Source: an optimization exercise on an open RTL-to-GDS flow (aim: small area and a short achievable clock period). Production flows keep margins and buffers that such runs may drop.
Where RTL was checked, it was by simulation tests only, not by an equivalence proof against the original.
Not every run is shown, and edits may drop behaviour that the tests do not exercise.
The RTL of run 2 was laid out without a check of its function.
Power and IR drop assume default switching activity.

## design.v

```verilog
`timescale 1ns / 1ps
module mux2 #(parameter WIDTH = 8)
  (input  [WIDTH-1:0] d0, d1,
   input              s,
   output [WIDTH-1:0] y);
  assign y = s ? d1 : d0;
endmodule
`timescale 1ns / 1ps
module adder(input  [31:0] a, b,
             output [31:0] y);
  assign y = a + b;
endmodule
`timescale 1ns / 1ps
module sl2(input  [31:0] a,
           output [31:0] y);
  assign y = a << 2;
endmodule
`timescale 1ns / 1ps
module signext(input  [15:0] a,
               output [31:0] y);
  assign y = {{16{a[15]}}, a};
endmodule
`timescale 1ns / 1ps
module zeroimm( input [15:0] a,
                output [31:0] y
    );
    assign y = {{16{1'b0}}, a};
endmodule
`timescale 1ns / 1ps
module flopr #(parameter WIDTH = 8)
  (input clk, reset,
   input  [WIDTH-1:0] d,
   output reg [WIDTH-1:0] q);
  always @(posedge clk or posedge reset)
    if (reset)
      q <= 0;
    else
      q <= d;
endmodule
`timescale 1ns / 1ps
module RegisterFile(
        input clk,WE3,
        input [4:0] A1,A2,A3,
        input [31:0] WD3,
        output [31:0] RD1,RD2
    );
    reg [31:0] RegFile[31:0];
    always @(posedge clk)
        if(WE3) RegFile[A3] <= WD3;
    assign RD1 = (A1 !=0 ) ? (RegFile[A1]) : 0;
    assign RD2 = (A2 !=0 ) ? (RegFile[A2]) : 0;
endmodule
`timescale 1ns / 1ps
module ALU(
    input [31:0] A, B,
    input [5:0] ALUControl,    
    input [4:0] shamt,         
    output reg [31:0] result,
    output ZeroFlag
);
    always @(*) begin
        case (ALUControl)
            6'b100000: result = A + B;              
            6'b100001: result = A + B;              
            6'b100010: result = A - B;              
            6'b100011: result = A - B;              
            6'b100100: result = A & B;              
            6'b100101: result = A | B;              
            6'b100110: result = A ^ B;              
            6'b100111: result = ~(A | B);           
            6'b101010: result = ($signed(A) < $signed(B)) ? 32'b1 : 32'b0;  
            6'b000000: result = B << shamt;         
            6'b000010: result = B >> shamt;         
            6'b000011: result = $signed(B) >>> shamt;  
            6'b000100: result = B << A[4:0];        
            6'b000110: result = B >> A[4:0];        
            6'b000111: result = $signed(B) >>> A[4:0];
            default:   result = 32'bx;              
        endcase
    end
    assign ZeroFlag = (result == 32'b0);
endmodule
`timescale 1ns / 1ps
module aludec(
    input [5:0] funct,
    input [1:0] aluop,
    output reg [5:0] alucontrol  
);
    always @(*) 
        case (aluop)
            2'b00: alucontrol = 6'b100000;  
            2'b01: alucontrol = 6'b100010;  
            2'b10: alucontrol = funct;                
            default: alucontrol = 6'bxxxxxx;   
        endcase
endmodule
`timescale 1ns / 1ps
module maindec(
    input  [5:0] op,
    output memtoreg, memwrite,
    output branch, alusrc,
    output regdst, regwrite,
    output jump,
    output [1:0] aluop
);
    reg [8:0] controls;
    assign {regwrite, regdst, alusrc,
            branch, memwrite,
            memtoreg, jump, aluop} = controls;
    always @(*) begin
        case(op)
            6'b000000: controls = 9'b110000010;  
            6'b100011: controls = 9'b101001000;  
            6'b101011: controls = 9'b001010000;  
            6'b000100: controls = 9'b000100001;  
            6'b001000: controls = 9'b101000000;  
            6'b000010: controls = 9'b000000100;  
            default:   controls = 9'bxxxxxxxxx;  
        endcase
    end
endmodule
`timescale 1ns / 1ps
module controller(
    input [5:0] op, funct,
    input zero,
    output memtoreg, memwrite,
    output pcsrc, alusrc,
    output regdst, regwrite,
    output jump,
    output [5:0] alucontrol,
    input [4:0] shamt
);
    wire [1:0] aluop;
    wire branch;
    maindec md(
        .op(op),
        .memtoreg(memtoreg),
        .memwrite(memwrite),
        .branch(branch),
        .alusrc(alusrc),
        .regdst(regdst),
        .regwrite(regwrite),
        .jump(jump),
        .aluop(aluop)
    );
    aludec ad(
        .funct(funct),
        .aluop(aluop),
        .alucontrol(alucontrol)
    );
    assign pcsrc = branch & zero;
endmodule
`timescale 1ns / 1ps
module datapath(
        input clk,reset,
        input memtoreg, pcsrc,
        input alusrc,regdst,
        input regwrite,jump,
        input [5:0] alucontrol,
        output zero,
        output [31:0] pc,
        input [31:0] instr,
        output [31:0] aluout, writedata,
        input [31:0] readdata,
        input [4:0] shamt
    );
    wire [4:0]  writereg;
    wire [31:0] pcnext, pcnextbr, pcplus4, pcbranch;
    wire [31:0] signimm, signimmsh,ZeroImm;
    wire [31:0] srca, srcb;
    wire [31:0] result;
    flopr #(32) pcreg(clk,reset,pcnext,pc);
    adder pcadd1(pc,32'b100,pcplus4);
    sl2 immsh(signimm, signimmsh);
    adder pcadd2(pcplus4, signimmsh, pcbranch);
    mux2 #(32) pcbrmux(pcplus4,pcbranch,pcsrc,pcnextbr);
    mux2 #(32) pcmux(pcnextbr, {pcplus4[31:28],instr[25:0], 2'b00},jump, pcnext);
    RegisterFile rf(clk, regwrite, instr[25:21],instr[20:16], writereg,result, srca, writedata);
    mux2 #(5) wrmux(instr[20:16], instr[15:11],regdst, writereg);
    mux2 #(32) resmux(aluout, readdata, memtoreg, result);
    signext se(instr[15:0], signimm);
    zeroimm ze(instr[15:0], ZeroImm);
    mux2 #(32) srcbmux(writedata, signimm, alusrc,srcb);
    ALU alu(srca, srcb, alucontrol,shamt,aluout, zero);
endmodule
`timescale 1ns / 1ps
module mips(
    input clk, reset,
    output [31:0] pc,
    input [31:0] instr,
    output memwrite,
    output [31:0] aluout, writedata,
    input [31:0] readdata
);
    wire memtoreg, branch;
    wire alusrc, regdst, regwrite, jump;
    wire [5:0] alucontrol;
    wire [4:0] shamt;
    wire pcsrc;
    wire zero;
    assign shamt = (instr[31:26] == 6'b000000) ? instr[10:6] : 5'b00000;
    controller c(
        .op(instr[31:26]),
        .funct(instr[5:0]),
        .zero(zero),
        .memtoreg(memtoreg),
        .memwrite(memwrite),
        .pcsrc(pcsrc),
        .alusrc(alusrc),
        .regdst(regdst),
        .regwrite(regwrite),
        .jump(jump),
        .alucontrol(alucontrol),
        .shamt(shamt)
    );
    datapath dp(
        .clk(clk),
        .reset(reset),
        .memtoreg(memtoreg),
        .pcsrc(pcsrc),
        .alusrc(alusrc),
        .regdst(regdst),
        .regwrite(regwrite),
        .jump(jump),
        .alucontrol(alucontrol),
        .zero(zero),
        .pc(pc),
        .instr(instr),
        .aluout(aluout),
        .writedata(writedata),
        .readdata(readdata),
        .shamt(shamt)
    );
endmodule
```

## run.sh

```bash
#!/bin/bash
# synth_recipe.tcl (not shown) runs the flow's synth.tcl, then flattens the netlist and writes it again
# the make line also repeats each setting of config.mk as NAME=value (left out here)
make -C /OpenROAD-flow-scripts/flow DESIGN_CONFIG=/design/flow/config.mk WORK_HOME=/design/flow/orfs CLKGATE_MAP_FILE= SYNTH_SCRIPT=/design/flow/synth_recipe.tcl finish
```

## config.mk

```make
export PLATFORM = sky130hd
export DESIGN_NAME = mips
export DESIGN_NICKNAME = mips
export VERILOG_FILES = /design/flow/design.v
export SDC_FILE = /design/flow/constraint.sdc
export NUM_CORES = 4
export LEC_CHECK = 0
export CAP_MARGIN = 20
export CORE_MARGIN = 2
export CORE_UTILIZATION = 40
export SETUP_SLACK_MARGIN = 0.3
export SLEW_MARGIN = 20
```

## constraint.sdc

```tcl
create_clock -name core_clock -period 11.5 [get_ports {clk}]
set_input_delay 2.3000 -clock core_clock [delete_from_list [all_inputs] [get_ports {clk}]]
set_output_delay 2.3000 -clock core_clock [all_outputs]
set_load 0.01 [all_outputs]
```

==> run_1/cell_density.png <==
20 x 20 tiles, from black (low) to pale yellow (high), 0 to 100% covered.
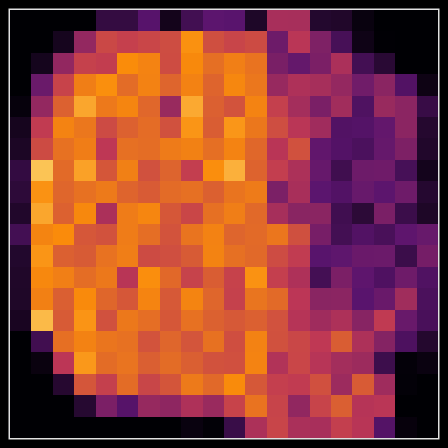
mean over tiles: 43%
tiles over 75% full: 4.5%
nearly empty tiles: 10%
emptiest ninth of the die: upper right

==> run_1/layout.png <==
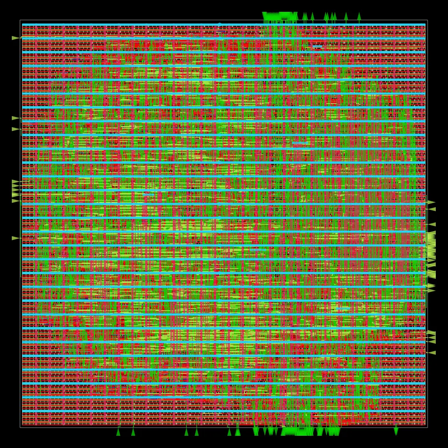
die width: 402 um
die area: 161,000 um^2
io pins: 163

==> run_1/clk_routes.png <==
Scale bar: 100 um.
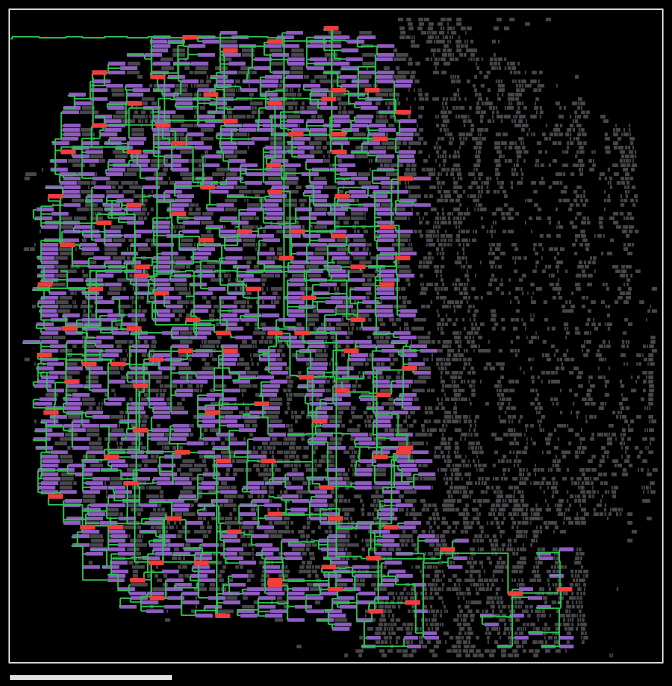
legend:
  green:
    item: clock wires
    length: 12,900 um
  purple:
    item: flip-flops
    count: 1,054
  red:
    item: clock drivers
    count: 106
routed clock nets: 107
Worst Skew: 0.0571 ns
clock share of power: 29.4%

-- run 1: cell type report --
type | count | area share [%]
sequential | 1054 | 43.4
multi-input combinational | 3303 | 41.5
timing repair buffer | 506 | 6.20
clock buffer | 123 | 3.74
tap | 2058 | 3.54
clock inverter | 73 | 1.04
inverter | 117 | 0.606
antenna | 5 | 0.0172
-- run 1: layout by cell type (no fill, tap or decap), drive strengths merged, types with 41 or more instances in the layout --
master         instances
mux4                 416
buf                  356
inv                  119
o211ai                41
mux2i                420
nand3                 95
nand2                329
nor3                  83
nand2b                44
edfxtp              1024
nor2                 361
o22ai                 66
clkbuf               123
nor2b                 48
clkinv                56
a211oi                85
a22oi                138
xnor2                 57
mux2                  54
ha                   135
a221oi                61
clkdlybuf4s50        150
a21oi                231
o21ai                 93
-- run 1: through the flow --
stage	total power, mW	hold slack (ns)
after detailed placement	8.38	0.603
final	11.9	0.622
after global routing	12.2	0.652
after CTS	11.8	0.629
after global placement	8.34	0.589
after floorplan	6.81	0.631
-- run 1: sequential cells by signal, indices dropped and copies added (netlist names) --
signal and count:
dp.pcreg.q 30, dp.rf.RegFile 1024
-- run 1: report_power, final --
part	switching (mW)	total [mW]	internal, mW
registers	0.0615	4.96	4.90
clock network	1.56	3.49	1.93
logic	2.32	3.42	1.10
-- run 1: synth_stat cells (all sizes together), types with 25 or more instances --
cell type | number | share of area, %
xor2 | 33 | 0.46
o21a | 27 | 0.33
nor3 | 83 | 0.69
o211ai | 41 | 0.50
a21o | 37 | 0.44
a22oi | 138 | 1.8
clkbuf | 188 | 1.1
a221oi | 61 | 0.84
nor2 | 361 | 2.2
buf | 178 | 1.7
nor4 | 25 | 0.27
nor2b | 48 | 0.47
mux2i | 420 | 6.7
edfxtp | 1024 | 49
nand2 | 329 | 2.0
mux4 | 416 | 15
a211oi | 85 | 1.1
o22ai | 66 | 0.65
o21ai | 93 | 0.76
ha | 135 | 2.7
xnor2 | 57 | 0.79
dfrtp | 30 | 1.2
nand2b | 44 | 0.44
o221ai | 40 | 0.55
a31oi | 28 | 0.28
and3 | 26 | 0.26
inv | 115 | 0.68
nand3 | 95 | 0.75
mux2 | 54 | 0.96
a22o | 29 | 0.40
or3 | 40 | 0.40
a21oi | 231 | 1.9
-- run 1: repair_timing --
item	in CTS	in global routing
hold endpoints to repair	0	0
endpoints found under the setup margin	3	4
resized for setup	18	4
pin swaps	1	1
buffers inserted	0	2
==> results.sh, run 1 <==
export IMPL_insertion_delay_ns=0.77
export IMPL_hold_viol=0
export IMPL_final_area_um2=72600
export IMPL_cts_htree_levels=3
export IMPL_antenna_found_initial=9
export IMPL_min_path_cells=2
export IMPL_met2_length_um=125000
export IMPL_ir_drop_uv=127
export IMPL_min_path_type="register to register"
export IMPL_drive_gt1_share_pct=22.4
export IMPL_fin_util_pct=46.4
export IMPL_ant_nets=0
export IMPL_synth_edf_count=1024
export IMPL_multi_input_area_um2=30100
export IMPL_dpl_cell_area_um2=69000
export IMPL_netlist_area_um2=63200
export IMPL_fin_cells=7239
export IMPL_nets=5292
export IMPL_met1Wirelength_um=97100
export IMPL_fillers=13900
export IMPL_synth_simple_area_share_pct=8.61
export IMPL_yosysUniqueCellTypes=104
export IMPL_synthMuxAreaShare_pct=22.5
export IMPL_synthFlopType="edfxtp_1"
export IMPL_critical_path_max_stage_delay_ns=0.54
export IMPL_start_util_pct=40.4
export IMPL_setup_worst_path_class="primary input to primary output"
export IMPL_port_buffer_count=160
export IMPL_fin_ws_ns=0.168
export IMPL_timing_rr_end="dp.pcreg.q[28]$_DFF_PP0_"
export IMPL_placed_cells=7036
export IMPL_place_worst_setup_slack_ns=-0.223
export IMPL_wl_um=262000
export IMPL_yosys_area_share_adder_pct=2.77
export IMPL_fp_coreArea_um2=157000
export IMPL_dp_hpwl_um=184000
export IMPL_syn2layout_area_growth_pct=14.9
export IMPL_period_needed_ns=11.33
export IMPL_viasPerCell=6.66
export IMPL_path_buf_inv=10
export IMPL_startpoint="instr[16]"
export IMPL_outcome="no timing/DRC/antenna violations"
export IMPL_rr_worst_depth=27
export IMPL_slew_violations=0
export IMPL_drt_initial_drc_count=6069
export IMPL_grt_usage_pct=31.8
export IMPL_grt_pass1_wl_um=362000
export IMPL_firstDrtPassIters=7
export IMPL_synth_top_family_by_area="multiplexers"
export IMPL_crit_family="compound AO/OA/AOI/OAI gates"
export IMPL_num_vias=48200
export IMPL_yosysWarnings=5
export IMPL_slew_limit_headroom_pct=21.3
export IMPL_grt_overflow=0
export IMPL_finalSetupViolations=0
export IMPL_start_kind="primary input"
export IMPL_grt_pass1_vias=46700
export IMPL_top_usage_layer="met2"
export IMPL_maxCapViolations=0
export IMPL_reg2reg_from="dp.rf.RegFile[12][0]$_DFFE_PP_"
==> run_1/layer_met3.png <==
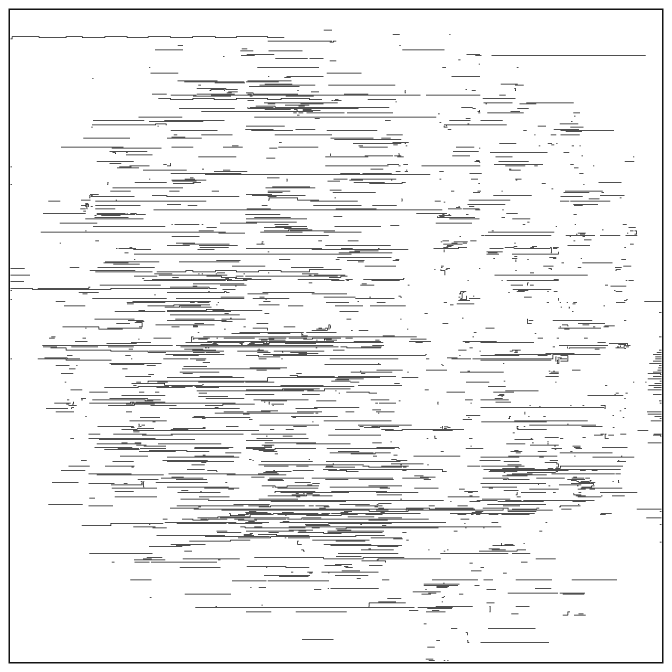

## Run 2: files that changed since run 1, shown whole
==> design.v <==
module aoi222(input a0, b0, a1, b1, a2, b2, output y);
    assign y = ~((a0 & b0) | (a1 & b1) | (a2 & b2));
endmodule
module nand2c(input a, b, output y);
    assign y = ~(a & b);
endmodule
module nand4c(input a, b, c, d, output y);
    assign y = ~(a & b & c & d);
endmodule
module or3c(input a, b, c, output y);
    assign y = a | b | c;
endmodule
module rdbit(input [31:1] sel, input [31:1] d, output y);
    wire [10:0] n;
    genvar g;
    generate
        for (g = 0; g < 10; g = g + 1) begin : a
            aoi222 u(.a0(sel[3*g+1]), .b0(d[3*g+1]), .a1(sel[3*g+2]), .b1(d[3*g+2]),
                     .a2(sel[3*g+3]), .b2(d[3*g+3]), .y(n[g]));
        end
    endgenerate
    nand2c u31(.a(sel[31]), .b(d[31]), .y(n[10]));
    wire p0, p1, p2;
    nand4c o0(.a(n[0]), .b(n[1]), .c(n[2]),  .d(n[3]),  .y(p0));
    nand4c o1(.a(n[4]), .b(n[5]), .c(n[6]),  .d(n[7]),  .y(p1));
    nand4c o2(.a(n[8]), .b(n[9]), .c(n[10]), .d(1'b1),  .y(p2));
    or3c   o3(.a(p0), .b(p1), .c(p2), .y(y));
endmodule
module ALU(
    input      [31:0] a, b,
    input      [5:0]  f,
    input             rtype,      
    input             sub,        
    input      [4:0]  sh,         
    output     [31:0] y,
    output            eq          
);
    wire [31:0] bx  = b ^ {32{sub}};
    wire [31:0] sum = a + bx + {31'b0, sub};
    wire        lt  = (a[31] ^ b[31]) ? a[31] : sum[31];
    wire [31:0] x  = a ^ b;
    wire [31:0] o  = a | b;
    wire [31:0] lg = f[1] ? (f[0] ? ~o : x) : (f[0] ? o : (a & b));
    assign eq = ~|x;
    wire        right = f[1];
    wire [31:0] br;
    genvar g;
    generate
        for (g = 0; g < 32; g = g + 1) begin : rev
            assign br[g] = right ? b[g] : b[31-g];
        end
    endgenerate
    wire        fill = f[0] & b[31];
    wire [31:0] s0 = sh[0] ? {fill,       br[31:1]}  : br;
    wire [31:0] s1 = sh[1] ? {{2{fill}},  s0[31:2]}  : s0;
    wire [31:0] s2 = sh[2] ? {{4{fill}},  s1[31:4]}  : s1;
    wire [31:0] s3 = sh[3] ? {{8{fill}},  s2[31:8]}  : s2;
    wire [31:0] s4 = sh[4] ? {{16{fill}}, s3[31:16]} : s3;
    wire [31:0] sl;
    generate
        for (g = 0; g < 32; g = g + 1) begin : rev2
            assign sl[g] = s4[31-g];
        end
    endgenerate
    wire is_sh  = rtype & ~f[5];
    wire is_lg  = rtype & f[5] & f[2];
    wire is_slt = rtype & f[5] & f[3];
    wire is_ar  = ~rtype | (f[5] & ~f[3] & ~f[2]);
    assign y = ({32{is_ar}}           & sum)
             | ({32{is_lg}}           & lg)
             | ({31'b0, is_slt & lt})
             | ({32{is_sh &  right}}  & s4)
             | ({32{is_sh & ~right}}  & sl);
endmodule
module mips(
    input         clk, reset,
    output [31:0] pc,
    input  [31:0] instr,
    output        memwrite,
    output [31:0] aluout, writedata,
    input  [31:0] readdata
);
    wire [5:0] op = instr[31:26];
    wire [5:0] fn = instr[5:0];
    wire rtype = (op == 6'b000000);
    wire lw    = (op == 6'b100011);
    wire sw    = (op == 6'b101011);
    wire beq   = (op == 6'b000100);
    wire addi  = (op == 6'b001000);
    wire jmp   = (op == 6'b000010);
    assign memwrite = sw;
    wire regwrite = rtype | lw | addi;
    wire [31:0] rs, rt;
    wire [4:0]  wa = rtype ? instr[15:11] : instr[20:16];
    wire [31:0] wd = lw ? readdata : aluout;
    reg  [31*32-1:0] rf;    
    wire [31:1] s1, s2;
    genvar g, b;
    generate
        for (g = 1; g < 32; g = g + 1) begin : regs
            always @(posedge clk)
                if (regwrite && wa == g) rf[(g-1)*32 +: 32] <= wd;
            assign s1[g] = (instr[25:21] == g);
            assign s2[g] = (instr[20:16] == g);
        end
        for (b = 0; b < 32; b = b + 1) begin : rd
            wire [31:1] col;
            for (g = 1; g < 32; g = g + 1) begin : c
                assign col[g] = rf[(g-1)*32 + b];
            end
            rdbit r1(.sel(s1), .d(col), .y(rs[b]));
            rdbit r2(.sel(s2), .d(col), .y(rt[b]));
        end
    endgenerate
    assign writedata = rt;
    wire [31:0] simm = {{16{instr[15]}}, instr[15:0]};
    wire [31:0] srcb = rtype | beq ? rt : simm;
    wire        sub  = beq | (rtype & fn[1]);
    wire [4:0]  sh   = fn[2] ? rs[4:0] : instr[10:6];
    wire        eq;
    ALU alu(.a(rs), .b(srcb), .f(fn), .rtype(rtype), .sub(sub), .sh(sh),
            .y(aluout), .eq(eq));
    reg  [31:2] pcr;
    wire [31:2] pcp4 = pcr + 30'd1;
    wire [31:2] pcbr = pcr + simm[29:0] + 30'd1;
    wire [31:2] pcn  = jmp ? {pcp4[31:28], instr[25:0]} :
                       (beq & eq) ? pcbr : pcp4;
    always @(posedge clk or posedge reset)
        if (reset) pcr <= 30'b0;
        else       pcr <= pcn;
    assign pc = {pcr, 2'b00};
endmodule
==> config.mk <==
export PLATFORM = sky130hd
export DESIGN_NAME = mips
export DESIGN_NICKNAME = mips
export VERILOG_FILES = /design/flow/design.v
export SDC_FILE = /design/flow/constraint.sdc
export NUM_CORES = 4
export LEC_CHECK = 0
export CAP_MARGIN = 20
export CORE_MARGIN = 2
export CORE_UTILIZATION = 40
export SETUP_SLACK_MARGIN = 3.0
export SLEW_MARGIN = 20
export SYNTH_HIERARCHICAL = 1
export SYNTH_MINIMUM_KEEP_SIZE = 0
==> run_2/layer_met3.png <==
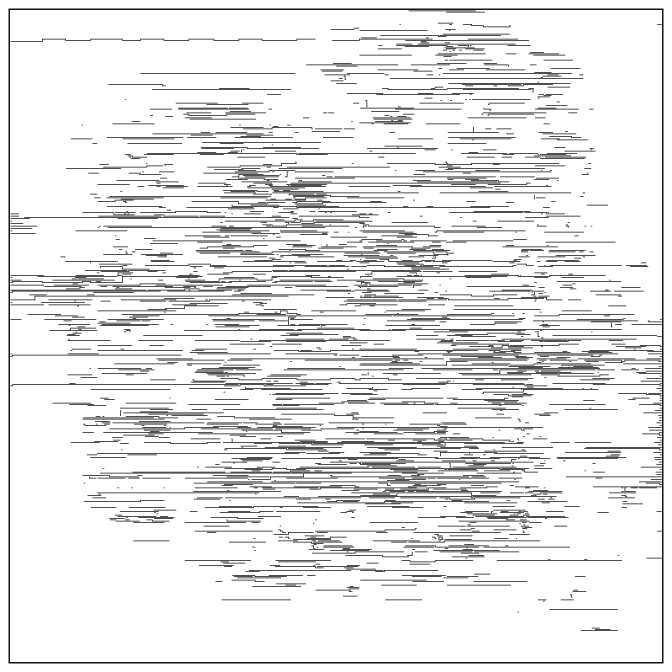
main direction: horizontal
nets with wire on the layer: 982
wire length on this layer: 31.1 mm
longest straight run: 146 um
share of all routed wire: 14%
Vias: 43,600
routed wire length: 218,000 um
met3 Use GR: 8.61%

==> run_2/cell_density.png <==
36 x 36 tiles, from black (low) to pale yellow (high), 0 to 100% covered.
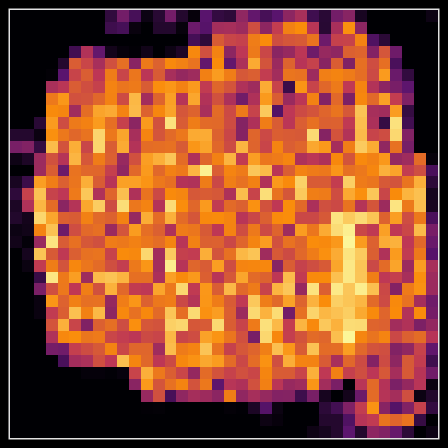
mean over tiles: 48%
fullest tile: 98%
emptiest ninth of the die: lower left
final design utilization: 51.3%
total core area: 126,000 um^2
starting density of the core: 40.4%

==> run 2 against run 1 <==
  * Still clean
  * Fmax increased by 18%
  * Highest routed layer unchanged
  * Sequential share of layout area increased by 3.9 points
  * Setup slack improved by 1.7 ns
  * Via count decreased by 9.6%
==> results.sh, run 2 <==
export IMPL_final_area_um2=64600
export IMPL_grt_overflow=0
export IMPL_synth_area_leaders="edfxtp_1, a222oi_1, ha_1"
export IMPL_startpoint="instr[17]"
export IMPL_yosysMostFrequentCell="edfxtp_1"
export IMPL_synth_top_area_share_pct=58.6
export IMPL_final_cell_mix="edfxtp_1, a222oi_1, buf_4, nand4_1, nand2_1"
export IMPL_grt_pass1_wl_um=303000
export IMPL_largest_register_ffs=992
export IMPL_min_path_cells=2
export IMPL_timing_rr_end="rf[412]$_DFFE_PP_"
export IMPL_viasPerCell=7.10
export IMPL_rr_worst_depth=19
export IMPL_slew_violations=0
export IMPL_outcome="no timing/DRC/antenna violations"
export IMPL_yosysWarnings=7
export IMPL_top_register="rf"
export IMPL_place_worst_setup_slack_ns=0.193
export IMPL_top_regs="rf x992, pcr x30"
export IMPL_fin_ws_ns=1.89
export IMPL_reg2reg_from="rf[391]$_DFFE_PP_"
export IMPL_io_pins=163
export IMPL_final_common_cell="edfxtp_1"
export IMPL_netlist_area_um2=50800
export IMPL_ant_nets=0
export IMPL_die_area_um2=130000
export IMPL_period_needed_ns=9.61
export IMPL_maxCapViolations=0
export IMPL_grt_usage_pct=32.3
==> run 2: through the flow <==
| stage | util (%) | cells | power [mW] |
|---|---|---|---|
| floorplan | - | 3774 | 5.87 |
| global placement | 44.7 | 5631 | 6.88 |
| detailed placement | 44.7 | 5631 | 6.89 |
| CTS | 50.7 | 6092 | 10.8 |
| global route | 51.3 | 6132 | 11.2 |
| finish | 51.3 | 6140 | 10.9 |
==> run 2: cell families after synthesis <==
| kind of cell | count (synthesis) | share of synthesized area [%] |
|---|---|---|
| adders and majority gates | 127 | 3.15 |
| buffers and inverters | 242 | 2.02 |
| other | 65 | 0.480 |
| AOI/OAI and AO/OA | 1151 | 19.0 |
| and+or+nand+nor | 895 | 8.84 |
| DFF | 1022 | 60.1 |
| muxes | 167 | 4.66 |
| xor gates and xnor gates | 104 | 1.79 |
==> run 2: layout make-up <==
class / count / area [um^2]
Inverter: 118 / 453
Timing Repair Buffer: 626 / 5860
Tap cell: 1650 / 2060
Multi-Input combinational cell: 2522 / 21900
Antenna cell: 8 / 20.0
Clock buffer: 113 / 2680
Fill cell: 10600 / 61300
Sequential cell: 1022 / 30500
Clock inverter: 81 / 1010
==> run 2: power breakdown <==
part	internal, mW	switching, mW
Sequential	4.52	0.0643
Combinational	0.958	1.72
Clock	2.14	1.50
==> run 2: what timing repair did <==
action,CTS,global route
pin swaps,262,101
endpoints found under the setup margin,205,32
gates resized for setup,598,79
gates cloned,14,1
buffers inserted,253,39
==> run 2: metal layers <==
| metal | vias up | GRT usage [%] | share of wire (%) |
|---|---|---|---|
| li1 | 17800 | - | - |
| met1 | 21600 | 43.4 | 37 |
| met2 | 3626 | 47.7 | 42 |
| met3 | 640 | 8.61 | 14 |
| met4 | 6 | 17.1 | 6.3 |
| met5 | - | 0 | 0.016 |
==> run 2: worst max-delay path, stage by stage <==
cell and delay [ns]:
buf_12 0.11, buf_8 0.13, nand2b_4 0.12, nor3_4 0.08, buf_6 0.13, buf_12 0.12, a222oi_1 0.38, nand4_1 0.44
or3_4 0.53, mux2_4 0.29, xor2_1 0.16, ha_2 0.32, nand2_2 0.07, o211ai_1 0.12, a211oi_2 0.24, buf_4 0.21
nor2_4 0.05, a221o_1 0.40, a21oi_2 0.18, mux2_4 0.33, o221ai_4 0.25, buf_6 0.19, buf_6 0.11
==> run_2/clk_routes.png <==
Scale bar: 100 um.
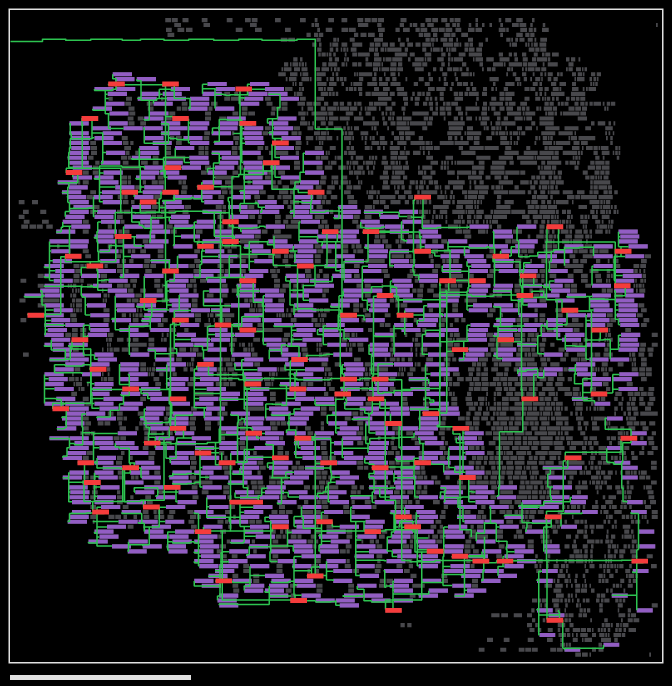

--- run 3 (changed files replaced; the others as in run 2) ---
==> design.v <==
module aoi222(input a0, b0, a1, b1, a2, b2, output y);
    assign y = ~((a0 & b0) | (a1 & b1) | (a2 & b2));
endmodule
module nand2c(input a, b, output y);
    assign y = ~(a & b);
endmodule
module nand3c(input a, b, c, output y);
    assign y = ~(a & b & c);
endmodule
module nand4c(input a, b, c, d, output y);
    assign y = ~(a & b & c & d);
endmodule
module nor3c(input a, b, c, output y);
    assign y = ~(a | b | c);
endmodule
module rdbit(input [31:1] sel, input [31:1] d, output yn);
    wire [10:0] n;
    genvar g;
    generate
        for (g = 0; g < 10; g = g + 1) begin : a
            aoi222 u(.a0(sel[3*g+1]), .b0(d[3*g+1]), .a1(sel[3*g+2]), .b1(d[3*g+2]),
                     .a2(sel[3*g+3]), .b2(d[3*g+3]), .y(n[g]));
        end
    endgenerate
    nand2c u31(.a(sel[31]), .b(d[31]), .y(n[10]));
    wire p0, p1, p2;
    nand4c o0(.a(n[0]), .b(n[1]), .c(n[2]), .d(n[3]),  .y(p0));
    nand4c o1(.a(n[4]), .b(n[5]), .c(n[6]), .d(n[7]),  .y(p1));
    nand3c o2(.a(n[8]), .b(n[9]), .c(n[10]),           .y(p2));
    nor3c  o3(.a(p0), .b(p1), .c(p2), .y(yn));
endmodule
module mux2c(input s, a1, a0, output y);
    assign y = s ? a1 : a0;
endmodule
module ALU(
    input      [31:0] an, bx,
    input      [5:0]  f,
    input             rtype,      
    input             sub,        
    input      [4:0]  sh,         
    output     [31:0] y,
    output            eq          
);
    wire [31:0] a = ~an;
    wire [31:0] p = a ^ bx;
    wire [31:0] k = a & bx;
    genvar i, l;
    wire [6*32-1:0] G, P;
    assign G[31:0] = {k[31:1], k[0] | (p[0] & sub)};
    assign P[31:0] = p;
    generate
        for (l = 0; l < 5; l = l + 1) begin : lv
            for (i = 0; i < 32; i = i + 1) begin : b
                if (i >= (1 << l)) begin : m
                    assign G[(l+1)*32+i] = G[l*32+i] | (P[l*32+i] & G[l*32+i-(1<<l)]);
                    assign P[(l+1)*32+i] = P[l*32+i] & P[l*32+i-(1<<l)];
                end else begin : c
                    assign G[(l+1)*32+i] = G[l*32+i];
                    assign P[(l+1)*32+i] = P[l*32+i];
                end
            end
        end
    endgenerate
    wire [31:0] c = {G[5*32+30 : 5*32], sub};    
    wire [31:0] o  = a | bx;
    wire [31:0] lg = f[1] ? (f[0] ? ~o : p) : (f[0] ? o : k);
    assign eq = &p;
    wire        right = f[1];
    wire [31:0] br;
    generate
        for (i = 0; i < 32; i = i + 1) begin : rv
            assign br[i] = right ? bx[i] : bx[31-i];
        end
    endgenerate
    wire        fill = f[0] & bx[31];
    wire [31:0] s0 = sh[0] ? {fill,       br[31:1]}  : br;
    wire [31:0] s1 = sh[1] ? {{2{fill}},  s0[31:2]}  : s0;
    wire [31:0] s2 = sh[2] ? {{4{fill}},  s1[31:4]}  : s1;
    wire [31:0] s3 = sh[3] ? {{8{fill}},  s2[31:8]}  : s2;
    wire [31:0] s4 = sh[4] ? {{16{fill}}, s3[31:16]} : s3;
    wire is_sh  = rtype & ~f[5];
    wire is_lg  = rtype & f[5] & f[2];
    wire is_slt = rtype & f[5] & f[3];
    wire is_ar  = ~rtype | (f[5] & ~f[3] & ~f[2]);
    wire [31:0] other;
    generate
        for (i = 0; i < 32; i = i + 1) begin : r
            assign other[i] = (is_lg & lg[i]) | (is_sh & right & s4[i]) | (is_sh & ~right & s4[31-i]);
        end
        for (i = 1; i < 32; i = i + 1) begin : o1
            assign y[i] = c[i] ? ((is_ar & ~p[i]) | other[i]) : ((is_ar & p[i]) | other[i]);
        end
    endgenerate
    wire base0 = (is_ar & (p[0] ^ sub)) | other[0];
    assign y[0] = c[31] ? (base0 | (is_slt & ~p[31] & a[31]))
                        : (base0 | (is_slt & (p[31] | a[31])));
endmodule
module mips(
    input         clk, reset,
    output [31:0] pc,
    input  [31:0] instr,
    output        memwrite,
    output [31:0] aluout, writedata,
    input  [31:0] readdata
);
    wire [5:0] op = instr[31:26];
    wire [5:0] fn = instr[5:0];
    wire rtype = (op == 6'b000000);
    wire lw    = (op == 6'b100011);
    wire sw    = (op == 6'b101011);
    wire beq   = (op == 6'b000100);
    wire addi  = (op == 6'b001000);
    wire jmp   = (op == 6'b000010);
    assign memwrite = sw;
    wire regwrite = rtype | lw | addi;
    wire [31:0] rsn, rtn;    
    wire [31:0] rs = ~rsn, rt = ~rtn;
    wire [4:0]  wa = rtype ? instr[15:11] : instr[20:16];
    wire [31:0] wd = lw ? readdata : aluout;
    reg  [31*32-1:0] rf;    
    wire [31:1] s1, s2;
    genvar g, b;
    generate
        for (g = 1; g < 32; g = g + 1) begin : regs
            always @(posedge clk)
                if (regwrite && wa == g) rf[(g-1)*32 +: 32] <= wd;
            assign s1[g] = (instr[25:21] == g);
            assign s2[g] = (instr[20:16] == g);
        end
        for (b = 0; b < 32; b = b + 1) begin : rd
            wire [31:1] col;
            for (g = 1; g < 32; g = g + 1) begin : c
                assign col[g] = rf[(g-1)*32 + b];
            end
            rdbit r1(.sel(s1), .d(col), .yn(rsn[b]));
            rdbit r2(.sel(s2), .d(col), .yn(rtn[b]));
        end
    endgenerate
    assign writedata = rt;
    wire [31:0] simm = {{16{instr[15]}}, instr[15:0]};
    wire        sub  = beq | (rtype & fn[5] & fn[1] & ~fn[2]);
    wire        usert = rtype | beq;
    wire [31:0] bx, bx0, bx1;    
    assign bx0 = usert ? {32{sub}}  : simm;
    assign bx1 = usert ? {32{~sub}} : simm;
    generate
        for (b = 0; b < 32; b = b + 1) begin : bxm
            mux2c m(.s(rtn[b]), .a1(bx0[b]), .a0(bx1[b]), .y(bx[b]));
        end
    endgenerate
    wire [4:0]  sh   = fn[2] ? rs[4:0] : instr[10:6];
    wire        eq;
    ALU alu(.an(rsn), .bx(bx), .f(fn), .rtype(rtype), .sub(sub), .sh(sh),
            .y(aluout), .eq(eq));
    reg  [31:2] pcr;
    wire [31:2] pcp4 = pcr + 30'd1;
    wire [30:0] pcb1 = {pcr, 1'b1} + {simm[29:0], 1'b1};
    wire [31:2] pcbr = pcb1[30:1];
    wire [31:2] pcn  = jmp ? {pcp4[31:28], instr[25:0]} :
                       (beq & eq) ? pcbr : pcp4;
    always @(posedge clk or posedge reset)
        if (reset) pcr <= 30'b0;
        else       pcr <= pcn;
    assign pc = {pcr, 2'b00};
endmodule
==> config.mk <==
export PLATFORM = sky130hd
export DESIGN_NAME = mips
export DESIGN_NICKNAME = mips
export VERILOG_FILES = /design/flow/design.v
export SDC_FILE = /design/flow/constraint.sdc
export NUM_CORES = 4
export LEC_CHECK = 0
export CAP_MARGIN = 20
export CORE_MARGIN = 2
export CORE_UTILIZATION = 40
export CTS_BUF_LIST = sky130_fd_sc_hd__clkbuf_8 sky130_fd_sc_hd__clkbuf_16
export CTS_CLUSTER_DIAMETER = 100
export CTS_CLUSTER_SIZE = 30
export SETUP_SLACK_MARGIN = 2.4
export SLEW_MARGIN = 20
export SYNTH_HIERARCHICAL = 1
export SYNTH_MINIMUM_KEEP_SIZE = 0
==> run_3/clk_routes.png <==
Scale bar: 100 um.
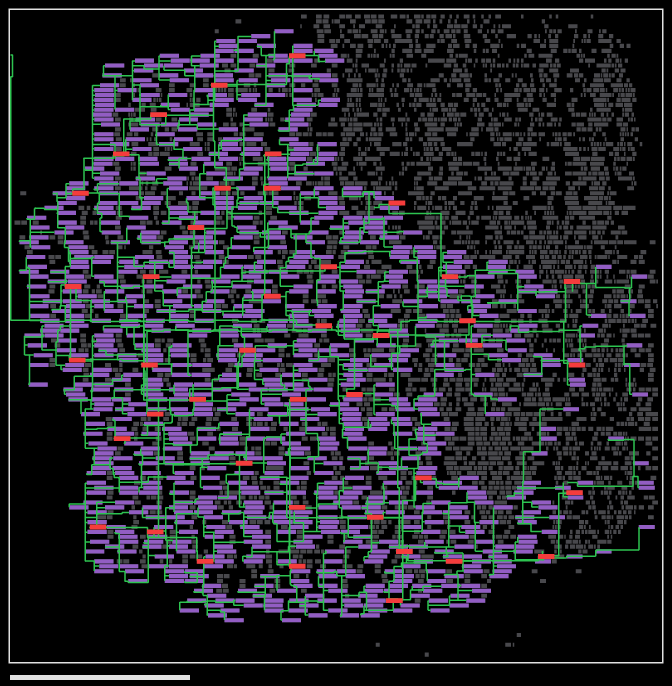
legend:
  red:
    item: clock drivers
    count: 42
  purple:
    item: flip-flops
    count: 1,022
  green:
    item: clock wires
    length: 10,700 um
routed clock nets: 43
clock group total power: 1.88 mW
Worst Skew: 0.0400 ns
clock share of power: 18.3%

==> run_3/logic_types.png <==
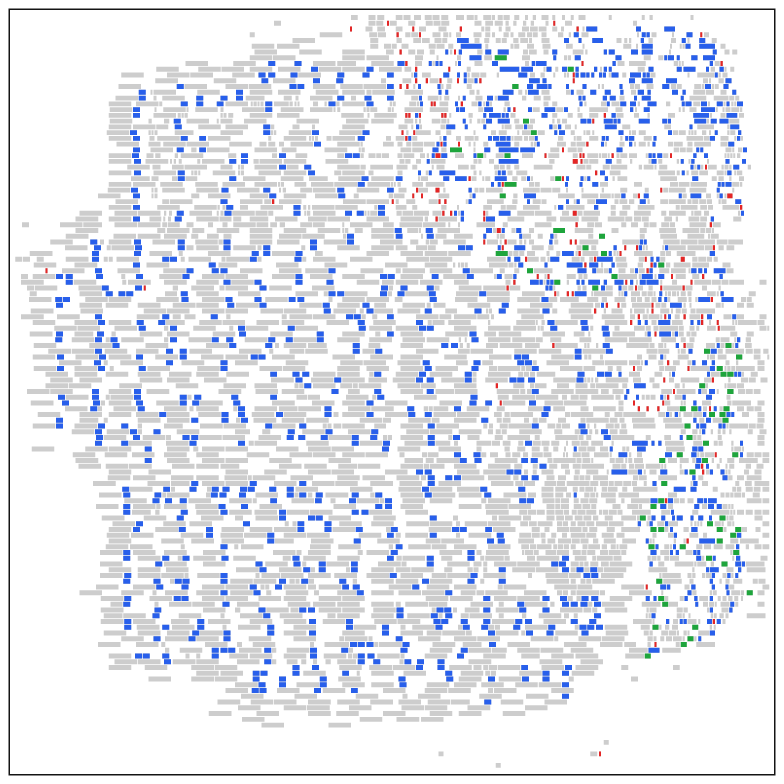
legend:
  green:
    family: XOR/XNOR gates
    cells: 69
  red:
    family: inverters
    cells: 151
  blue:
    family: inverting AOI/OAI gates
    cells: 1,144
    where: spread over the die
Non-Filler Instances: 6,045
multi-input combinational area share: 35.3%
most common cell after layout, fill and taps aside: edfxtp_1

==> run 3 against run 2 <==
  * Still clean on timing, DRC and antenna
  * Largest cell class unchanged
  * Critical path type unchanged
  * Critical path depth shrank 2
  * Area after synthesis is 0.41% higher
  * Wire length up 0.84%
  * First-iteration DRC count increased by 3.0%
==> results.sh, run 3 <==
export IMPL_outcome="no timing/DRC/antenna violations"
export IMPL_synth_top_family_by_area="compound AO/OA/AOI/OAI gates"
export IMPL_period_needed_ns=9.47
export IMPL_firstDrtPassIters=14
export IMPL_startpoint="instr[20]"
export IMPL_internal_power_mw=6.69
export IMPL_yosysUniqueCellTypes=105
export IMPL_synth_top_area_share_pct=58.3
export IMPL_p_seq_share_pct=46.5
export IMPL_synth_common_cells="edfxtp_1, a222oi_1, nand2_1"
export IMPL_ir_drop_uv=128
export IMPL_port_buffer_count=160
export IMPL_fin_util_pct=49.0
export IMPL_slowest_stage="mux4_2"
export IMPL_num_vias=43800
export IMPL_insertion_delay_ns=0.68
export IMPL_reg2reg_from="rf[503]$_DFFE_PP_"
export IMPL_synthMuxAreaShare_pct=4.92
export IMPL_synth_compound_area_share_pct=19.8
export IMPL_fp_coreArea_um2=127000
export IMPL_antenna_found_initial=2
export IMPL_dp_hpwl_um=144000
export IMPL_synth_edf_count=992
export IMPL_start_kind="primary input"
export IMPL_drt_initial_drc_count=10500
export IMPL_synthFlopType="edfxtp_1"
export IMPL_crit_path_frequent_cell="buf_6"
export IMPL_largest_register_ffs=992
export IMPL_final_cell_mix="edfxtp_1, a222oi_1, buf_4, nand2_1, nand4_1"
export IMPL_min_path_type="register to register"
export IMPL_synth_area_leaders="edfxtp_1, a222oi_1, ha_1"
export IMPL_wl_um=220000
export IMPL_maxCapViolations=0
export IMPL_slew_violations=0
export IMPL_min_path_cells=1
export IMPL_ant_nets=0
export IMPL_power_mw=10.3
export IMPL_io_pins=163
export IMPL_viasPerCell=7.24
export IMPL_fin_hold_ws_ns=0.487
export IMPL_start_util_pct=40.1
export IMPL_syn2layout_area_growth_pct=22.2
export IMPL_slew_limit_headroom_pct=12.9
export IMPL_rr_worst_depth=17
-- run 3: stage by stage --
| step | setup slack [ns] | cell area, um^2 | cells |
|---|---|---|---|
| after global placement | 0.149 | 56600 | 5716 |
| final | 2.03 | 62400 | 6045 |
| after global routing | 2.09 | 62400 | 6044 |
| after detailed placement | 0.162 | 56600 | 5716 |
| after CTS | 2.24 | 61300 | 5971 |
| after floorplan | 2.41 | 51300 | 3810 |
-- run 3: path summary, 6_finish.rpt --
kind                       slack [ns]                 to
min                              0.49  pcr[31]$_DFF_PP0_
max reg2reg                      5.14  pcr[31]$_DFF_PP0_
min reg2reg                      0.49  pcr[31]$_DFF_PP0_
max                              2.03         aluout[19]
max in group asynchronous        9.09  pcr[13]$_DFF_PP0_
min in group asynchronous        2.04  pcr[30]$_DFF_PP0_
-- run 3: critical path, delay by kind of cell --
| family | cells | cell delay [ns] |
|---|---|---|
| and+or+nand+nor | 4 | 1.04 |
| buffers and inverters | 8 | 1.28 |
| muxes | 3 | 1.15 |
| AOI/OAI and AO/OA | 6 | 1.34 |
-- run 3: cell type report --
type                            instances  area (um^2)
Clock buffer                           43         1080
Tap cell                             1662         2080
Antenna cell                            1         2.50
Inverter                              151          588
Clock inverter                          9          129
Fill cell                           11000        64800
Timing Repair Buffer                  643         5950
Sequential cell                      1022        30500
Multi-Input combinational cell       2514        22000
-- run 3: cell families after synthesis --
kind of cell / Yosys count
flip-flops: 1022
other: 1
multiplexers: 180
AO/OA/AOI/OAI: 1217
buffers and inverters: 283
XOR/XNOR: 69
AND/OR/NAND/NOR: 940
adder cells (fa/ha/maj): 97
-- run 3: power by group through the flow --
stage,clock network [mW],registers [mW],logic [mW]
global placement,0,4.87,3.04
global route,1.99,4.80,3.76
CTS,1.89,4.79,3.37
detailed placement,0,4.87,3.05
finish,1.88,4.79,3.62
floorplan,0,4.85,1.62
-- run 3: what timing repair did --
| action | in CTS | in global routing |
|---|---|---|
| endpoints found under the setup margin | 44 | 32 |
| buffers inserted | 190 | 71 |
| gates cloned | 13 | 2 |
| gates resized for setup | 556 | 137 |
| pin swaps | 242 | 139 |
-- run 3: layer usage --
layer  up-vias  GRT usage [%]  share of wire (%)
met5         -              0                  0
met4         0           17.9                7.0
met3       525           5.63                 13
met2      3664           48.1                 43
met1     21900           44.8                 37
li1      17700              -                  -
==> run_3/layout.png <==
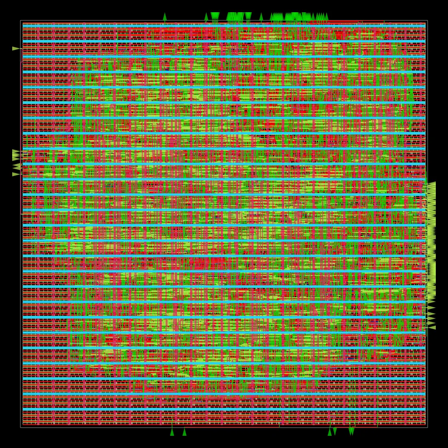

==> run 4: a larger rewrite; changed files in full <==
==> design.v <==
module aoi222(input a0, b0, a1, b1, a2, b2, output y);
    assign y = ~((a0 & b0) | (a1 & b1) | (a2 & b2));
endmodule
module nand2c(input a, b, output y);
    assign y = ~(a & b);
endmodule
module nand3c(input a, b, c, output y);
    assign y = ~(a & b & c);
endmodule
module nand4c(input a, b, c, d, output y);
    assign y = ~(a & b & c & d);
endmodule
module mux4c(input [1:0] s, input d0, d1, d2, d3, output y);
    assign y = s[1] ? (s[0] ? d3 : d2) : (s[0] ? d1 : d0);
endmodule
module mux2c(input s, a1, a0, output y);
    assign y = s ? a1 : a0;
endmodule
module ao8(input [7:0] h, input [7:0] d, output y);
    wire n0, n1, n2, n3;
    aoi222 u0(.a0(h[0]), .b0(d[0]), .a1(h[1]), .b1(d[1]), .a2(h[2]), .b2(d[2]), .y(n0));
    aoi222 u1(.a0(h[3]), .b0(d[3]), .a1(h[4]), .b1(d[4]), .a2(h[5]), .b2(d[5]), .y(n1));
    nand2c u2(.a(h[6]), .b(d[6]), .y(n2));
    nand2c u3(.a(h[7]), .b(d[7]), .y(n3));
    nand4c u4(.a(n0), .b(n1), .c(n2), .d(n3), .y(y));
endmodule
module ao7(input [7:1] h, input [7:1] d, output y);
    wire n0, n1, n2;
    aoi222 u0(.a0(h[1]), .b0(d[1]), .a1(h[2]), .b1(d[2]), .a2(h[3]), .b2(d[3]), .y(n0));
    aoi222 u1(.a0(h[4]), .b0(d[4]), .a1(h[5]), .b1(d[5]), .a2(h[6]), .b2(d[6]), .y(n1));
    nand2c u2(.a(h[7]), .b(d[7]), .y(n2));
    nand3c u3(.a(n0), .b(n1), .c(n2), .y(y));
endmodule
module ao2222(input l0, q0, l1, q1, l2, q2, l3, q3, output y);
    assign y = (l0 & q0) | (l1 & q1) | (l2 & q2) | (l3 & q3);
endmodule
module rdbit(input [7:0] h, input [3:0] l, input [31:1] d, output y);
    wire [3:0] q;
    ao7 g0(.h(h[7:1]), .d({d[28], d[24], d[20], d[16], d[12], d[8], d[4]}), .y(q[0]));
    ao8 g1(.h(h), .d({d[29], d[25], d[21], d[17], d[13], d[9], d[5], d[1]}), .y(q[1]));
    ao8 g2(.h(h), .d({d[30], d[26], d[22], d[18], d[14], d[10], d[6], d[2]}), .y(q[2]));
    ao8 g3(.h(h), .d({d[31], d[27], d[23], d[19], d[15], d[11], d[7], d[3]}), .y(q[3]));
    ao2222 m(.l0(l[0]), .q0(q[0]), .l1(l[1]), .q1(q[1]), .l2(l[2]), .q2(q[2]), .l3(l[3]), .q3(q[3]), .y(y));
endmodule
module ALU(
    input      [31:0] an, bx,
    input      [31:0] bs,         
    input      [5:0]  f,
    input             rtype,      
    input             sub,        
    input      [4:0]  sh,         
    output     [31:0] y,
    output            eq          
);
    wire [31:0] a = ~an;
    wire [31:0] p = a ^ bx;
    wire [31:0] k = a & bx;
    genvar i, l;
    wire [6*32-1:0] G, P;
    assign G[31:0] = {k[31:1], k[0] | (p[0] & sub)};
    assign P[31:0] = p;
    generate
        for (l = 0; l < 5; l = l + 1) begin : lv
            for (i = 0; i < 32; i = i + 1) begin : b
                if (i >= (1 << l)) begin : m
                    assign G[(l+1)*32+i] = G[l*32+i] | (P[l*32+i] & G[l*32+i-(1<<l)]);
                    assign P[(l+1)*32+i] = P[l*32+i] & P[l*32+i-(1<<l)];
                end else begin : c
                    assign G[(l+1)*32+i] = G[l*32+i];
                    assign P[(l+1)*32+i] = P[l*32+i];
                end
            end
        end
    endgenerate
    wire [31:0] c = {G[5*32+30 : 5*32], sub};    
    wire [31:0] o  = a | bx;
    wire [31:0] lg = f[1] ? (f[0] ? ~o : p) : (f[0] ? o : k);
    assign eq = &p;
    wire        right = f[1];
    wire [31:0] br;
    generate
        for (i = 0; i < 32; i = i + 1) begin : rv
            assign br[i] = right ? bs[i] : bs[31-i];
        end
    endgenerate
    wire        fill = f[0] & bs[31];
    wire [31:0] s0 = sh[0] ? {fill,       br[31:1]}  : br;
    wire [31:0] s1 = sh[1] ? {{2{fill}},  s0[31:2]}  : s0;
    wire [31:0] s2 = sh[2] ? {{4{fill}},  s1[31:4]}  : s1;
    wire [31:0] s3 = sh[3] ? {{8{fill}},  s2[31:8]}  : s2;
    wire [31:0] s4 = sh[4] ? {{16{fill}}, s3[31:16]} : s3;
    wire is_sh  = rtype & ~f[5];
    wire is_lg  = rtype & f[5] & f[2];
    wire is_slt = rtype & f[5] & f[3];
    wire is_ar  = ~rtype | (f[5] & ~f[3] & ~f[2]);
    wire [31:0] other;
    generate
        for (i = 0; i < 32; i = i + 1) begin : r
            assign other[i] = (is_lg & lg[i]) | (is_sh & right & s4[i]) | (is_sh & ~right & s4[31-i]);
        end
        for (i = 1; i < 32; i = i + 1) begin : o1
            assign y[i] = c[i] ? ((is_ar & ~p[i]) | other[i]) : ((is_ar & p[i]) | other[i]);
        end
    endgenerate
    wire base0 = (is_ar & (p[0] ^ sub)) | other[0];
    assign y[0] = c[31] ? (base0 | (is_slt & ~p[31] & a[31]))
                        : (base0 | (is_slt & (p[31] | a[31])));
endmodule
module mips(
    input         clk, reset,
    output [31:0] pc,
    input  [31:0] instr,
    output        memwrite,
    output [31:0] aluout, writedata,
    input  [31:0] readdata
);
    wire [5:0] op = instr[31:26];
    wire [5:0] fn = instr[5:0];
    wire rtype = (op == 6'b000000);
    wire lw    = (op == 6'b100011);
    wire sw    = (op == 6'b101011);
    wire beq   = (op == 6'b000100);
    wire addi  = (op == 6'b001000);
    wire jmp   = (op == 6'b000010);
    assign memwrite = sw;
    wire regwrite = rtype | lw | addi;
    wire [31:0] rs, rt;
    wire [4:0]  wa = rtype ? instr[15:11] : instr[20:16];
    wire [31:0] wd = lw ? readdata : aluout;
    reg  [31*32-1:0] rf;    
    wire [7:0]  h1, h2;      
    wire [3:0]  l1, l2;      
    genvar g, b;
    generate
        for (g = 1; g < 32; g = g + 1) begin : regs
            always @(posedge clk)
                if (regwrite && wa == g) rf[(g-1)*32 +: 32] <= wd;
        end
        for (g = 0; g < 8; g = g + 1) begin : hd
            assign h1[g] = (instr[25:23] == g);
            assign h2[g] = (instr[20:18] == g);
        end
        for (g = 0; g < 4; g = g + 1) begin : ld
            assign l1[g] = (instr[22:21] == g);
            assign l2[g] = (instr[17:16] == g);
        end
        for (b = 0; b < 32; b = b + 1) begin : rd
            wire [31:1] col;
            for (g = 1; g < 32; g = g + 1) begin : c
                assign col[g] = rf[(g-1)*32 + b];
            end
            rdbit r1(.h(h1), .l(l1), .d(col), .y(rs[b]));
            rdbit r2(.h(h2), .l(l2), .d(col), .y(rt[b]));
        end
    endgenerate
    assign writedata = rt;
    wire [31:0] simm = {{16{instr[15]}}, instr[15:0]};
    wire        sub  = beq | (rtype & fn[5] & fn[1] & ~fn[2]);
    wire        usert = rtype | beq;
    wire [31:0] bx, bx0, bx1;    
    assign bx0 = usert ? {32{sub}}  : simm;
    assign bx1 = usert ? {32{~sub}} : simm;
    generate
        for (b = 0; b < 32; b = b + 1) begin : bxm
            mux2c m(.s(rt[b]), .a1(bx1[b]), .a0(bx0[b]), .y(bx[b]));
        end
    endgenerate
    wire [4:0]  sh   = fn[2] ? rs[4:0] : instr[10:6];
    wire        eq;
    ALU alu(.an(~rs), .bx(bx), .bs(rt), .f(fn), .rtype(rtype), .sub(sub), .sh(sh),
            .y(aluout), .eq(eq));
    reg  [31:2] pcr;
    wire [31:2] pcp4 = pcr + 30'd1;
    wire [30:0] pcb1 = {pcr, 1'b1} + {simm[29:0], 1'b1};
    wire [31:2] pcbr = pcb1[30:1];
    wire [31:2] pcn  = jmp ? {pcp4[31:28], instr[25:0]} :
                       (beq & eq) ? pcbr : pcp4;
    always @(posedge clk or posedge reset)
        if (reset) pcr <= 30'b0;
        else       pcr <= pcn;
    assign pc = {pcr, 2'b00};
endmodule
==> run_4/layout.png <==
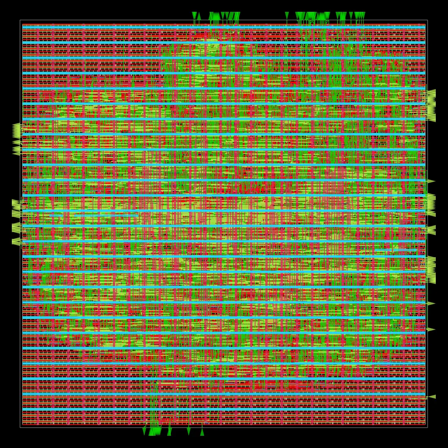
row count: 131
Non-Filler Instances: 6,117
final instance area: 61,000 um^2
die width: 363 um
routed wire length: 224,000 um

==> run 4 against run 3 <==
  * Still clean on timing, DRC and antenna
  * Total power is 5.2% lower
  * Clock power is 2% lower
  * Non-clock buffer count is 190 lower
  * Final area is 2.2% lower
  * Wire length is 2.0% higher
  * Sequential share of layout area is 1.1 points higher
  * Die area is 0.87% higher
  * Area after synthesis is 0.88% higher
  * First-iteration DRC count is 5.8% higher
  * Setup slack better by 0.21 ns
  * Largest cell class unchanged
==> results.sh, run 4 <==
export IMPL_hold_viol=0
export IMPL_route_met3_wl_um=33700
export IMPL_syn2layout_area_growth_pct=18.5
export IMPL_cts_htree_levels=2
export IMPL_met2_usage_pct=48.6
export IMPL_maxCapViolations=0
export IMPL_fin_hold_ws_ns=0.668
export IMPL_met1Wirelength_um=81300
export IMPL_yosysWarnings=7
export IMPL_place_worst_setup_slack_ns=0.703
export IMPL_final_common_cell="edfxtp_1"
export IMPL_yosys_area_top_type="edfxtp_1"
export IMPL_grt_pass1_wl_um=307000
export IMPL_rr_worst_depth=20
export IMPL_insertion_delay_ns=0.66
export IMPL_firstDrtPassIters=14
export IMPL_antenna_found_initial=12
export IMPL_hold_path_end="pcr[29]$_DFF_PP0_"
export IMPL_finalSetupViolations=0
export IMPL_fin_ws_ns=2.24
export IMPL_top_layer_used="met5"
export IMPL_netlist_area_um2=51500
export IMPL_nets=4610
export IMPL_dp_hpwl_um=131000
export IMPL_start_util_pct=40.3
export IMPL_start_kind="primary input"
export IMPL_slowest_stage="or4_4"
export IMPL_io_pins=163
export IMPL_fin_worst_skew_ns=0.0279
export IMPL_yosysUniqueCellTypes=85
export IMPL_outcome="no timing/DRC/antenna violations"
export IMPL_met1_usage_pct=43.1
export IMPL_largest_register_ffs=992
export IMPL_grt_overflow=0
export IMPL_crit_family="compound AO/OA/AOI/OAI gates"
export IMPL_synthFlopType="edfxtp_1"
export IMPL_top_regs="rf x992, pcr x30"
==> run_4/cell_density.png <==
36 x 36 tiles, from black (low) to pale yellow (high), 0 to 100% covered.
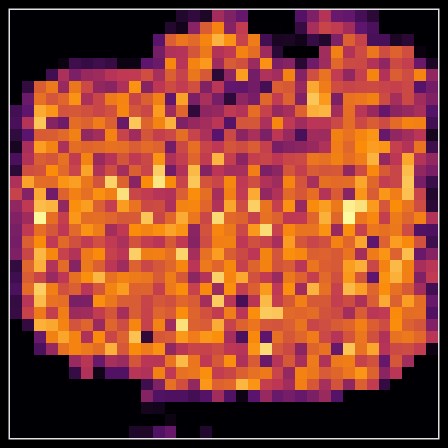
tiles over 75% full: 11%
mean over tiles: 45%
nearly empty tiles: 18%
fullest tile: 99%

==> run 4: cell count changes after synthesis, moves of 9 or more <==
cell / before / now
a21oi_1: 143 / 133
a222oi_1: 646 / 518
a22oi_1: 7 / 133
clkbuf_1: 75 / 65
mux2_2: 47 / 61
mux4_2: 37 / 52
nand2_1: 251 / 654
nand3_1: 106 / 97
nand4_1: 146 / 212
nor2_1: 215 / 144
nor3_1: 42 / 22
nor3_2: 66 / 0
o211ai_1: 25 / 14
o21ai_0: 153 / 129
==> run 4: power breakdown <==
| part | leakage, nW | switching [mW] | internal [mW] | total (mW) |
|---|---|---|---|---|
| Sequential | 9.27 | 0.0738 | 4.64 | 4.72 |
| Combinational | 10.5 | 2.09 | 1.11 | 3.20 |
| Clock | 0.562 | 1.15 | 0.692 | 1.84 |
==> run 4: repair_timing <==
action / CTS / global route
gates cloned: 12 / 11
setup buffers: 62 / 29
endpoints found under the setup margin: 32 / 32
pin swaps: 90 / 103
resized for setup: 304 / 159
==> run 4: how the worst max path moves through the flow <==
| stage | startpoint | to | slack [ns] | cells after the start |
|---|---|---|---|---|
| 3_5_place_dp | instr[19] | aluout[31] | 0.70 | 23 |
| 5_1_grt | instr[25] | aluout[27] | 2.14 | 23 |
| 4_1_cts | instr[20] | aluout[0] | 2.31 | 23 |
| 2_1_floorplan | instr[20] | aluout[30] | 0.98 | 20 |
| 6_report | instr[20] | aluout[0] | 2.24 | 23 |
| 3_3_place_gp | instr[25] | aluout[29] | 0.70 | 17 |
==> run 4: layout make-up <==
class	count	area (um^2)	area share, %
clock buffer	43	1080	1.76
clock inverter	7	83.8	0.137
sequential	1022	30500	50.1
antenna	1	2.50	0.00410
inverter	148	569	0.933
multi-input combinational	2781	21800	35.8
timing repair buffer	453	4830	7.92
tap	1662	2080	3.41
==> run 4: kinds of logic after synthesis <==
family / Yosys count / share of synthesized area (%)
AND/OR/NAND/NOR: 1226 / 10.9
AO/OA/AOI/OAI: 1162 / 18.2
flip-flops: 1022 / 59.3
buffers and inverters: 267 / 2.17
multiplexers: 209 / 5.79
adder cells (fa/ha/maj): 97 / 2.40
XOR/XNOR: 74 / 1.26
other: 1 / 0.00728
==> run 4: tightest hold or removal path: stages, from the launching register on <==
cell and delay (ns):
dfrtp_1 0.44, xnor2_1 0.14, a211oi_1 0.06
==> run_4/clk_routes.png <==
Scale bar: 100 um.
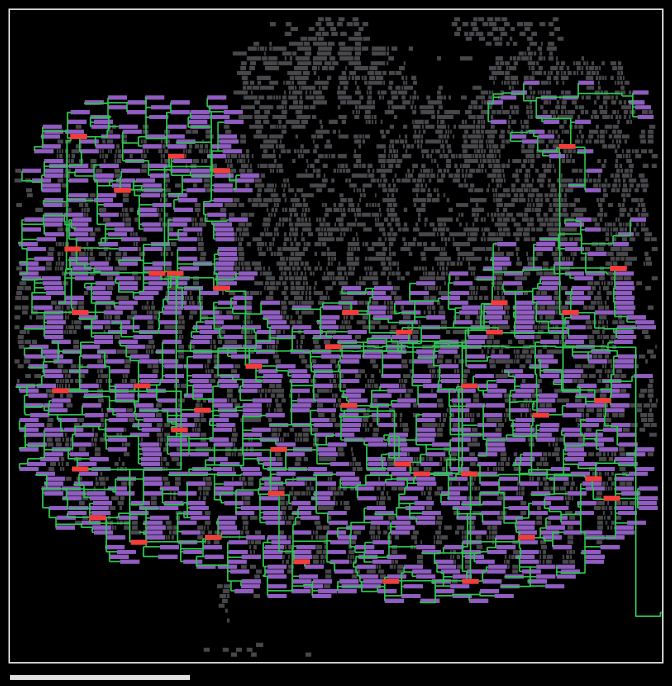

==> run 5: changes to the inputs <==
==> flow/run.sh (new file) <==
#!/bin/bash
# The standard layout, except that the port buffers are inserted as
# buf_2 cells (which repair may then resize within the buf family) instead of
# the default delay-buffer cell. Output goes to standard.log.
set -euo pipefail
export BUFFER_PORTS_ARGS="-buffer_cell sky130_fd_sc_hd__buf_2"
bash standard.sh > standard.log 2>&1
==> standard.sh (new file) <==
#!/bin/bash
# synth_recipe.tcl (not shown) runs the flow's synth.tcl, then flattens the netlist and writes it again
# the make line also repeats each setting of config.mk as NAME=value (left out here)
make -C /OpenROAD-flow-scripts/flow DESIGN_CONFIG=/design/flow/config.mk WORK_HOME=/design/flow/orfs CLKGATE_MAP_FILE= SYNTH_SCRIPT=/design/flow/synth_recipe.tcl "${@:-finish}"
removed: run.sh
==> run_5/clk_routes.png <==
Scale bar: 100 um.
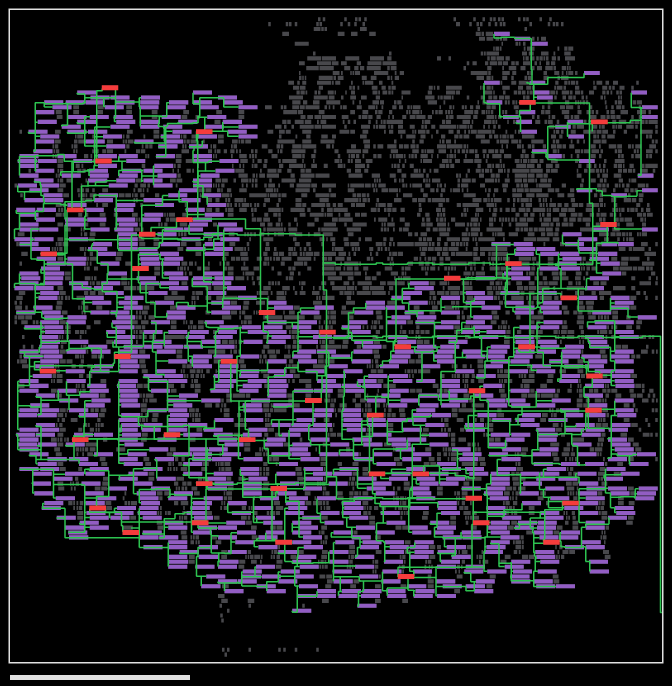
legend:
  red:
    item: clock drivers
    count: 42
  purple:
    item: flip-flops
    count: 1,022
  green:
    item: clock wires
    length: 10,900 um
routed clock nets: 43
Worst Skew: 0.0504 ns
clock share of power: 19.6%

==> run 5 against run 4 <==
  * Worst hold slack better by 0.0016 ns
  * Count of clock-buffer cells in the layout unchanged
  * Final area down 1.6%
  * Critical path type unchanged
  * Critical endpoint unchanged
==> results.sh, run 5 <==
export IMPL_outcome="no timing/DRC/antenna violations"
export IMPL_hold_viol=0
export IMPL_io_pins=163
export IMPL_crit_family="simple AND/OR/NAND/NOR gates"
export IMPL_grt_pass1_wl_um=313000
export IMPL_synth_top_family_by_area="compound AO/OA/AOI/OAI gates"
export IMPL_path_cells="buf_2 > nor2b_4 > buf_4 > buf_4 > a22oi_1 > nand2_1 > inv_1 > ha_1 > and3_4 > and2_1 > nand3_1 > a211oi_2 > nor3_4 > o311a_4 > or4_4 > nand3_4 > buf_2"
export IMPL_r2r_setup_slack_ns=6.20
export IMPL_synth_area_leaders="edfxtp_1, a222oi_1, nand2_1"
export IMPL_top_register="rf"
export IMPL_yosysWarnings=7
export IMPL_reg2reg_from="rf[32]$_DFFE_PP_"
export IMPL_wl_um=228000
export IMPL_min_path_cells=2
export IMPL_synth_edf_count=992
export IMPL_grt_usage_pct=33.3
export IMPL_firstDrtPassIters=14
export IMPL_grt_pass1_vias=41600
export IMPL_port_buffer_count=160
export IMPL_period_needed_ns=9.36
export IMPL_hold_path_end="pcr[29]$_DFF_PP0_"
export IMPL_syn2layout_area_growth_pct=16.5
export IMPL_synth_common_cells="edfxtp_1, nand2_1, a222oi_1"
export IMPL_viasPerCell=7.35
export IMPL_final_common_cell="edfxtp_1"
export IMPL_die_area_um2=132000
export IMPL_maxCapViolations=0
export IMPL_dp_hpwl_um=131000
export IMPL_start_util_pct=40.3
export IMPL_largest_register_ffs=992
export IMPL_yosys_area_top_type="edfxtp_1"
export IMPL_drt_initial_drc_count=11500
export IMPL_slew_limit_headroom_pct=25.5
export IMPL_crit_cells=17
export IMPL_ant_nets=0
export IMPL_synth_xor_area_share_pct=1.26
export IMPL_fp_coreArea_um2=128000
export IMPL_netlist_area_um2=51500
export IMPL_path_buf_inv=5
export IMPL_rows=131
export IMPL_slew_violations=0
==> run_5/logic_types.png <==
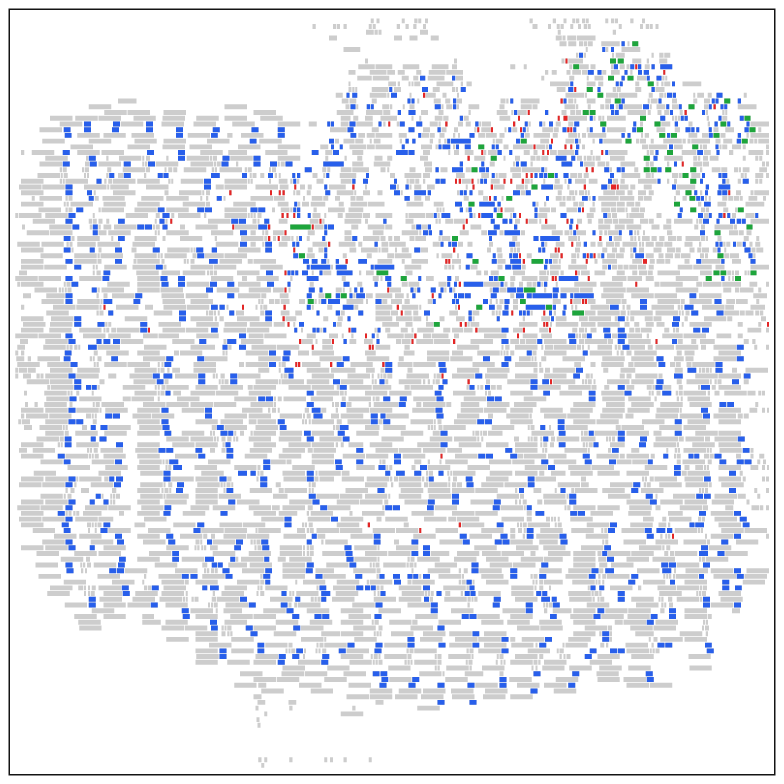
legend:
  red:
    family: inverters
    cells: 148
  blue:
    family: inverting AOI/OAI gates
    cells: 1,076
  green:
    family: XOR/XNOR gates
    cells: 74
    where: upper right
Non-Filler Instances: 6,127
multi-input combinational area share: 35.9%

==> run 5: what timing repair did <==
action                                  in CTS  in global routing
pin swaps                                   70                 80
setup buffers                               91                 19
gates cloned                                14                  1
resized for setup                          183                 93
endpoints found under the setup margin      32                 29
==> run 5: cells by family (layout without fill, tap and decap cells) <==
group	Yosys count	after routing
flip-flops	1022	1022
AND/OR/NAND/NOR	1226	1231
adder cells (fa/ha/maj)	97	97
XOR/XNOR	74	74
buffers and inverters	267	660
AO/OA/AOI/OAI	1162	1162
other	1	8
multiplexers	209	211
==> run 5: final cells by class <==
type                            count  area (um^2)
Tap cell                         1662         2080
Inverter                          148          564
Antenna cell                        6         15.0
Fill cell                       11200        67700
Sequential cell                  1022        30500
Multi-Input combinational cell   2777        21500
Clock buffer                       43         1080
Clock inverter                      9          131
Timing Repair Buffer              460         4080
==> run 5: where the power goes <==
part | total [mW] | internal (mW) | switching (mW)
registers | 4.71 | 4.65 | 0.0647
clock network | 1.91 | 0.722 | 1.18
logic | 3.09 | 1.02 | 2.07
==> run 5: worst register-to-register path, stage by stage (launching register included) <==
cell and delay [ns]:
edfxtp_1 0.42, a222oi_1 0.54, nand4_1 0.18, a22oi_2 0.23
nand2_4 0.15, mux2_8 0.41, buf_4 0.20, mux4_2 0.47
mux2_4 0.30, a21oi_2 0.19, mux2i_1 0.13, nand2b_4 0.21
a222oi_1 0.62, o21ai_1 0.25, mux2_2 0.58
==> run 5: metal layers <==
metal	vias up	share of wire [%]	track usage [%]
met5	-	0.017	0.481
met4	6	6.7	18.3
met3	776	16	10.4
met2	4104	42	48.7
met1	22300	36	43.8
li1	17900	-	-
==> run 5: per-stage QoR <==
step,setup slack [ns],instance area (um^2)
after detailed placement,1.07,56100
after CTS,2.27,59400
after global routing,2.09,60000
after floorplan,0.980,51900
after global placement,1.07,56100
final,2.14,60000
==> run 5: modules after synthesis (local to each module, per instance), a selection <==
module / cells / copies in the design / cell area [um^2]
mux2c: 1 / 32 / 15.0
ALU: 942 / 1 / 6840
ao2222: 3 / 64 / 18.8
aoi222: 1 / 512 / 10.0
nand4c: 1 / 192 / 6.26
nand2c: 1 / 448 / 3.75
mips: 1676 / 1 / 34600
nand3c: 1 / 64 / 5.00
==> run_5/cell_density.png <==
36 x 36 tiles, from black (low) to pale yellow (high), 0 to 100% covered.
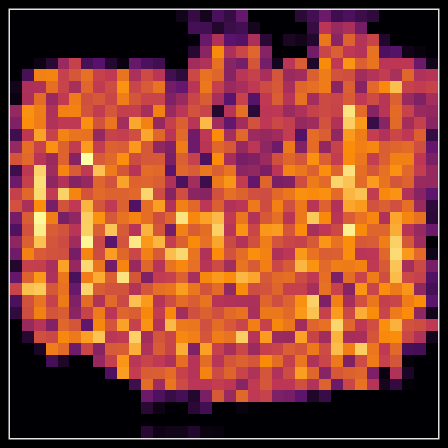

==> run 6: changes to the inputs <==
--- a/design.v
+++ b/design.v
@@ -18,17 +18,8 @@
 endmodule
 module ao8(input [7:0] h, input [7:0] d, output y);
-    wire n0, n1, n2, n3;
-    aoi222 u0(.a0(h[0]), .b0(d[0]), .a1(h[1]), .b1(d[1]), .a2(h[2]), .b2(d[2]), .y(n0));
-    aoi222 u1(.a0(h[3]), .b0(d[3]), .a1(h[4]), .b1(d[4]), .a2(h[5]), .b2(d[5]), .y(n1));
-    nand2c u2(.a(h[6]), .b(d[6]), .y(n2));
-    nand2c u3(.a(h[7]), .b(d[7]), .y(n3));
-    nand4c u4(.a(n0), .b(n1), .c(n2), .d(n3), .y(y));
+    assign y = |(h & d);
 endmodule
 module ao7(input [7:1] h, input [7:1] d, output y);
-    wire n0, n1, n2;
-    aoi222 u0(.a0(h[1]), .b0(d[1]), .a1(h[2]), .b1(d[2]), .a2(h[3]), .b2(d[3]), .y(n0));
-    aoi222 u1(.a0(h[4]), .b0(d[4]), .a1(h[5]), .b1(d[5]), .a2(h[6]), .b2(d[6]), .y(n1));
-    nand2c u2(.a(h[7]), .b(d[7]), .y(n2));
-    nand3c u3(.a(n0), .b(n1), .c(n2), .y(y));
+    assign y = |(h & d);
 endmodule
 module ao2222(input l0, q0, l1, q1, l2, q2, l3, q3, output y);
@@ -43,6 +34,9 @@
     ao2222 m(.l0(l[0]), .q0(q[0]), .l1(l[1]), .q1(q[1]), .l2(l[2]), .q2(q[2]), .l3(l[3]), .q3(q[3]), .y(y));
 endmodule
+module hold2(input we, wen, input [1:0] wd, q, output [1:0] d);
+    assign d = (wd & {2{we}}) | (q & {2{wen}});
+endmodule
 module ALU(
-    input      [31:0] an, bx,
+    input      [31:0] a, bx,
     input      [31:0] bs,         
     input      [5:0]  f,
@@ -53,5 +47,4 @@
     output            eq          
 );
-    wire [31:0] a = ~an;
     wire [31:0] p = a ^ bx;
     wire [31:0] k = a & bx;
@@ -134,6 +127,12 @@
     generate
         for (g = 1; g < 32; g = g + 1) begin : regs
+            wire        we = regwrite && wa == g;
+            wire [31:0] d;
+            genvar j;
+            for (j = 0; j < 16; j = j + 1) begin : hb
+                hold2 h(.we(we), .wen(~we), .wd(wd[2*j +: 2]), .q(rf[(g-1)*32 + 2*j +: 2]), .d(d[2*j +: 2]));
+            end
             always @(posedge clk)
-                if (regwrite && wa == g) rf[(g-1)*32 +: 32] <= wd;
+                rf[(g-1)*32 +: 32] <= d;
         end
         for (g = 0; g < 8; g = g + 1) begin : hd
@@ -168,5 +167,5 @@
     wire [4:0]  sh   = fn[2] ? rs[4:0] : instr[10:6];
     wire        eq;
-    ALU alu(.an(~rs), .bx(bx), .bs(rt), .f(fn), .rtype(rtype), .sub(sub), .sh(sh),
+    ALU alu(.a(rs), .bx(bx), .bs(rt), .f(fn), .rtype(rtype), .sub(sub), .sh(sh),
             .y(aluout), .eq(eq));
     reg  [31:2] pcr;
==> run_6/cell_density.png <==
36 x 36 tiles, from black (low) to pale yellow (high), 0 to 100% covered.
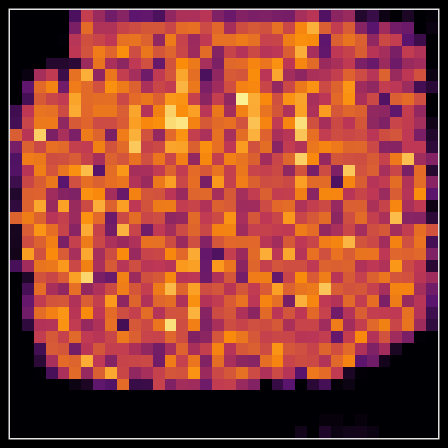
tiles over 75% full: 7.3%
nearly empty tiles: 17%
fullest tile: 97%
mean over tiles: 45%

==> run 6 against run 5 <==
  * Critical path type unchanged
  * Critical endpoint is now aluout[26]
  * Highest routed layer unchanged
  * Still clean
  * Cell count up 17%
  * Total power down 18%
  * Critical path depth up 4
  * Fmax up 1.1%
  * Worst hold slack worse by 0.18 ns
  * Sequential power down 15%
==> results.sh, run 6 <==
export IMPL_power_mw=8.00
export IMPL_grt_pass1_vias=49800
export IMPL_die_area_um2=130000
export IMPL_hold_viol=0
export IMPL_firstDrtPassIters=11
export IMPL_yosysUniqueCellTypes=87
export IMPL_fin_util_pct=47.6
export IMPL_place_worst_setup_slack_ns=1.30
export IMPL_yosysMostFrequentCell="a22oi_1"
export IMPL_synthFlopType="dfxtp_1"
export IMPL_nets=5641
export IMPL_r2r_setup_slack_ns=6.00
export IMPL_period_needed_ns=9.26
export IMPL_drive_gt1_share_pct=18.7
export IMPL_final_cell_mix="a22o_1, dfxtp_1, a22oi_1, buf_4, nand4_1"
export IMPL_fp_coreArea_um2=126000
export IMPL_syn2layout_area_growth_pct=18.0
export IMPL_switching_share_pct=35.0
export IMPL_fin_ws_ns=2.24
export IMPL_top_regs="rf x992, pcr x30"
export IMPL_outcome="no timing/DRC/antenna violations"
export IMPL_drt_initial_drc_count=10700
export IMPL_insertion_delay_ns=0.70
export IMPL_port_buffer_count=160
export IMPL_yosysWarnings=7
export IMPL_maxCapViolations=0
export IMPL_min_path_type="register to register"
export IMPL_path_buf_inv=6
export IMPL_setup_worst_path_class="primary input to primary output"
export IMPL_pwr_share_clk_pct=24.7
export IMPL_p_sw_mw=2.80
export IMPL_synth_common_cells="a22oi_1, a22o_1, dfxtp_1"
export IMPL_ant_nets=0
export IMPL_slowest_stage="a22oi_2"
export IMPL_p_comb_share_pct=25.5
export IMPL_crit_family="compound AO/OA/AOI/OAI gates"
export IMPL_cts_htree_levels=2
export IMPL_slew_limit_headroom_pct=25.2
export IMPL_fin_worst_skew_ns=0.0391
export IMPL_slew_violations=0
export IMPL_num_vias=54000
export IMPL_synth_area_leaders="dfxtp_1, a22o_1, a22oi_1"
export IMPL_ir_drop_uv=114
export IMPL_critical_path_max_stage_delay_ns=0.52
export IMPL_start_util_pct=40.4
export IMPL_viasPerCell=7.55
export IMPL_rows=130
export IMPL_synth_top_area_share_pct=39.1
export IMPL_die_w_um=360
export IMPL_p_seq_share_pct=49.7
export IMPL_final_common_cell="a22o_1"
==> run_6/layer_met3.png <==
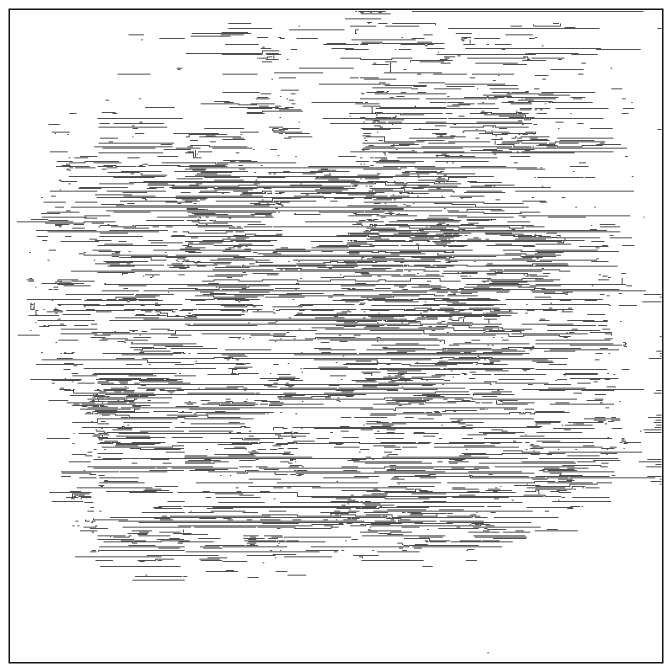
wire length on this layer: 38.7 mm
main direction: horizontal
routed wire length: 264,000 um
met3 Use GR: 12.1%

-- run 6: metal layers --
layer  GRT usage, %  wire length (um)
met1           49.5             97900
met2           54.3            107000
met4           25.0             20800
met5          0.148                19
met3           12.1             38700
-- run 6: power by group through the flow --
stage                     clock network (mW)  registers [mW]  logic [mW]
after floorplan                            0            4.00        1.12
after detailed placement                   0            4.04        1.79
after global placement                     0            4.04        1.78
after CTS                               1.97            3.96        1.90
after global routing                    2.09            4.00        2.11
final                                   1.98            3.98        2.04
-- run 6: path summary, 6_finish.rpt --
path,from,to,cells after the start
max in group asynchronous,reset,pcr[3]$_DFF_PP0_,3
worst max register to register,rf[480]$_DFF_P_,rf[956]$_DFF_P_,18
worst min-delay path,pcr[31]$_DFF_PP0_,pcr[31]$_DFF_PP0_,1
min in group asynchronous,reset,pcr[23]$_DFF_PP0_,3
worst max-delay path,instr[19],aluout[26],21
worst min register to register,pcr[31]$_DFF_PP0_,pcr[31]$_DFF_PP0_,1
-- run 6: kinds of logic after synthesis --
| logic type | after synthesis | share of synthesized area, % |
|---|---|---|
| compound gates | 2580 | 39.8 |
| flops | 1022 | 40.6 |
| simple gates | 808 | 7.98 |
| buf+inv | 259 | 2.09 |
| mux | 211 | 5.80 |
| fa+ha+maj | 97 | 2.44 |
| xor+xnor | 71 | 1.23 |
| other cells | 1 | 0.00739 |
-- run 6: repair_timing --
| action | 4_1_cts | 5_1_grt |
|---|---|---|
| pin swaps | 76 | 116 |
| setup buffers | 91 | 38 |
| hold buffers | 0 | 0 |
| cloned | 15 | 6 |
| endpoints found under the setup margin | 32 | 24 |
| gates resized for setup | 216 | 131 |
-- run 6: area by class of cell --
| type | instances | area (um^2) | share of cell area, % |
|---|---|---|---|
| inverter | 144 | 556 | 0.928 |
| clock inverter | 10 | 159 | 0.265 |
| antenna | 5 | 12.5 | 0.0209 |
| sequential | 1022 | 20600 | 34.4 |
| multi-input combinational | 3776 | 30900 | 51.6 |
| tap | 1650 | 2060 | 3.45 |
| clock buffer | 45 | 1100 | 1.84 |
| timing repair buffer | 491 | 4470 | 7.46 |
-- run 6: stage by stage --
step           cells  hold WS [ns]  instance area, um^2
2_1_floorplan   5050         0.460                51300
3_3_place_gp    6933         0.462                55400
3_5_place_dp    6933         0.475                55400
4_1_cts         7094         0.490                58900
5_1_grt         7138         0.510                59900
6_report        7143         0.486                59900
==> run_6/layout.png <==
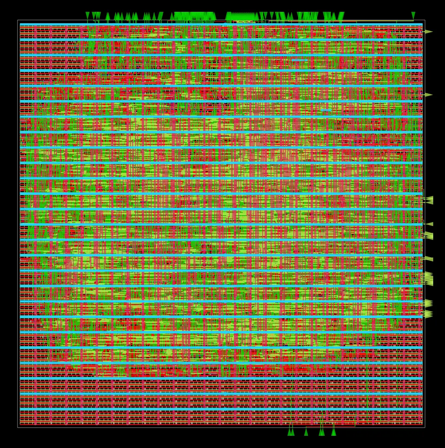

==> run 7: changes to the inputs <==
==> run.sh (new file) <==
#!/bin/bash
# synth_recipe.tcl (not shown) runs the flow's synth.tcl, then flattens the netlist and writes it again
# the make line also repeats each setting of config.mk as NAME=value (left out here)
make -C /OpenROAD-flow-scripts/flow DESIGN_CONFIG=/design/flow/config.mk WORK_HOME=/design/flow/orfs CLKGATE_MAP_FILE= SYNTH_SCRIPT=/design/flow/synth_recipe.tcl finish
removed: flow/run.sh
removed: standard.sh
==> run_7/layout.png <==
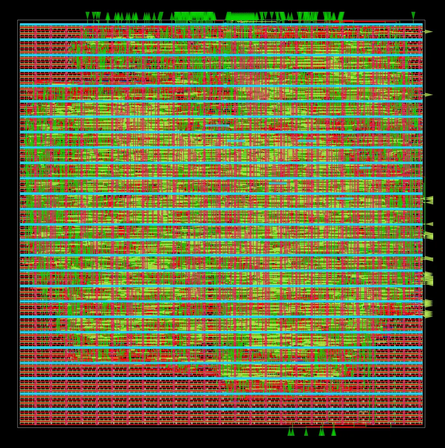
Die Height: 360 um
die area: 130,000 um^2
routed wire length: 265,000 um
die width: 360 um
final instance area: 61,000 um^2

==> run_7/clk_routes.png <==
Scale bar: 100 um.
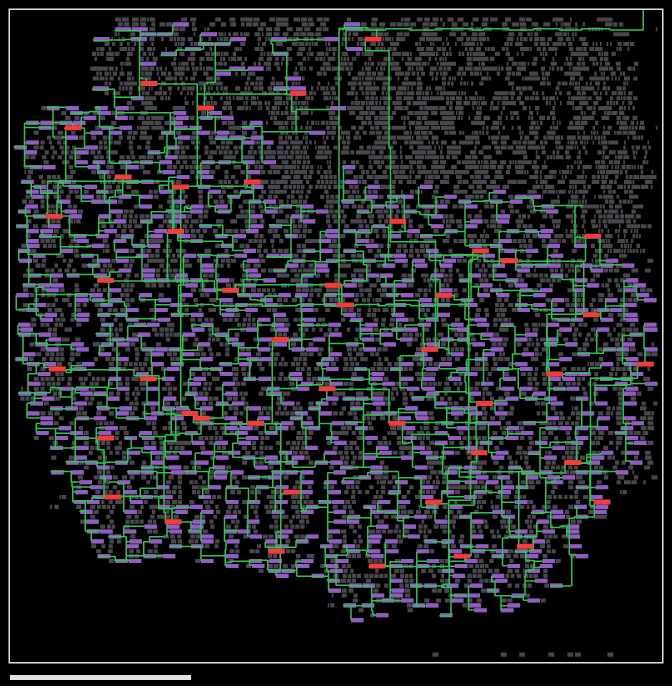
legend:
  purple:
    item: flip-flops
    count: 1,022
  green:
    item: clock wires
    length: 11,700 um
  red:
    item: clock drivers
    count: 44
routed clock nets: 45
clock group total power: 2.05 mW
worst skew pair latency: 0.70 ns
Worst Skew: 0.0627 ns
clock share of power: 25.2%

==> run 7 against run 6 <==
  * Cell count up 1.1%
  * Global-route usage increased by 0.37 points
  * Sequential cell count unchanged
  * Non-clock buffer count grew 65
  * Synthesized cell count is the same
  * Setup slack improved by 0.0077 ns
  * Largest cell class unchanged
  * Final area up 1.8%
  * Area after synthesis did not move
  * First-iteration DRC count shrank 0.98%
==> results.sh, run 7 <==
export IMPL_period_needed_ns=9.25
export IMPL_dpl_cell_area_um2=56600
export IMPL_largest_register_ffs=992
export IMPL_placed_cells=6987
export IMPL_netlist_area_um2=50700
export IMPL_reg2reg_from="rf[735]$_DFF_P_"
export IMPL_start_kind="primary input"
export IMPL_synth_common_cells="a22oi_1, a22o_1, dfxtp_1"
export IMPL_crit_path_frequent_cell="buf_6"
export IMPL_synth_edf_count=0
export IMPL_top_register="rf"
export IMPL_p_comb_share_pct=26.0
export IMPL_crit_family="simple AND/OR/NAND/NOR gates"
export IMPL_top_regs="rf x992, pcr x30"
export IMPL_path_cells="buf_12 > nand2b_4 > nor2_4 > buf_6 > buf_8 > a22oi_1 > nand4_1 > a22oi_2 > nand2_4 > mux2_4 > inv_1 > ha_4 > and3_4 > a221oi_4 > o221a_4 > o41ai_4 > a31oi_4 > o31a_1 > buf_4 > or4_1 > nand4_1 > buf_6 > buf_6"
export IMPL_top_usage_layer="met2"
export IMPL_fin_ws_ns=2.25
export IMPL_met3_usage_pct=12.9
export IMPL_multi_input_area_um2=30900
export IMPL_top_layer_used="met5"
export IMPL_outcome="no timing/DRC/antenna violations"
export IMPL_final_common_cell="a22o_1"
export IMPL_p_comb_mw=2.11
export IMPL_maxCapViolations=0
export IMPL_syn2layout_area_growth_pct=20.2
export IMPL_internal_power_mw=5.32
export IMPL_met1_usage_pct=50.2
export IMPL_final_cell_mix="a22o_1, dfxtp_1, a22oi_1, buf_4, nand4_1"
export IMPL_maxPowerGroup="registers"
export IMPL_met2_usage_pct=54.2
export IMPL_drt_initial_drc_count=10600
export IMPL_port_buffer_count=160
export IMPL_yosysWarnings=7
export IMPL_power_mw=8.15
export IMPL_grt_pass1_wl_um=372000
export IMPL_synth_area_leaders="dfxtp_1, a22o_1, a22oi_1"
export IMPL_switching_share_pct=34.7
export IMPL_route_met3_wl_um=39600
export IMPL_nets=5713
## run 7: cell count changes in the layout (fill, tap and decap cells not counted), sizes merged, moves of 3 or more
cell,change
clkdlybuf4s50,+123
buf,-66
inv,+9
bufbuf,-7
clkdlybuf4s15,+6
dlymetal6s2s,+5
clkbuf,+4
clkinv,-3
## run 7: worst paths after layout
| kind | endpoint | slack [ns] | depth (start not counted) |
|---|---|---|---|
| min | pcr[31]$_DFF_PP0_ | 0.49 | 1 |
| max | aluout[26] | 2.25 | 23 |
| min reg2reg | pcr[31]$_DFF_PP0_ | 0.49 | 1 |
| min in group asynchronous | pcr[31]$_DFF_PP0_ | 2.01 | 3 |
| max reg2reg | pcr[29]$_DFF_PP0_ | 5.83 | 16 |
| max in group asynchronous | pcr[3]$_DFF_PP0_ | 9.10 | 3 |
## run 7: worst register-to-register path, stage by stage, from the launching register on
cell and delay [ns]:
dfxtp_1 0.36, a22oi_1 0.25, nand4_1 0.19, a22oi_2 0.41, nand2_1 0.23, buf_4 0.25, mux2_4 0.24, inv_1 0.05
ha_1 0.47, nand4_1 0.17, nor3_1 0.53, nand3_1 0.33, nor4_1 0.66, and3_1 0.79, buf_4 0.36, and4_1 0.24
nor3_2 0.05
## run 7: per-module statistics from Yosys (local to each module, per instance), excerpt
module,cell area [um^2],flops+latches
mips,24600,1022
ALU,6860,0
ao8,36.3,0
ao7,30.0,0
ao2222,18.8,0
hold2,17.5,0
mux2c,15.0,0
## run 7: cell families (layout without fill, tap and decap cells)
family / Yosys count / count (layout) / synth area share, %
AOI/OAI and AO/OA: 2580 / 2580 / 39.8
xor gates and xnor gates: 71 / 71 / 1.23
adders and majority gates: 97 / 97 / 2.44
buffers and inverters: 259 / 761 / 2.09
DFF: 1022 / 1022 / 40.6
muxes: 211 / 216 / 5.80
other: 1 / 6 / 0.00739
and+or+nand+nor: 808 / 816 / 7.98
## run 7: what timing repair did
action / CTS / global route
setup buffers: 99 / 48
cloned: 19 / 1
gates resized for setup: 340 / 123
pin swaps: 95 / 104
hold buffers: 0 / 0
setup endpoints to repair: 32 / 32
## run 7: layout make-up
cell class / count / area share [%]
Tap cell: 1650 / 3.39
Sequential cell: 1022 / 33.8
Multi-Input combinational cell: 3782 / 50.7
Clock inverter: 14 / 0.341
Antenna cell: 4 / 0.0164
Inverter: 144 / 0.917
Clock buffer: 47 / 1.91
Timing Repair Buffer: 556 / 8.89
==> run_7/cell_density.png <==
36 x 36 tiles, from black (low) to pale yellow (high), 0 to 100% covered.
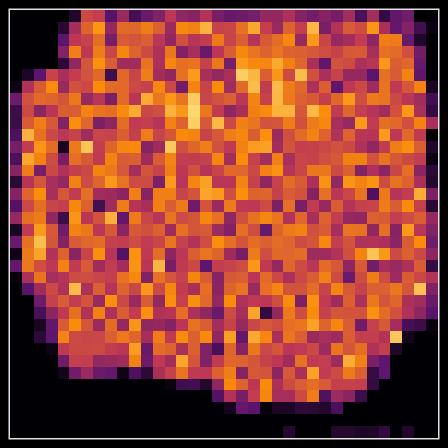

==> run 8: changes to the inputs <==
--- a/design.v
+++ b/design.v
@@ -1,16 +1,4 @@
-module aoi222(input a0, b0, a1, b1, a2, b2, output y);
-    assign y = ~((a0 & b0) | (a1 & b1) | (a2 & b2));
-endmodule
 module nand2c(input a, b, output y);
     assign y = ~(a & b);
-endmodule
-module nand3c(input a, b, c, output y);
-    assign y = ~(a & b & c);
-endmodule
-module nand4c(input a, b, c, d, output y);
-    assign y = ~(a & b & c & d);
-endmodule
-module mux4c(input [1:0] s, input d0, d1, d2, d3, output y);
-    assign y = s[1] ? (s[0] ? d3 : d2) : (s[0] ? d1 : d0);
 endmodule
 module mux2c(input s, a1, a0, output y);
@@ -23,14 +11,17 @@
     assign y = |(h & d);
 endmodule
-module ao2222(input l0, q0, l1, q1, l2, q2, l3, q3, output y);
-    assign y = (l0 & q0) | (l1 & q1) | (l2 & q2) | (l3 & q3);
+module nor2c(input a, b, output y);
+    assign y = ~(a | b);
 endmodule
-module rdbit(input [7:0] h, input [3:0] l, input [31:1] d, output y);
+module rdbit(input [31:1] sel, input [31:1] d, output y);
     wire [3:0] q;
-    ao7 g0(.h(h[7:1]), .d({d[28], d[24], d[20], d[16], d[12], d[8], d[4]}), .y(q[0]));
-    ao8 g1(.h(h), .d({d[29], d[25], d[21], d[17], d[13], d[9], d[5], d[1]}), .y(q[1]));
-    ao8 g2(.h(h), .d({d[30], d[26], d[22], d[18], d[14], d[10], d[6], d[2]}), .y(q[2]));
-    ao8 g3(.h(h), .d({d[31], d[27], d[23], d[19], d[15], d[11], d[7], d[3]}), .y(q[3]));
-    ao2222 m(.l0(l[0]), .q0(q[0]), .l1(l[1]), .q1(q[1]), .l2(l[2]), .q2(q[2]), .l3(l[3]), .q3(q[3]), .y(y));
+    wire [1:0] r;
+    ao7 g0(.h(sel[7:1]),   .d(d[7:1]),   .y(q[0]));
+    ao8 g1(.h(sel[15:8]),  .d(d[15:8]),  .y(q[1]));
+    ao8 g2(.h(sel[23:16]), .d(d[23:16]), .y(q[2]));
+    ao8 g3(.h(sel[31:24]), .d(d[31:24]), .y(q[3]));
+    nor2c  o0(.a(q[0]), .b(q[1]), .y(r[0]));
+    nor2c  o1(.a(q[2]), .b(q[3]), .y(r[1]));
+    nand2c o2(.a(r[0]), .b(r[1]), .y(y));
 endmodule
 module hold2(input we, wen, input [1:0] wd, q, output [1:0] d);
@@ -122,6 +113,5 @@
     wire [31:0] wd = lw ? readdata : aluout;
     reg  [31*32-1:0] rf;    
-    wire [7:0]  h1, h2;      
-    wire [3:0]  l1, l2;      
+    wire [31:1] s1, s2;      
     genvar g, b;
     generate
@@ -136,11 +126,7 @@
                 rf[(g-1)*32 +: 32] <= d;
         end
-        for (g = 0; g < 8; g = g + 1) begin : hd
-            assign h1[g] = (instr[25:23] == g);
-            assign h2[g] = (instr[20:18] == g);
-        end
-        for (g = 0; g < 4; g = g + 1) begin : ld
-            assign l1[g] = (instr[22:21] == g);
-            assign l2[g] = (instr[17:16] == g);
+        for (g = 1; g < 32; g = g + 1) begin : sd
+            assign s1[g] = (instr[25:21] == g);
+            assign s2[g] = (instr[20:16] == g);
         end
         for (b = 0; b < 32; b = b + 1) begin : rd
@@ -149,6 +135,6 @@
                 assign col[g] = rf[(g-1)*32 + b];
             end
-            rdbit r1(.h(h1), .l(l1), .d(col), .y(rs[b]));
-            rdbit r2(.h(h2), .l(l2), .d(col), .y(rt[b]));
+            rdbit r1(.sel(s1), .d(col), .y(rs[b]));
+            rdbit r2(.sel(s2), .d(col), .y(rt[b]));
         end
     endgenerate
==> flow/run.sh (new file) <==
#!/bin/bash
# The standard layout, except that the port buffers are inserted as
# buf_2 cells (which repair may then resize within the buf family) instead of
# the default delay-buffer cell. Output goes to standard.log.
set -euo pipefail
export BUFFER_PORTS_ARGS="-buffer_cell sky130_fd_sc_hd__buf_2"
bash standard.sh > standard.log 2>&1
==> standard.sh (new file) <==
#!/bin/bash
# synth_recipe.tcl (not shown) runs the flow's synth.tcl, then flattens the netlist and writes it again
# the make line also repeats each setting of config.mk as NAME=value (left out here)
make -C /OpenROAD-flow-scripts/flow DESIGN_CONFIG=/design/flow/config.mk WORK_HOME=/design/flow/orfs CLKGATE_MAP_FILE= SYNTH_SCRIPT=/design/flow/synth_recipe.tcl "${@:-finish}"
--- a/config.mk
+++ b/config.mk
@@ -10,6 +10,6 @@
 export CORE_UTILIZATION = 40
 export CTS_BUF_LIST = sky130_fd_sc_hd__clkbuf_8 sky130_fd_sc_hd__clkbuf_16
-export CTS_CLUSTER_DIAMETER = 100
-export CTS_CLUSTER_SIZE = 30
+export CTS_CLUSTER_DIAMETER = 90
+export CTS_CLUSTER_SIZE = 24
 export SETUP_SLACK_MARGIN = 2.4
 export SLEW_MARGIN = 20
removed: run.sh
==> run_8/cell_density.png <==
36 x 36 tiles, from black (low) to pale yellow (high), 0 to 100% covered.
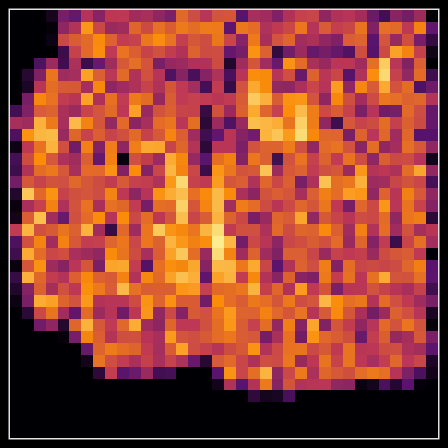
emptiest ninth of the die: lower left
nearly empty tiles: 16%
tiles over 75% full: 9.5%
starting density of the core: 40.1%
final design utilization: 47.9%
total core area: 125,000 um^2

==> run_8/logic_types.png <==
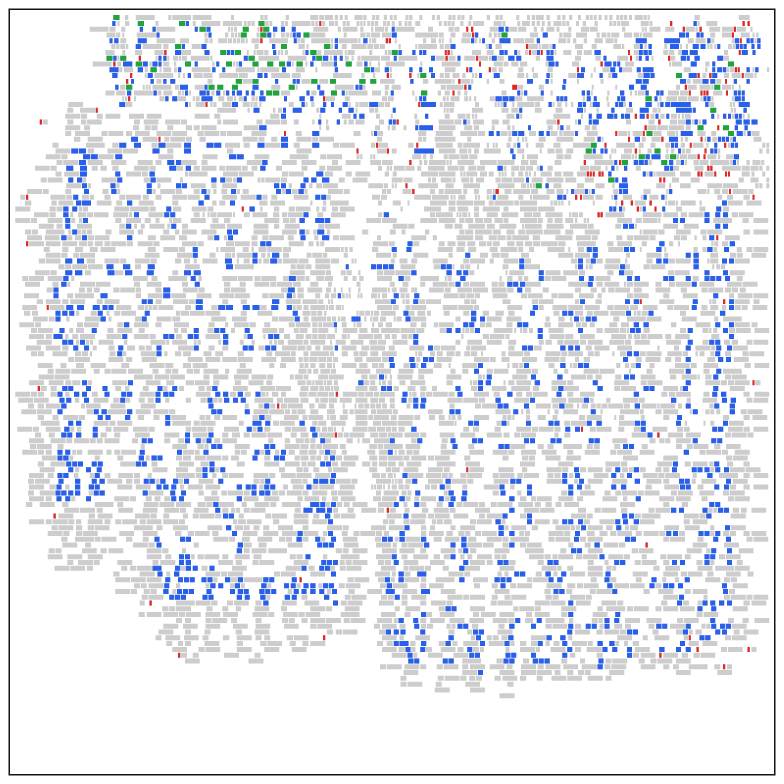
legend:
  green:
    family: XOR/XNOR gates
    cells: 66
    where: a band across the top
  red:
    family: inverters
    cells: 144
  blue:
    family: inverting AOI/OAI gates
    cells: 1,362
    where: spread over the die
Non-Filler Instances: 7,279
most common cell after layout, fill and taps aside: a22o_1
multi-input combinational area share: 51.1%

==> run 8 against run 7 <==
  * Still clean on timing, DRC and antenna
  * Combinational power is 18% lower
  * Area after synthesis is 0.92% lower
  * Die area is 0.91% lower
  * Wire length is 5.1% lower
  * Cell count is 0.83% higher
==> results.sh, run 8 <==
export IMPL_outcome="no timing/DRC/antenna violations"
export IMPL_crit_family="compound AO/OA/AOI/OAI gates"
export IMPL_antenna_found_initial=7
export IMPL_fin_ws_ns=2.13
export IMPL_path_cells="buf_16 > nand3b_1 > buf_12 > nor2_4 > buf_4 > a22oi_2 > nand4_1 > nor2_2 > nand2_4 > mux2_4 > inv_1 > ha_4 > a21o_1 > a221oi_4 > buf_6 > nor2_2 > o22ai_2 > o221a_4 > o31a_1 > mux2i_2 > o211ai_1 > buf_2"
export IMPL_synth_edf_count=0
export IMPL_wl_um=251000
export IMPL_grt_overflow=0
export IMPL_met2_usage_pct=51.5
export IMPL_largest_register_ffs=992
export IMPL_start_kind="primary input"
export IMPL_slowest_stage="nand4_1"
export IMPL_final_area_um2=60000
export IMPL_fin_worst_skew_ns=0.0531
export IMPL_grt_usage_pct=36.8
export IMPL_path_buf_inv=6
export IMPL_slew_violations=0
export IMPL_yosysMostFrequentCell="a22o_1"
export IMPL_top_usage_layer="met2"
export IMPL_die_y_um=359
export IMPL_nets=5779
export IMPL_final_cell_mix="a22o_1, dfxtp_1, a22oi_1, buf_4, nand2_1"
export IMPL_finalSetupViolations=0
export IMPL_insertion_delay_ns=0.73
export IMPL_startpoint="instr[20]"
export IMPL_drt_initial_drc_count=10100
export IMPL_min_path_type="register to register"
export IMPL_ir_drop_uv=109
export IMPL_num_vias=52900
export IMPL_hold_viol=0
export IMPL_r2r_setup_slack_ns=5.89
export IMPL_synth_common_cells="a22o_1, dfxtp_1, a22oi_1"
export IMPL_cts_htree_levels=2
export IMPL_route_met3_wl_um=36000
export IMPL_critical_path_max_stage_delay_ns=0.52
export IMPL_top_layer_used="met4"
export IMPL_min_from="pcr[31]$_DFF_PP0_"
export IMPL_rr_worst_depth=17
export IMPL_grt_pass1_wl_um=348000
export IMPL_synth_top_area_share_pct=39.5
export IMPL_viasPerCell=7.26
export IMPL_cp_endpoint="aluout[29]"
export IMPL_fillers=11700
export IMPL_slew_limit_headroom_pct=16.2
export IMPL_crit_path_frequent_cell="nor2_2"
export IMPL_synth_area_leaders="dfxtp_1, a22o_1, a22oi_1"
export IMPL_netlist_area_um2=50300
export IMPL_min_path_cells=1
export IMPL_crit_cells=22
export IMPL_timing_rr_end="pcr[25]$_DFF_PP0_"
export IMPL_top_regs="rf x992, pcr x30"
export IMPL_dp_hpwl_um=155000
export IMPL_syn2layout_area_growth_pct=19.4
export IMPL_period_needed_ns=9.37
export IMPL_firstDrtPassIters=10
export IMPL_die_area_um2=129000
export IMPL_rows=130
export IMPL_met1_usage_pct=47.8
export IMPL_synthFlopType="dfxtp_1"
-- run 8: cell types whose count changed after synthesis, sizes merged, moves of 8 or more --
| cell | before | now |
|---|---|---|
| o21ai | 156 | 135 |
| nand2b | 13 | 31 |
| o21a | 28 | 12 |
| mux2 | 87 | 102 |
| and4 | 11 | 3 |
| nor2 | 131 | 326 |
| a22oi | 1032 | 899 |
| o31ai | 6 | 16 |
| nand4 | 210 | 202 |
| mux2i | 76 | 63 |
| nand2 | 240 | 262 |
| or3 | 2 | 13 |
-- run 8: power by group --
part	switching (mW)	internal, mW	total, mW
clock	1.28	0.843	2.12
combinational	1.14	0.591	1.73
sequential	0.206	3.74	3.95
-- run 8: kinds of logic after synthesis --
family,Yosys count,synth area share (%)
AO/OA/AOI/OAI,2408,37.6
flip-flops,1022,41.0
AND/OR/NAND/NOR,1019,9.57
buffers and inverters,247,2.03
multiplexers,218,6.15
adder cells (fa/ha/maj),97,2.46
XOR/XNOR,66,1.15
other,1,0.00746
-- run 8: layout make-up --
class / count / area (um^2) / area share, %
Clock inverter: 11 / 155 / 0.258
Tap cell: 1650 / 2060 / 3.44
Sequential cell: 1022 / 20600 / 34.3
Inverter: 144 / 546 / 0.909
Antenna cell: 2 / 5.00 / 0.00834
Multi-Input combinational cell: 3835 / 30700 / 51.1
Clock buffer: 53 / 1320 / 2.19
Timing Repair Buffer: 562 / 4680 / 7.80
-- run 8: timing repair --
item / in CTS / in global routing
gates cloned: 22 / 6
setup buffers: 133 / 95
pin swaps: 81 / 109
gates resized for setup: 242 / 186
hold buffers: 0 / 0
endpoints found under the setup margin: 32 / 32
-- run 8: modules after synthesis (local to each module, per instance), excerpt --
module / copies in the design / area [um^2] / cells
ao8: 192 / 36.3 / 5
nor2c: 128 / 3.75 / 1
ao7: 64 / 30.0 / 4
nand2c: 64 / 3.75 / 1
ALU: 1 / 6690 / 920
mips: 1 / 24800 / 1726
hold2: 496 / 17.5 / 2
mux2c: 32 / 15.0 / 1
-- run 8: through the flow --
step	hold slack, ns	utilization [%]	total power, mW	instances
CTS	0.486	46.5	7.65	7176
floorplan	0.460	-	4.91	5079
detailed placement	0.468	43.5	5.54	6957
global route	0.521	47.9	8.00	7277
global placement	0.460	43.5	5.53	6957
finish	0.480	47.9	7.80	7279
==> run_8/clk_routes.png <==
Scale bar: 100 um.
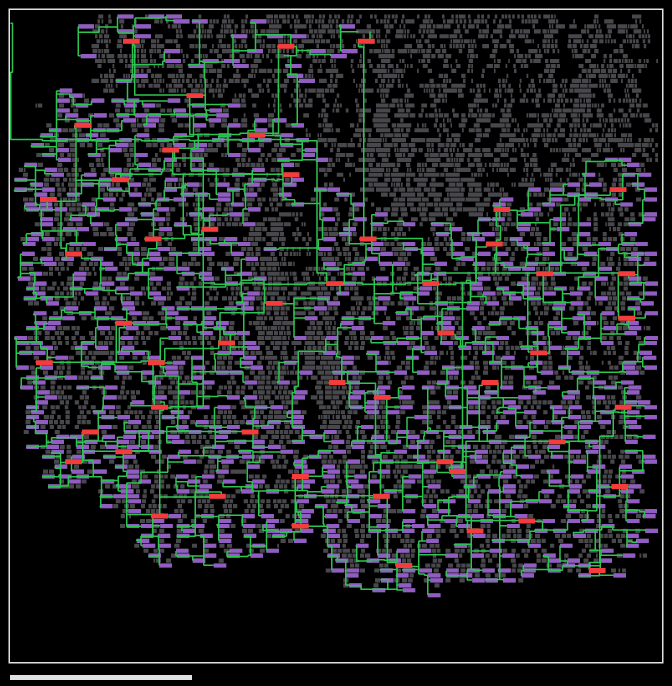

==> run 9: changes to the inputs <==
--- a/config.mk
+++ b/config.mk
@@ -12,5 +12,5 @@
 export CTS_CLUSTER_DIAMETER = 90
 export CTS_CLUSTER_SIZE = 24
-export SETUP_SLACK_MARGIN = 2.4
+export SETUP_SLACK_MARGIN = 2.6
 export SLEW_MARGIN = 20
 export SYNTH_HIERARCHICAL = 1
==> run_9/clk_routes.png <==
Scale bar: 100 um.
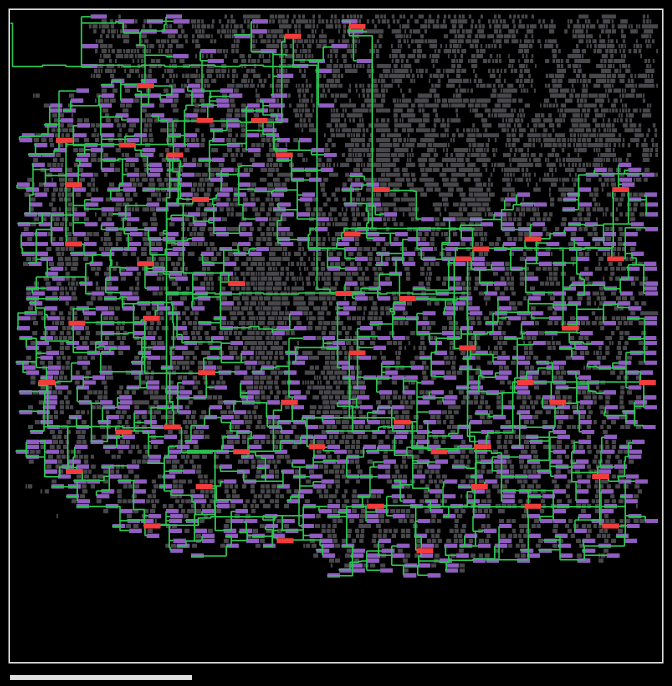
legend:
  red:
    item: clock drivers
    count: 51
  purple:
    item: flip-flops
    count: 1,022
  green:
    item: clock wires
    length: 11,800 um
routed clock nets: 52

==> run 9 against run 8 <==
  * Register-to-register slack worse by 0.29 ns
  * Setup slack better by 0.29 ns
  * Sequential share of layout area is 0.46 points lower
  * Count of clock-buffer cells in the layout stayed put
  * Area after synthesis stayed put
  * Fmax is 3.1% higher
  * Combinational power is 2% higher
==> results.sh, run 9 <==
export IMPL_hold_viol=0
export IMPL_fin_worst_skew_ns=0.0279
export IMPL_viasPerCell=7.21
export IMPL_synth_compound_area_share_pct=37.6
export IMPL_synth_simple_area_share_pct=9.57
export IMPL_wl_um=250000
export IMPL_cts_htree_levels=2
export IMPL_yosys_area_share_adder_pct=2.46
export IMPL_period_needed_ns=9.08
export IMPL_maxCapViolations=0
export IMPL_synth_common_cells="a22o_1, dfxtp_1, a22oi_1"
export IMPL_fin_util_pct=48.6
export IMPL_slowest_stage="fa_2"
export IMPL_num_vias=52600
export IMPL_largest_register_ffs=992
export IMPL_power_mw=7.83
export IMPL_setup_worst_path_class="primary input to primary output"
export IMPL_final_area_um2=60800
export IMPL_synth_edf_count=0
export IMPL_path_buf_inv=5
export IMPL_io_pins=163
export IMPL_yosysWarnings=7
export IMPL_crit_family="compound AO/OA/AOI/OAI gates"
export IMPL_fp_coreArea_um2=125000
export IMPL_top_regs="rf x992, pcr x30"
export IMPL_synth_area_leaders="dfxtp_1, a22o_1, a22oi_1"
export IMPL_final_common_cell="a22o_1"
export IMPL_ir_drop_uv=121
export IMPL_top_register="rf"
export IMPL_min_path_type="register to register"
export IMPL_outcome="no timing/DRC/antenna violations"
export IMPL_slew_violations=0
==> run_9/layer_met3.png <==
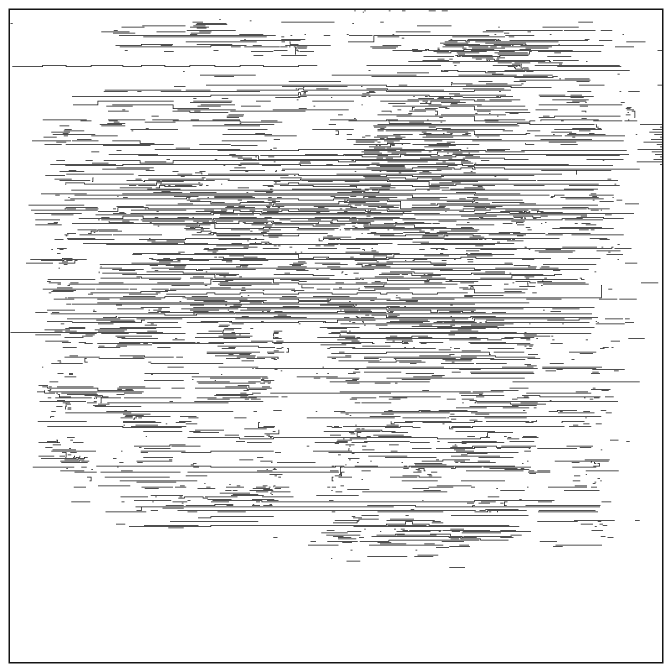
nets with wire on the layer: 1,139
main direction: horizontal

==> run 9: cell counts after synthesis <==
No cell type changed its count.
==> run 9: cell families after synthesis <==
group                    count (synthesis)
AO/OA/AOI/OAI                         2408
flip-flops                            1022
AND/OR/NAND/NOR                       1019
buffers and inverters                  247
multiplexers                           218
adder cells (fa/ha/maj)                 97
XOR/XNOR                                66
other                                    1
==> run 9: per-stage QoR <==
stage / setup WS (ns) / hold slack [ns]
finish: 2.42 / 0.484
global route: 2.38 / 0.495
CTS: 2.55 / 0.483
detailed placement: 0.937 / 0.469
global placement: 1.07 / 0.459
floorplan: 2.59 / 0.460
==> run 9: final timing paths <==
kind                       slack (ns)                 to  cells after the start         startpoint
min in group asynchronous        1.72  pcr[16]$_DFF_PP0_                      3              reset
max in group asynchronous        9.46   pcr[2]$_DFF_PP0_                      3              reset
min                              0.48  pcr[31]$_DFF_PP0_                      1  pcr[31]$_DFF_PP0_
min reg2reg                      0.48  pcr[31]$_DFF_PP0_                      1  pcr[31]$_DFF_PP0_
max reg2reg                      5.60  pcr[31]$_DFF_PP0_                     17    rf[411]$_DFF_P_
max                              2.42         aluout[26]                     23          instr[17]
==> run 9: area by class of cell <==
class | instances | area (um^2)
fillers | 11600 | 64400
multi-input cells | 3835 | 31300
flip-flops and latches | 1022 | 20600
repair buffers | 583 | 4830
well taps | 1650 | 2060
clock buffers | 53 | 1320
inverters | 144 | 554
clock inverters | 11 | 133
diodes | 1 | 2.50
==> run 9: power by group <==
group	internal, mW	switching (mW)	leakage, nW
clock	0.840	1.27	0.712
combinational	0.616	1.15	14.2
sequential	3.74	0.208	8.38
total	5.20	2.63	23.3
==> run 9: Yosys stat by module, one instance, submodules excluded, a selection <==
module,copies in the design,area [um^2]
nor2c,128,3.75
ao8,192,36.3
hold2,496,17.5
mips,1,24800
nand2c,64,3.75
ALU,1,6690
==> run 9: metal layers <==
| metal | track usage [%] | vias up | share of wire (%) |
|---|---|---|---|
| met4 | 23.4 | 4 | 8.1 |
| met2 | 51.7 | 4110 | 40 |
| met3 | 14.1 | 803 | 15 |
| li1 | - | 22000 | - |
| met5 | 0 | - | 0.073 |
| met1 | 46.6 | 25700 | 37 |
==> run 9: what timing repair did <==
item,in CTS,in global routing
resized for setup,350,239
endpoints found under the setup margin,32,31
cloned,24,6
pin swaps,137,177
buffers inserted,191,79
endpoints found under the hold margin,0,0
==> run_9/logic_types.png <==
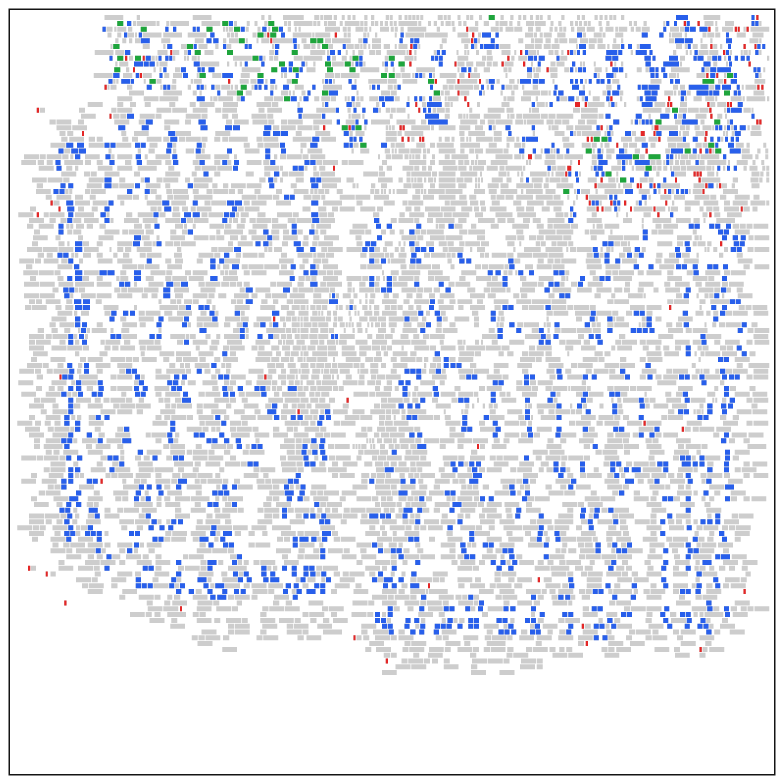

==> run 10: changes to the inputs <==
--- a/design.v
+++ b/design.v
@@ -156,9 +156,8 @@
             .y(aluout), .eq(eq));
     reg  [31:2] pcr;
-    wire [31:2] pcp4 = pcr + 30'd1;
-    wire [30:0] pcb1 = {pcr, 1'b1} + {simm[29:0], 1'b1};
-    wire [31:2] pcbr = pcb1[30:1];
-    wire [31:2] pcn  = jmp ? {pcp4[31:28], instr[25:0]} :
-                       (beq & eq) ? pcbr : pcp4;
+    wire [29:0] boff = {30{beq & eq}} & simm[29:0];
+    wire [30:0] pcs  = {pcr, 1'b1} + {boff, 1'b1};
+    wire [31:2] pcp  = pcs[30:1];
+    wire [31:2] pcn  = jmp ? {pcp[31:28], instr[25:0]} : pcp;
     always @(posedge clk or posedge reset)
         if (reset) pcr <= 30'b0;
--- a/config.mk
+++ b/config.mk
@@ -12,5 +12,5 @@
 export CTS_CLUSTER_DIAMETER = 90
 export CTS_CLUSTER_SIZE = 24
-export SETUP_SLACK_MARGIN = 2.6
+export SETUP_SLACK_MARGIN = 2.4
 export SLEW_MARGIN = 20
 export SYNTH_HIERARCHICAL = 1
==> run_10/logic_types.png <==
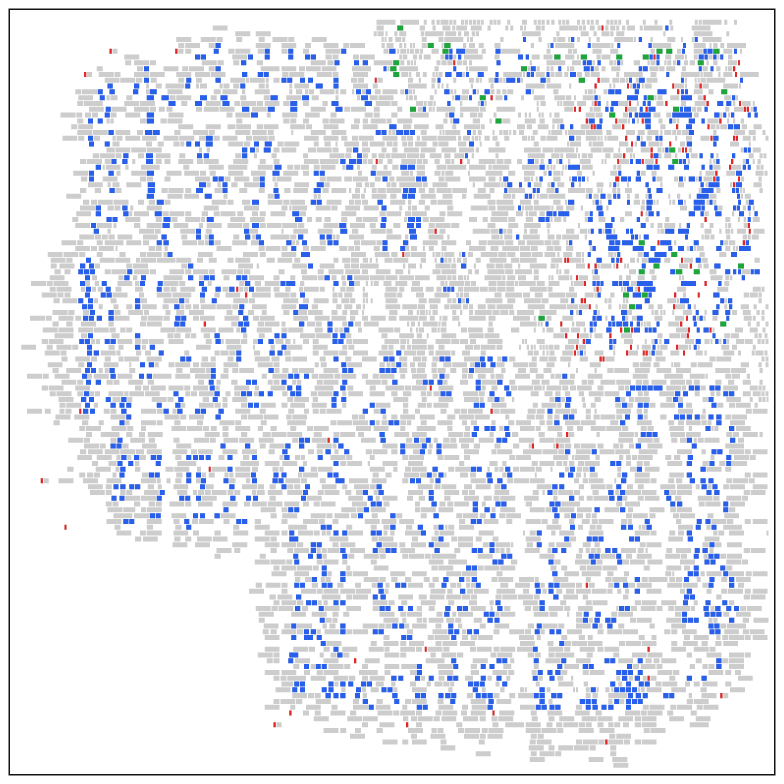
legend:
  blue:
    family: inverting AOI/OAI gates
    cells: 1,344
    where: spread over the die
  red:
    family: inverters
    cells: 134
  green:
    family: XOR/XNOR gates
    cells: 39
    where: upper right

==> run 10 against run 9 <==
  * Combinational power shrank 8%
  * Utilization shrank 1.0 points
  * Critical path depth shrank 5
  * Fmax shrank 2.1%
  * Register-to-register slack lost 0.86 ns
  * Global-route usage grew 0.072 points
  * Sequential cell count is the same
  * Sequential share of layout area grew 1.1 points
  * First-iteration DRC count grew 2.4%
  * Total power shrank 1.0%
  * Highest routed layer unchanged
==> results.sh, run 10 <==
export IMPL_met2_usage_pct=52.3
export IMPL_timing_rr_end="pcr[28]$_DFF_PP0_"
export IMPL_maxCapViolations=0
export IMPL_p_seq_share_pct=51.2
export IMPL_wl_um=248000
export IMPL_p_comb_share_pct=20.8
export IMPL_met1_usage_pct=48.9
export IMPL_nets=5682
export IMPL_final_area_um2=59000
export IMPL_route_met3_wl_um=34100
export IMPL_start_util_pct=40.4
export IMPL_rr_worst_depth=23
export IMPL_placed_cells=6973
export IMPL_grt_pass1_vias=47000
export IMPL_p_sw_mw=2.60
export IMPL_cts_htree_levels=2
export IMPL_r2r_setup_slack_ns=4.74
export IMPL_power_mw=7.75
export IMPL_fin_cells=7185
export IMPL_met3_usage_pct=11.3
export IMPL_grt_usage_pct=36.8
export IMPL_yosysUniqueCellTypes=84
export IMPL_top_usage_layer="met2"
export IMPL_hold_path_end="pcr[31]$_DFF_PP0_"
export IMPL_diodes=0
export IMPL_yosysMostFrequentCell="a22o_1"
export IMPL_slew_violations=0
export IMPL_synth_area_leaders="dfxtp_1, a22o_1, a22oi_1"
export IMPL_port_buffer_count=160
export IMPL_synthFlopType="dfxtp_1"
export IMPL_top_regs="rf x992, pcr x30"
export IMPL_slowest_stage="mux4_2"
export IMPL_cts_hold_buffers=0
export IMPL_setup_worst_path_class="primary input to primary output"
export IMPL_die_area_um2=128000
export IMPL_top_register="rf"
export IMPL_grt_pass1_wl_um=348000
export IMPL_ctsResizeCount=216
export IMPL_crit_family="simple AND/OR/NAND/NOR gates"
export IMPL_outcome="no timing/DRC/antenna violations"
export IMPL_die_w_um=358
export IMPL_fp_coreArea_um2=124000
export IMPL_num_vias=52200
export IMPL_crit_path_frequent_cell="buf_4"
export IMPL_period_needed_ns=9.28
export IMPL_top_layer_used="met5"
export IMPL_min_path_cells=1
export IMPL_post_cts_buffers=102
export IMPL_slew_limit_headroom_pct=14.5
export IMPL_synth_top_area_share_pct=39.6
export IMPL_place_worst_setup_slack_ns=0.999
export IMPL_min_from="pcr[31]$_DFF_PP0_"
export IMPL_met1Wirelength_um=95100
==> run_10/clk_routes.png <==
Scale bar: 100 um.
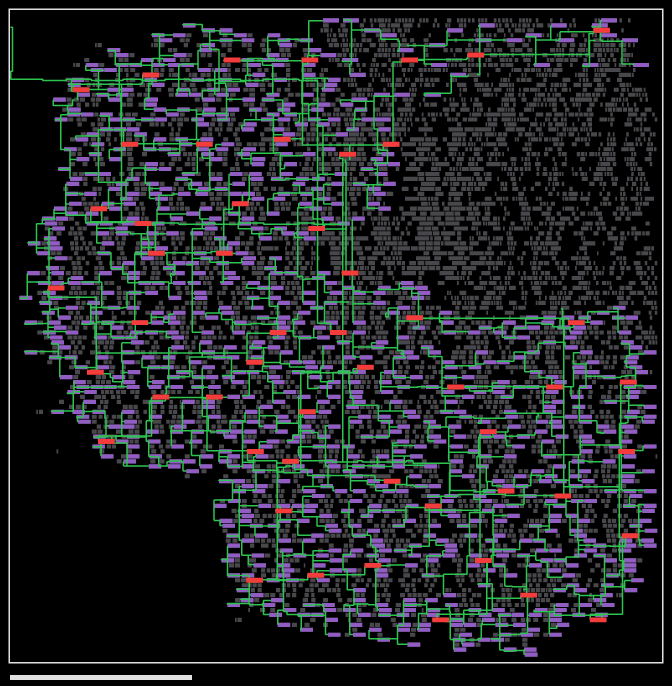
legend:
  purple:
    item: flip-flops
    count: 1,022
  green:
    item: clock wires
    length: 11,900 um
  red:
    item: clock drivers
    count: 52
flops lie: spread over the die
worst skew pair latency: 0.76 ns
Worst Skew: 0.0860 ns
clock group total power: 2.17 mW
clock share of power: 27.9%

==> run 10: per-module statistics from Yosys, one instance, submodules excluded, excerpt <==
module | times used | cells inside | flip-flops and latches | area (um^2)
ao7 | 64 | 4 | 0 | 30.0
mux2c | 32 | 1 | 0 | 15.0
ALU | 1 | 997 | 0 | 7020
hold2 | 496 | 2 | 0 | 17.5
nand2c | 64 | 1 | 0 | 3.75
mips | 1 | 1659 | 1022 | 24300
ao8 | 192 | 5 | 0 | 36.3
nor2c | 128 | 1 | 0 | 3.75
==> run 10: power by group through the flow <==
stage | combinational, mW | sequential, mW | clock (mW)
6_report | 1.62 | 3.97 | 2.17
3_5_place_dp | 1.45 | 4.03 | 0
4_1_cts | 1.51 | 3.95 | 2.16
3_3_place_gp | 1.44 | 4.03 | 0
5_1_grt | 1.67 | 3.99 | 2.29
2_1_floorplan | 0.835 | 3.99 | 0
==> run 10: cell type report <==
class / count / area, um^2
Fill cell: 11600 / 65000
Multi-Input combinational cell: 3814 / 30300
Sequential cell: 1022 / 20600
Timing Repair Buffer: 510 / 3990
Tap cell: 1637 / 2050
Clock buffer: 55 / 1350
Inverter: 134 / 505
Clock inverter: 13 / 174
==> run 10: worst reg2reg max path: cells and delay by family (launching register included) <==
family | cells | cell delay, ns
xor+xnor | 1 | 0.17
flops | 1 | 0.34
simple gates | 11 | 2.92
compound gates | 5 | 1.53
buf+inv | 1 | 0.06
fa+ha+maj | 3 | 1.08
mux | 2 | 0.55
==> run 10: worst max path at each step <==
stage | start | endpoint | slack (ns)
6_report | instr[22] | aluout[20] | 2.22
5_1_grt | instr[17] | aluout[30] | 2.31
4_1_cts | instr[18] | aluout[22] | 2.36
3_5_place_dp | instr[20] | aluout[22] | 1.0
3_3_place_gp | instr[23] | aluout[18] | 1.05
2_1_floorplan | instr[21] | aluout[12] | 2.42
==> run 10: kinds of logic (layout without fill, tap and decap cells) <==
logic type / Yosys count / in the layout / share of synthesized area [%]
AOI/OAI and AO/OA: 2399 / 2399 / 37.6
xor gates and xnor gates: 39 / 39 / 0.682
and+or+nand+nor: 1063 / 1066 / 10.2
adders and majority gates: 82 / 82 / 2.09
DFF: 1022 / 1022 / 41.1
other: 1 / 2 / 0.00748
buffers and inverters: 263 / 712 / 2.15
muxes: 219 / 226 / 6.12

==> screenshots <==
Selected gate families.
Plate I
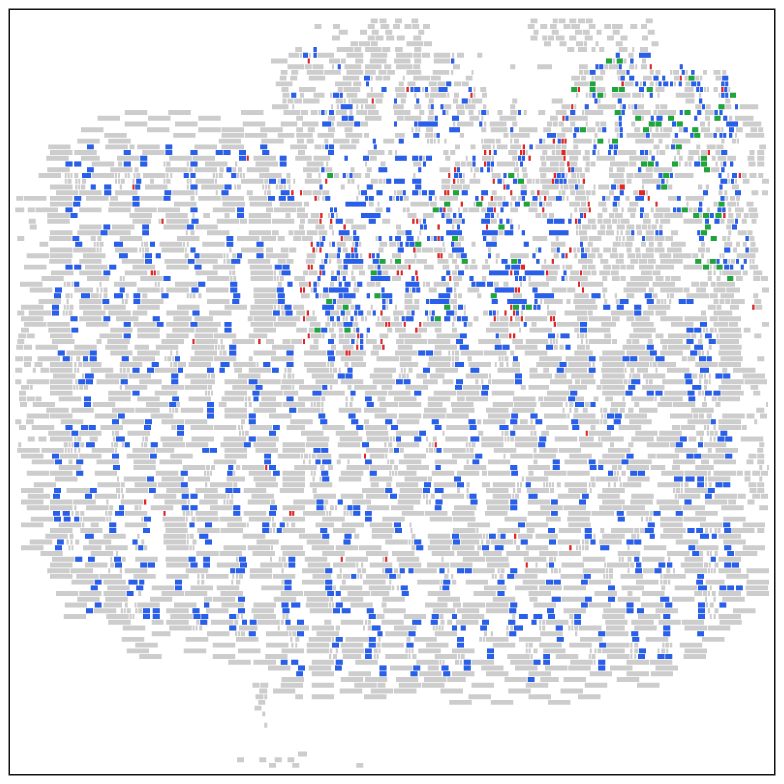
Plate II
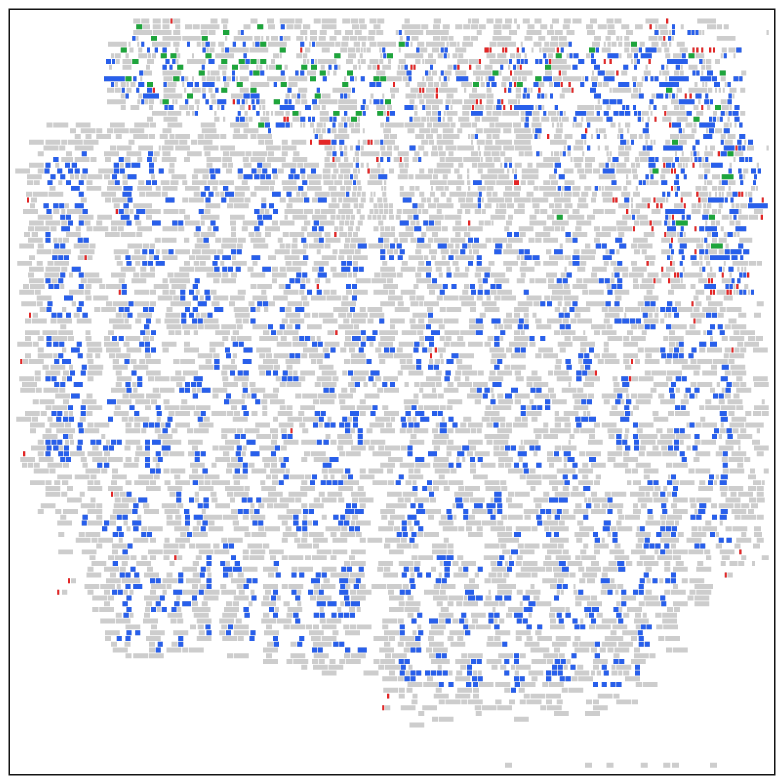
Plate III
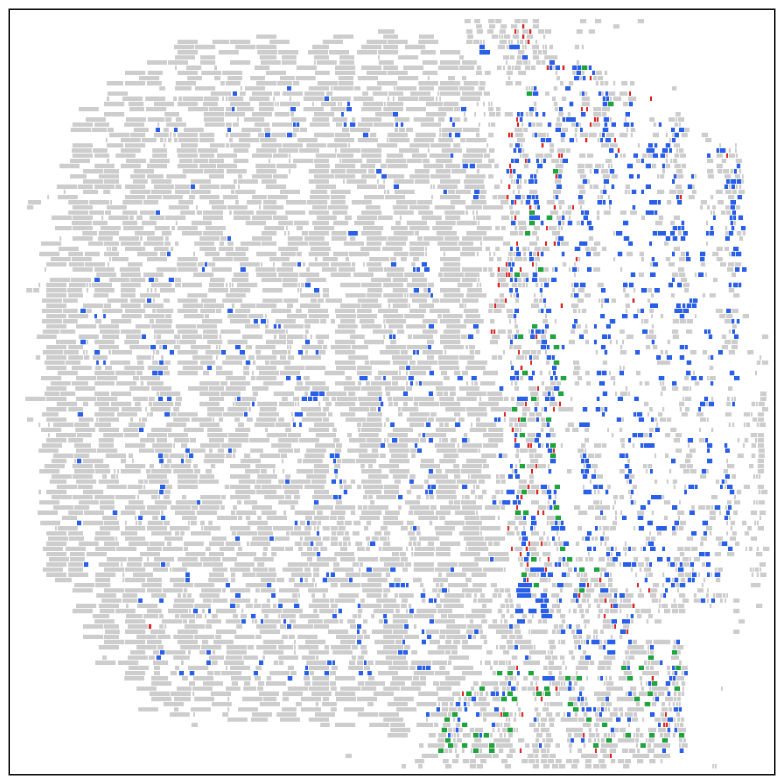
Plate IV
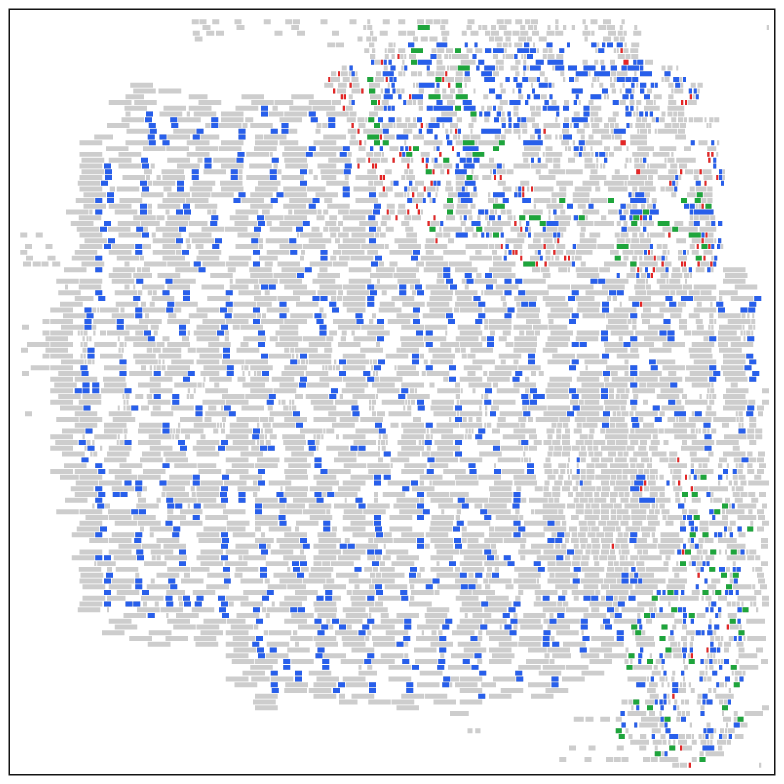
- Plate III = run 1
- Plate I = run 4
- Plate IV = run 2
- Plate II = run 7


==> notes/layouts.md <==
Pictures saved along the way, in no particular order.

Placement density heat map.
36 x 36 tiles, from black (low) to pale yellow (high), 0 to 100% covered.
panel A
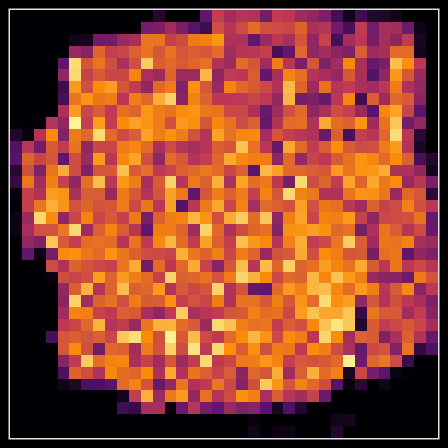
panel B
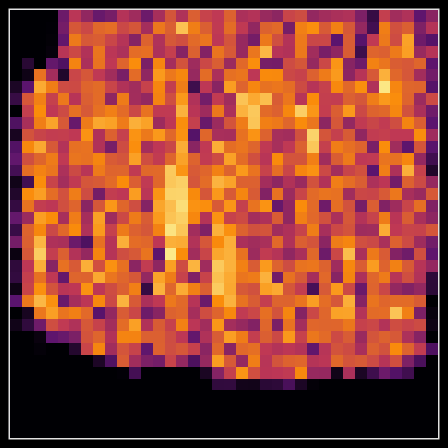
panel C
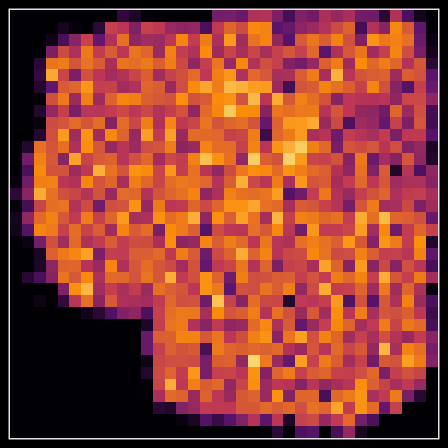
| picture | from |
|---|---|
| panel C | run 10 |
| panel A | run 3 |
| panel B | run 9 |

Key to panel B:
fullest tile: 96%
tiles over 75% full: 11%
emptiest ninth of the die: lower left
densest ninth of the die: centre
mean over tiles: 46%

re-timing with driven ports:
The flow's constraints put no driver on any port. The routed layouts listed below were extracted and timed again, unchanged, in two steps.
Step 1, drivers: a clkbuf_16 drives clk and a buf_2 each remaining input, both assumed.
Step 2 also shifts input and output timing later by t, the mid clock arrival at the registers, as if the neighbouring blocks saw the same clock.
Slacks: ideal / step 1 / step 2; pairs: ideal / step 1.
run | shift t [ns] | slack for setup (ns) | worst register clock-pin slew, ns
run 1 | 0.828 | 0.168 / 0.058 / 0.058 | 0.07 / 0.07
run 2 | 0.791 | 1.888 / 1.796 / 1.796 | 0.07 / 0.07
run 3 | 0.729 | 2.029 / 1.979 / 1.979 | 0.12 / 0.12
run 4 | 0.724 | 2.236 / 2.156 / 2.156 | 0.12 / 0.12
run 5 | 0.759 | 2.138 / 2.106 / 2.106 | 0.12 / 0.12
run 6 | 0.752 | 2.238 / 2.175 / 2.175 | 0.12 / 0.12
run 7 | 0.754 | 2.246 / 2.193 / 2.193 | 0.12 / 0.12
run 8 | 0.782 | 2.132 / 2.023 / 2.023 | 0.11 / 0.11
run 9 | 0.774 | 2.417 / 2.300 / 2.300 | 0.11 / 0.11
run 10 | 0.795 | 2.220 / 2.194 / 1.891 | 0.11 / 0.11
After both steps setup and hold are still met in every run listed. For run 10, which loses most, drivers alone change the setup slack by -0.026 ns; drivers and shift together by -0.329 ns.
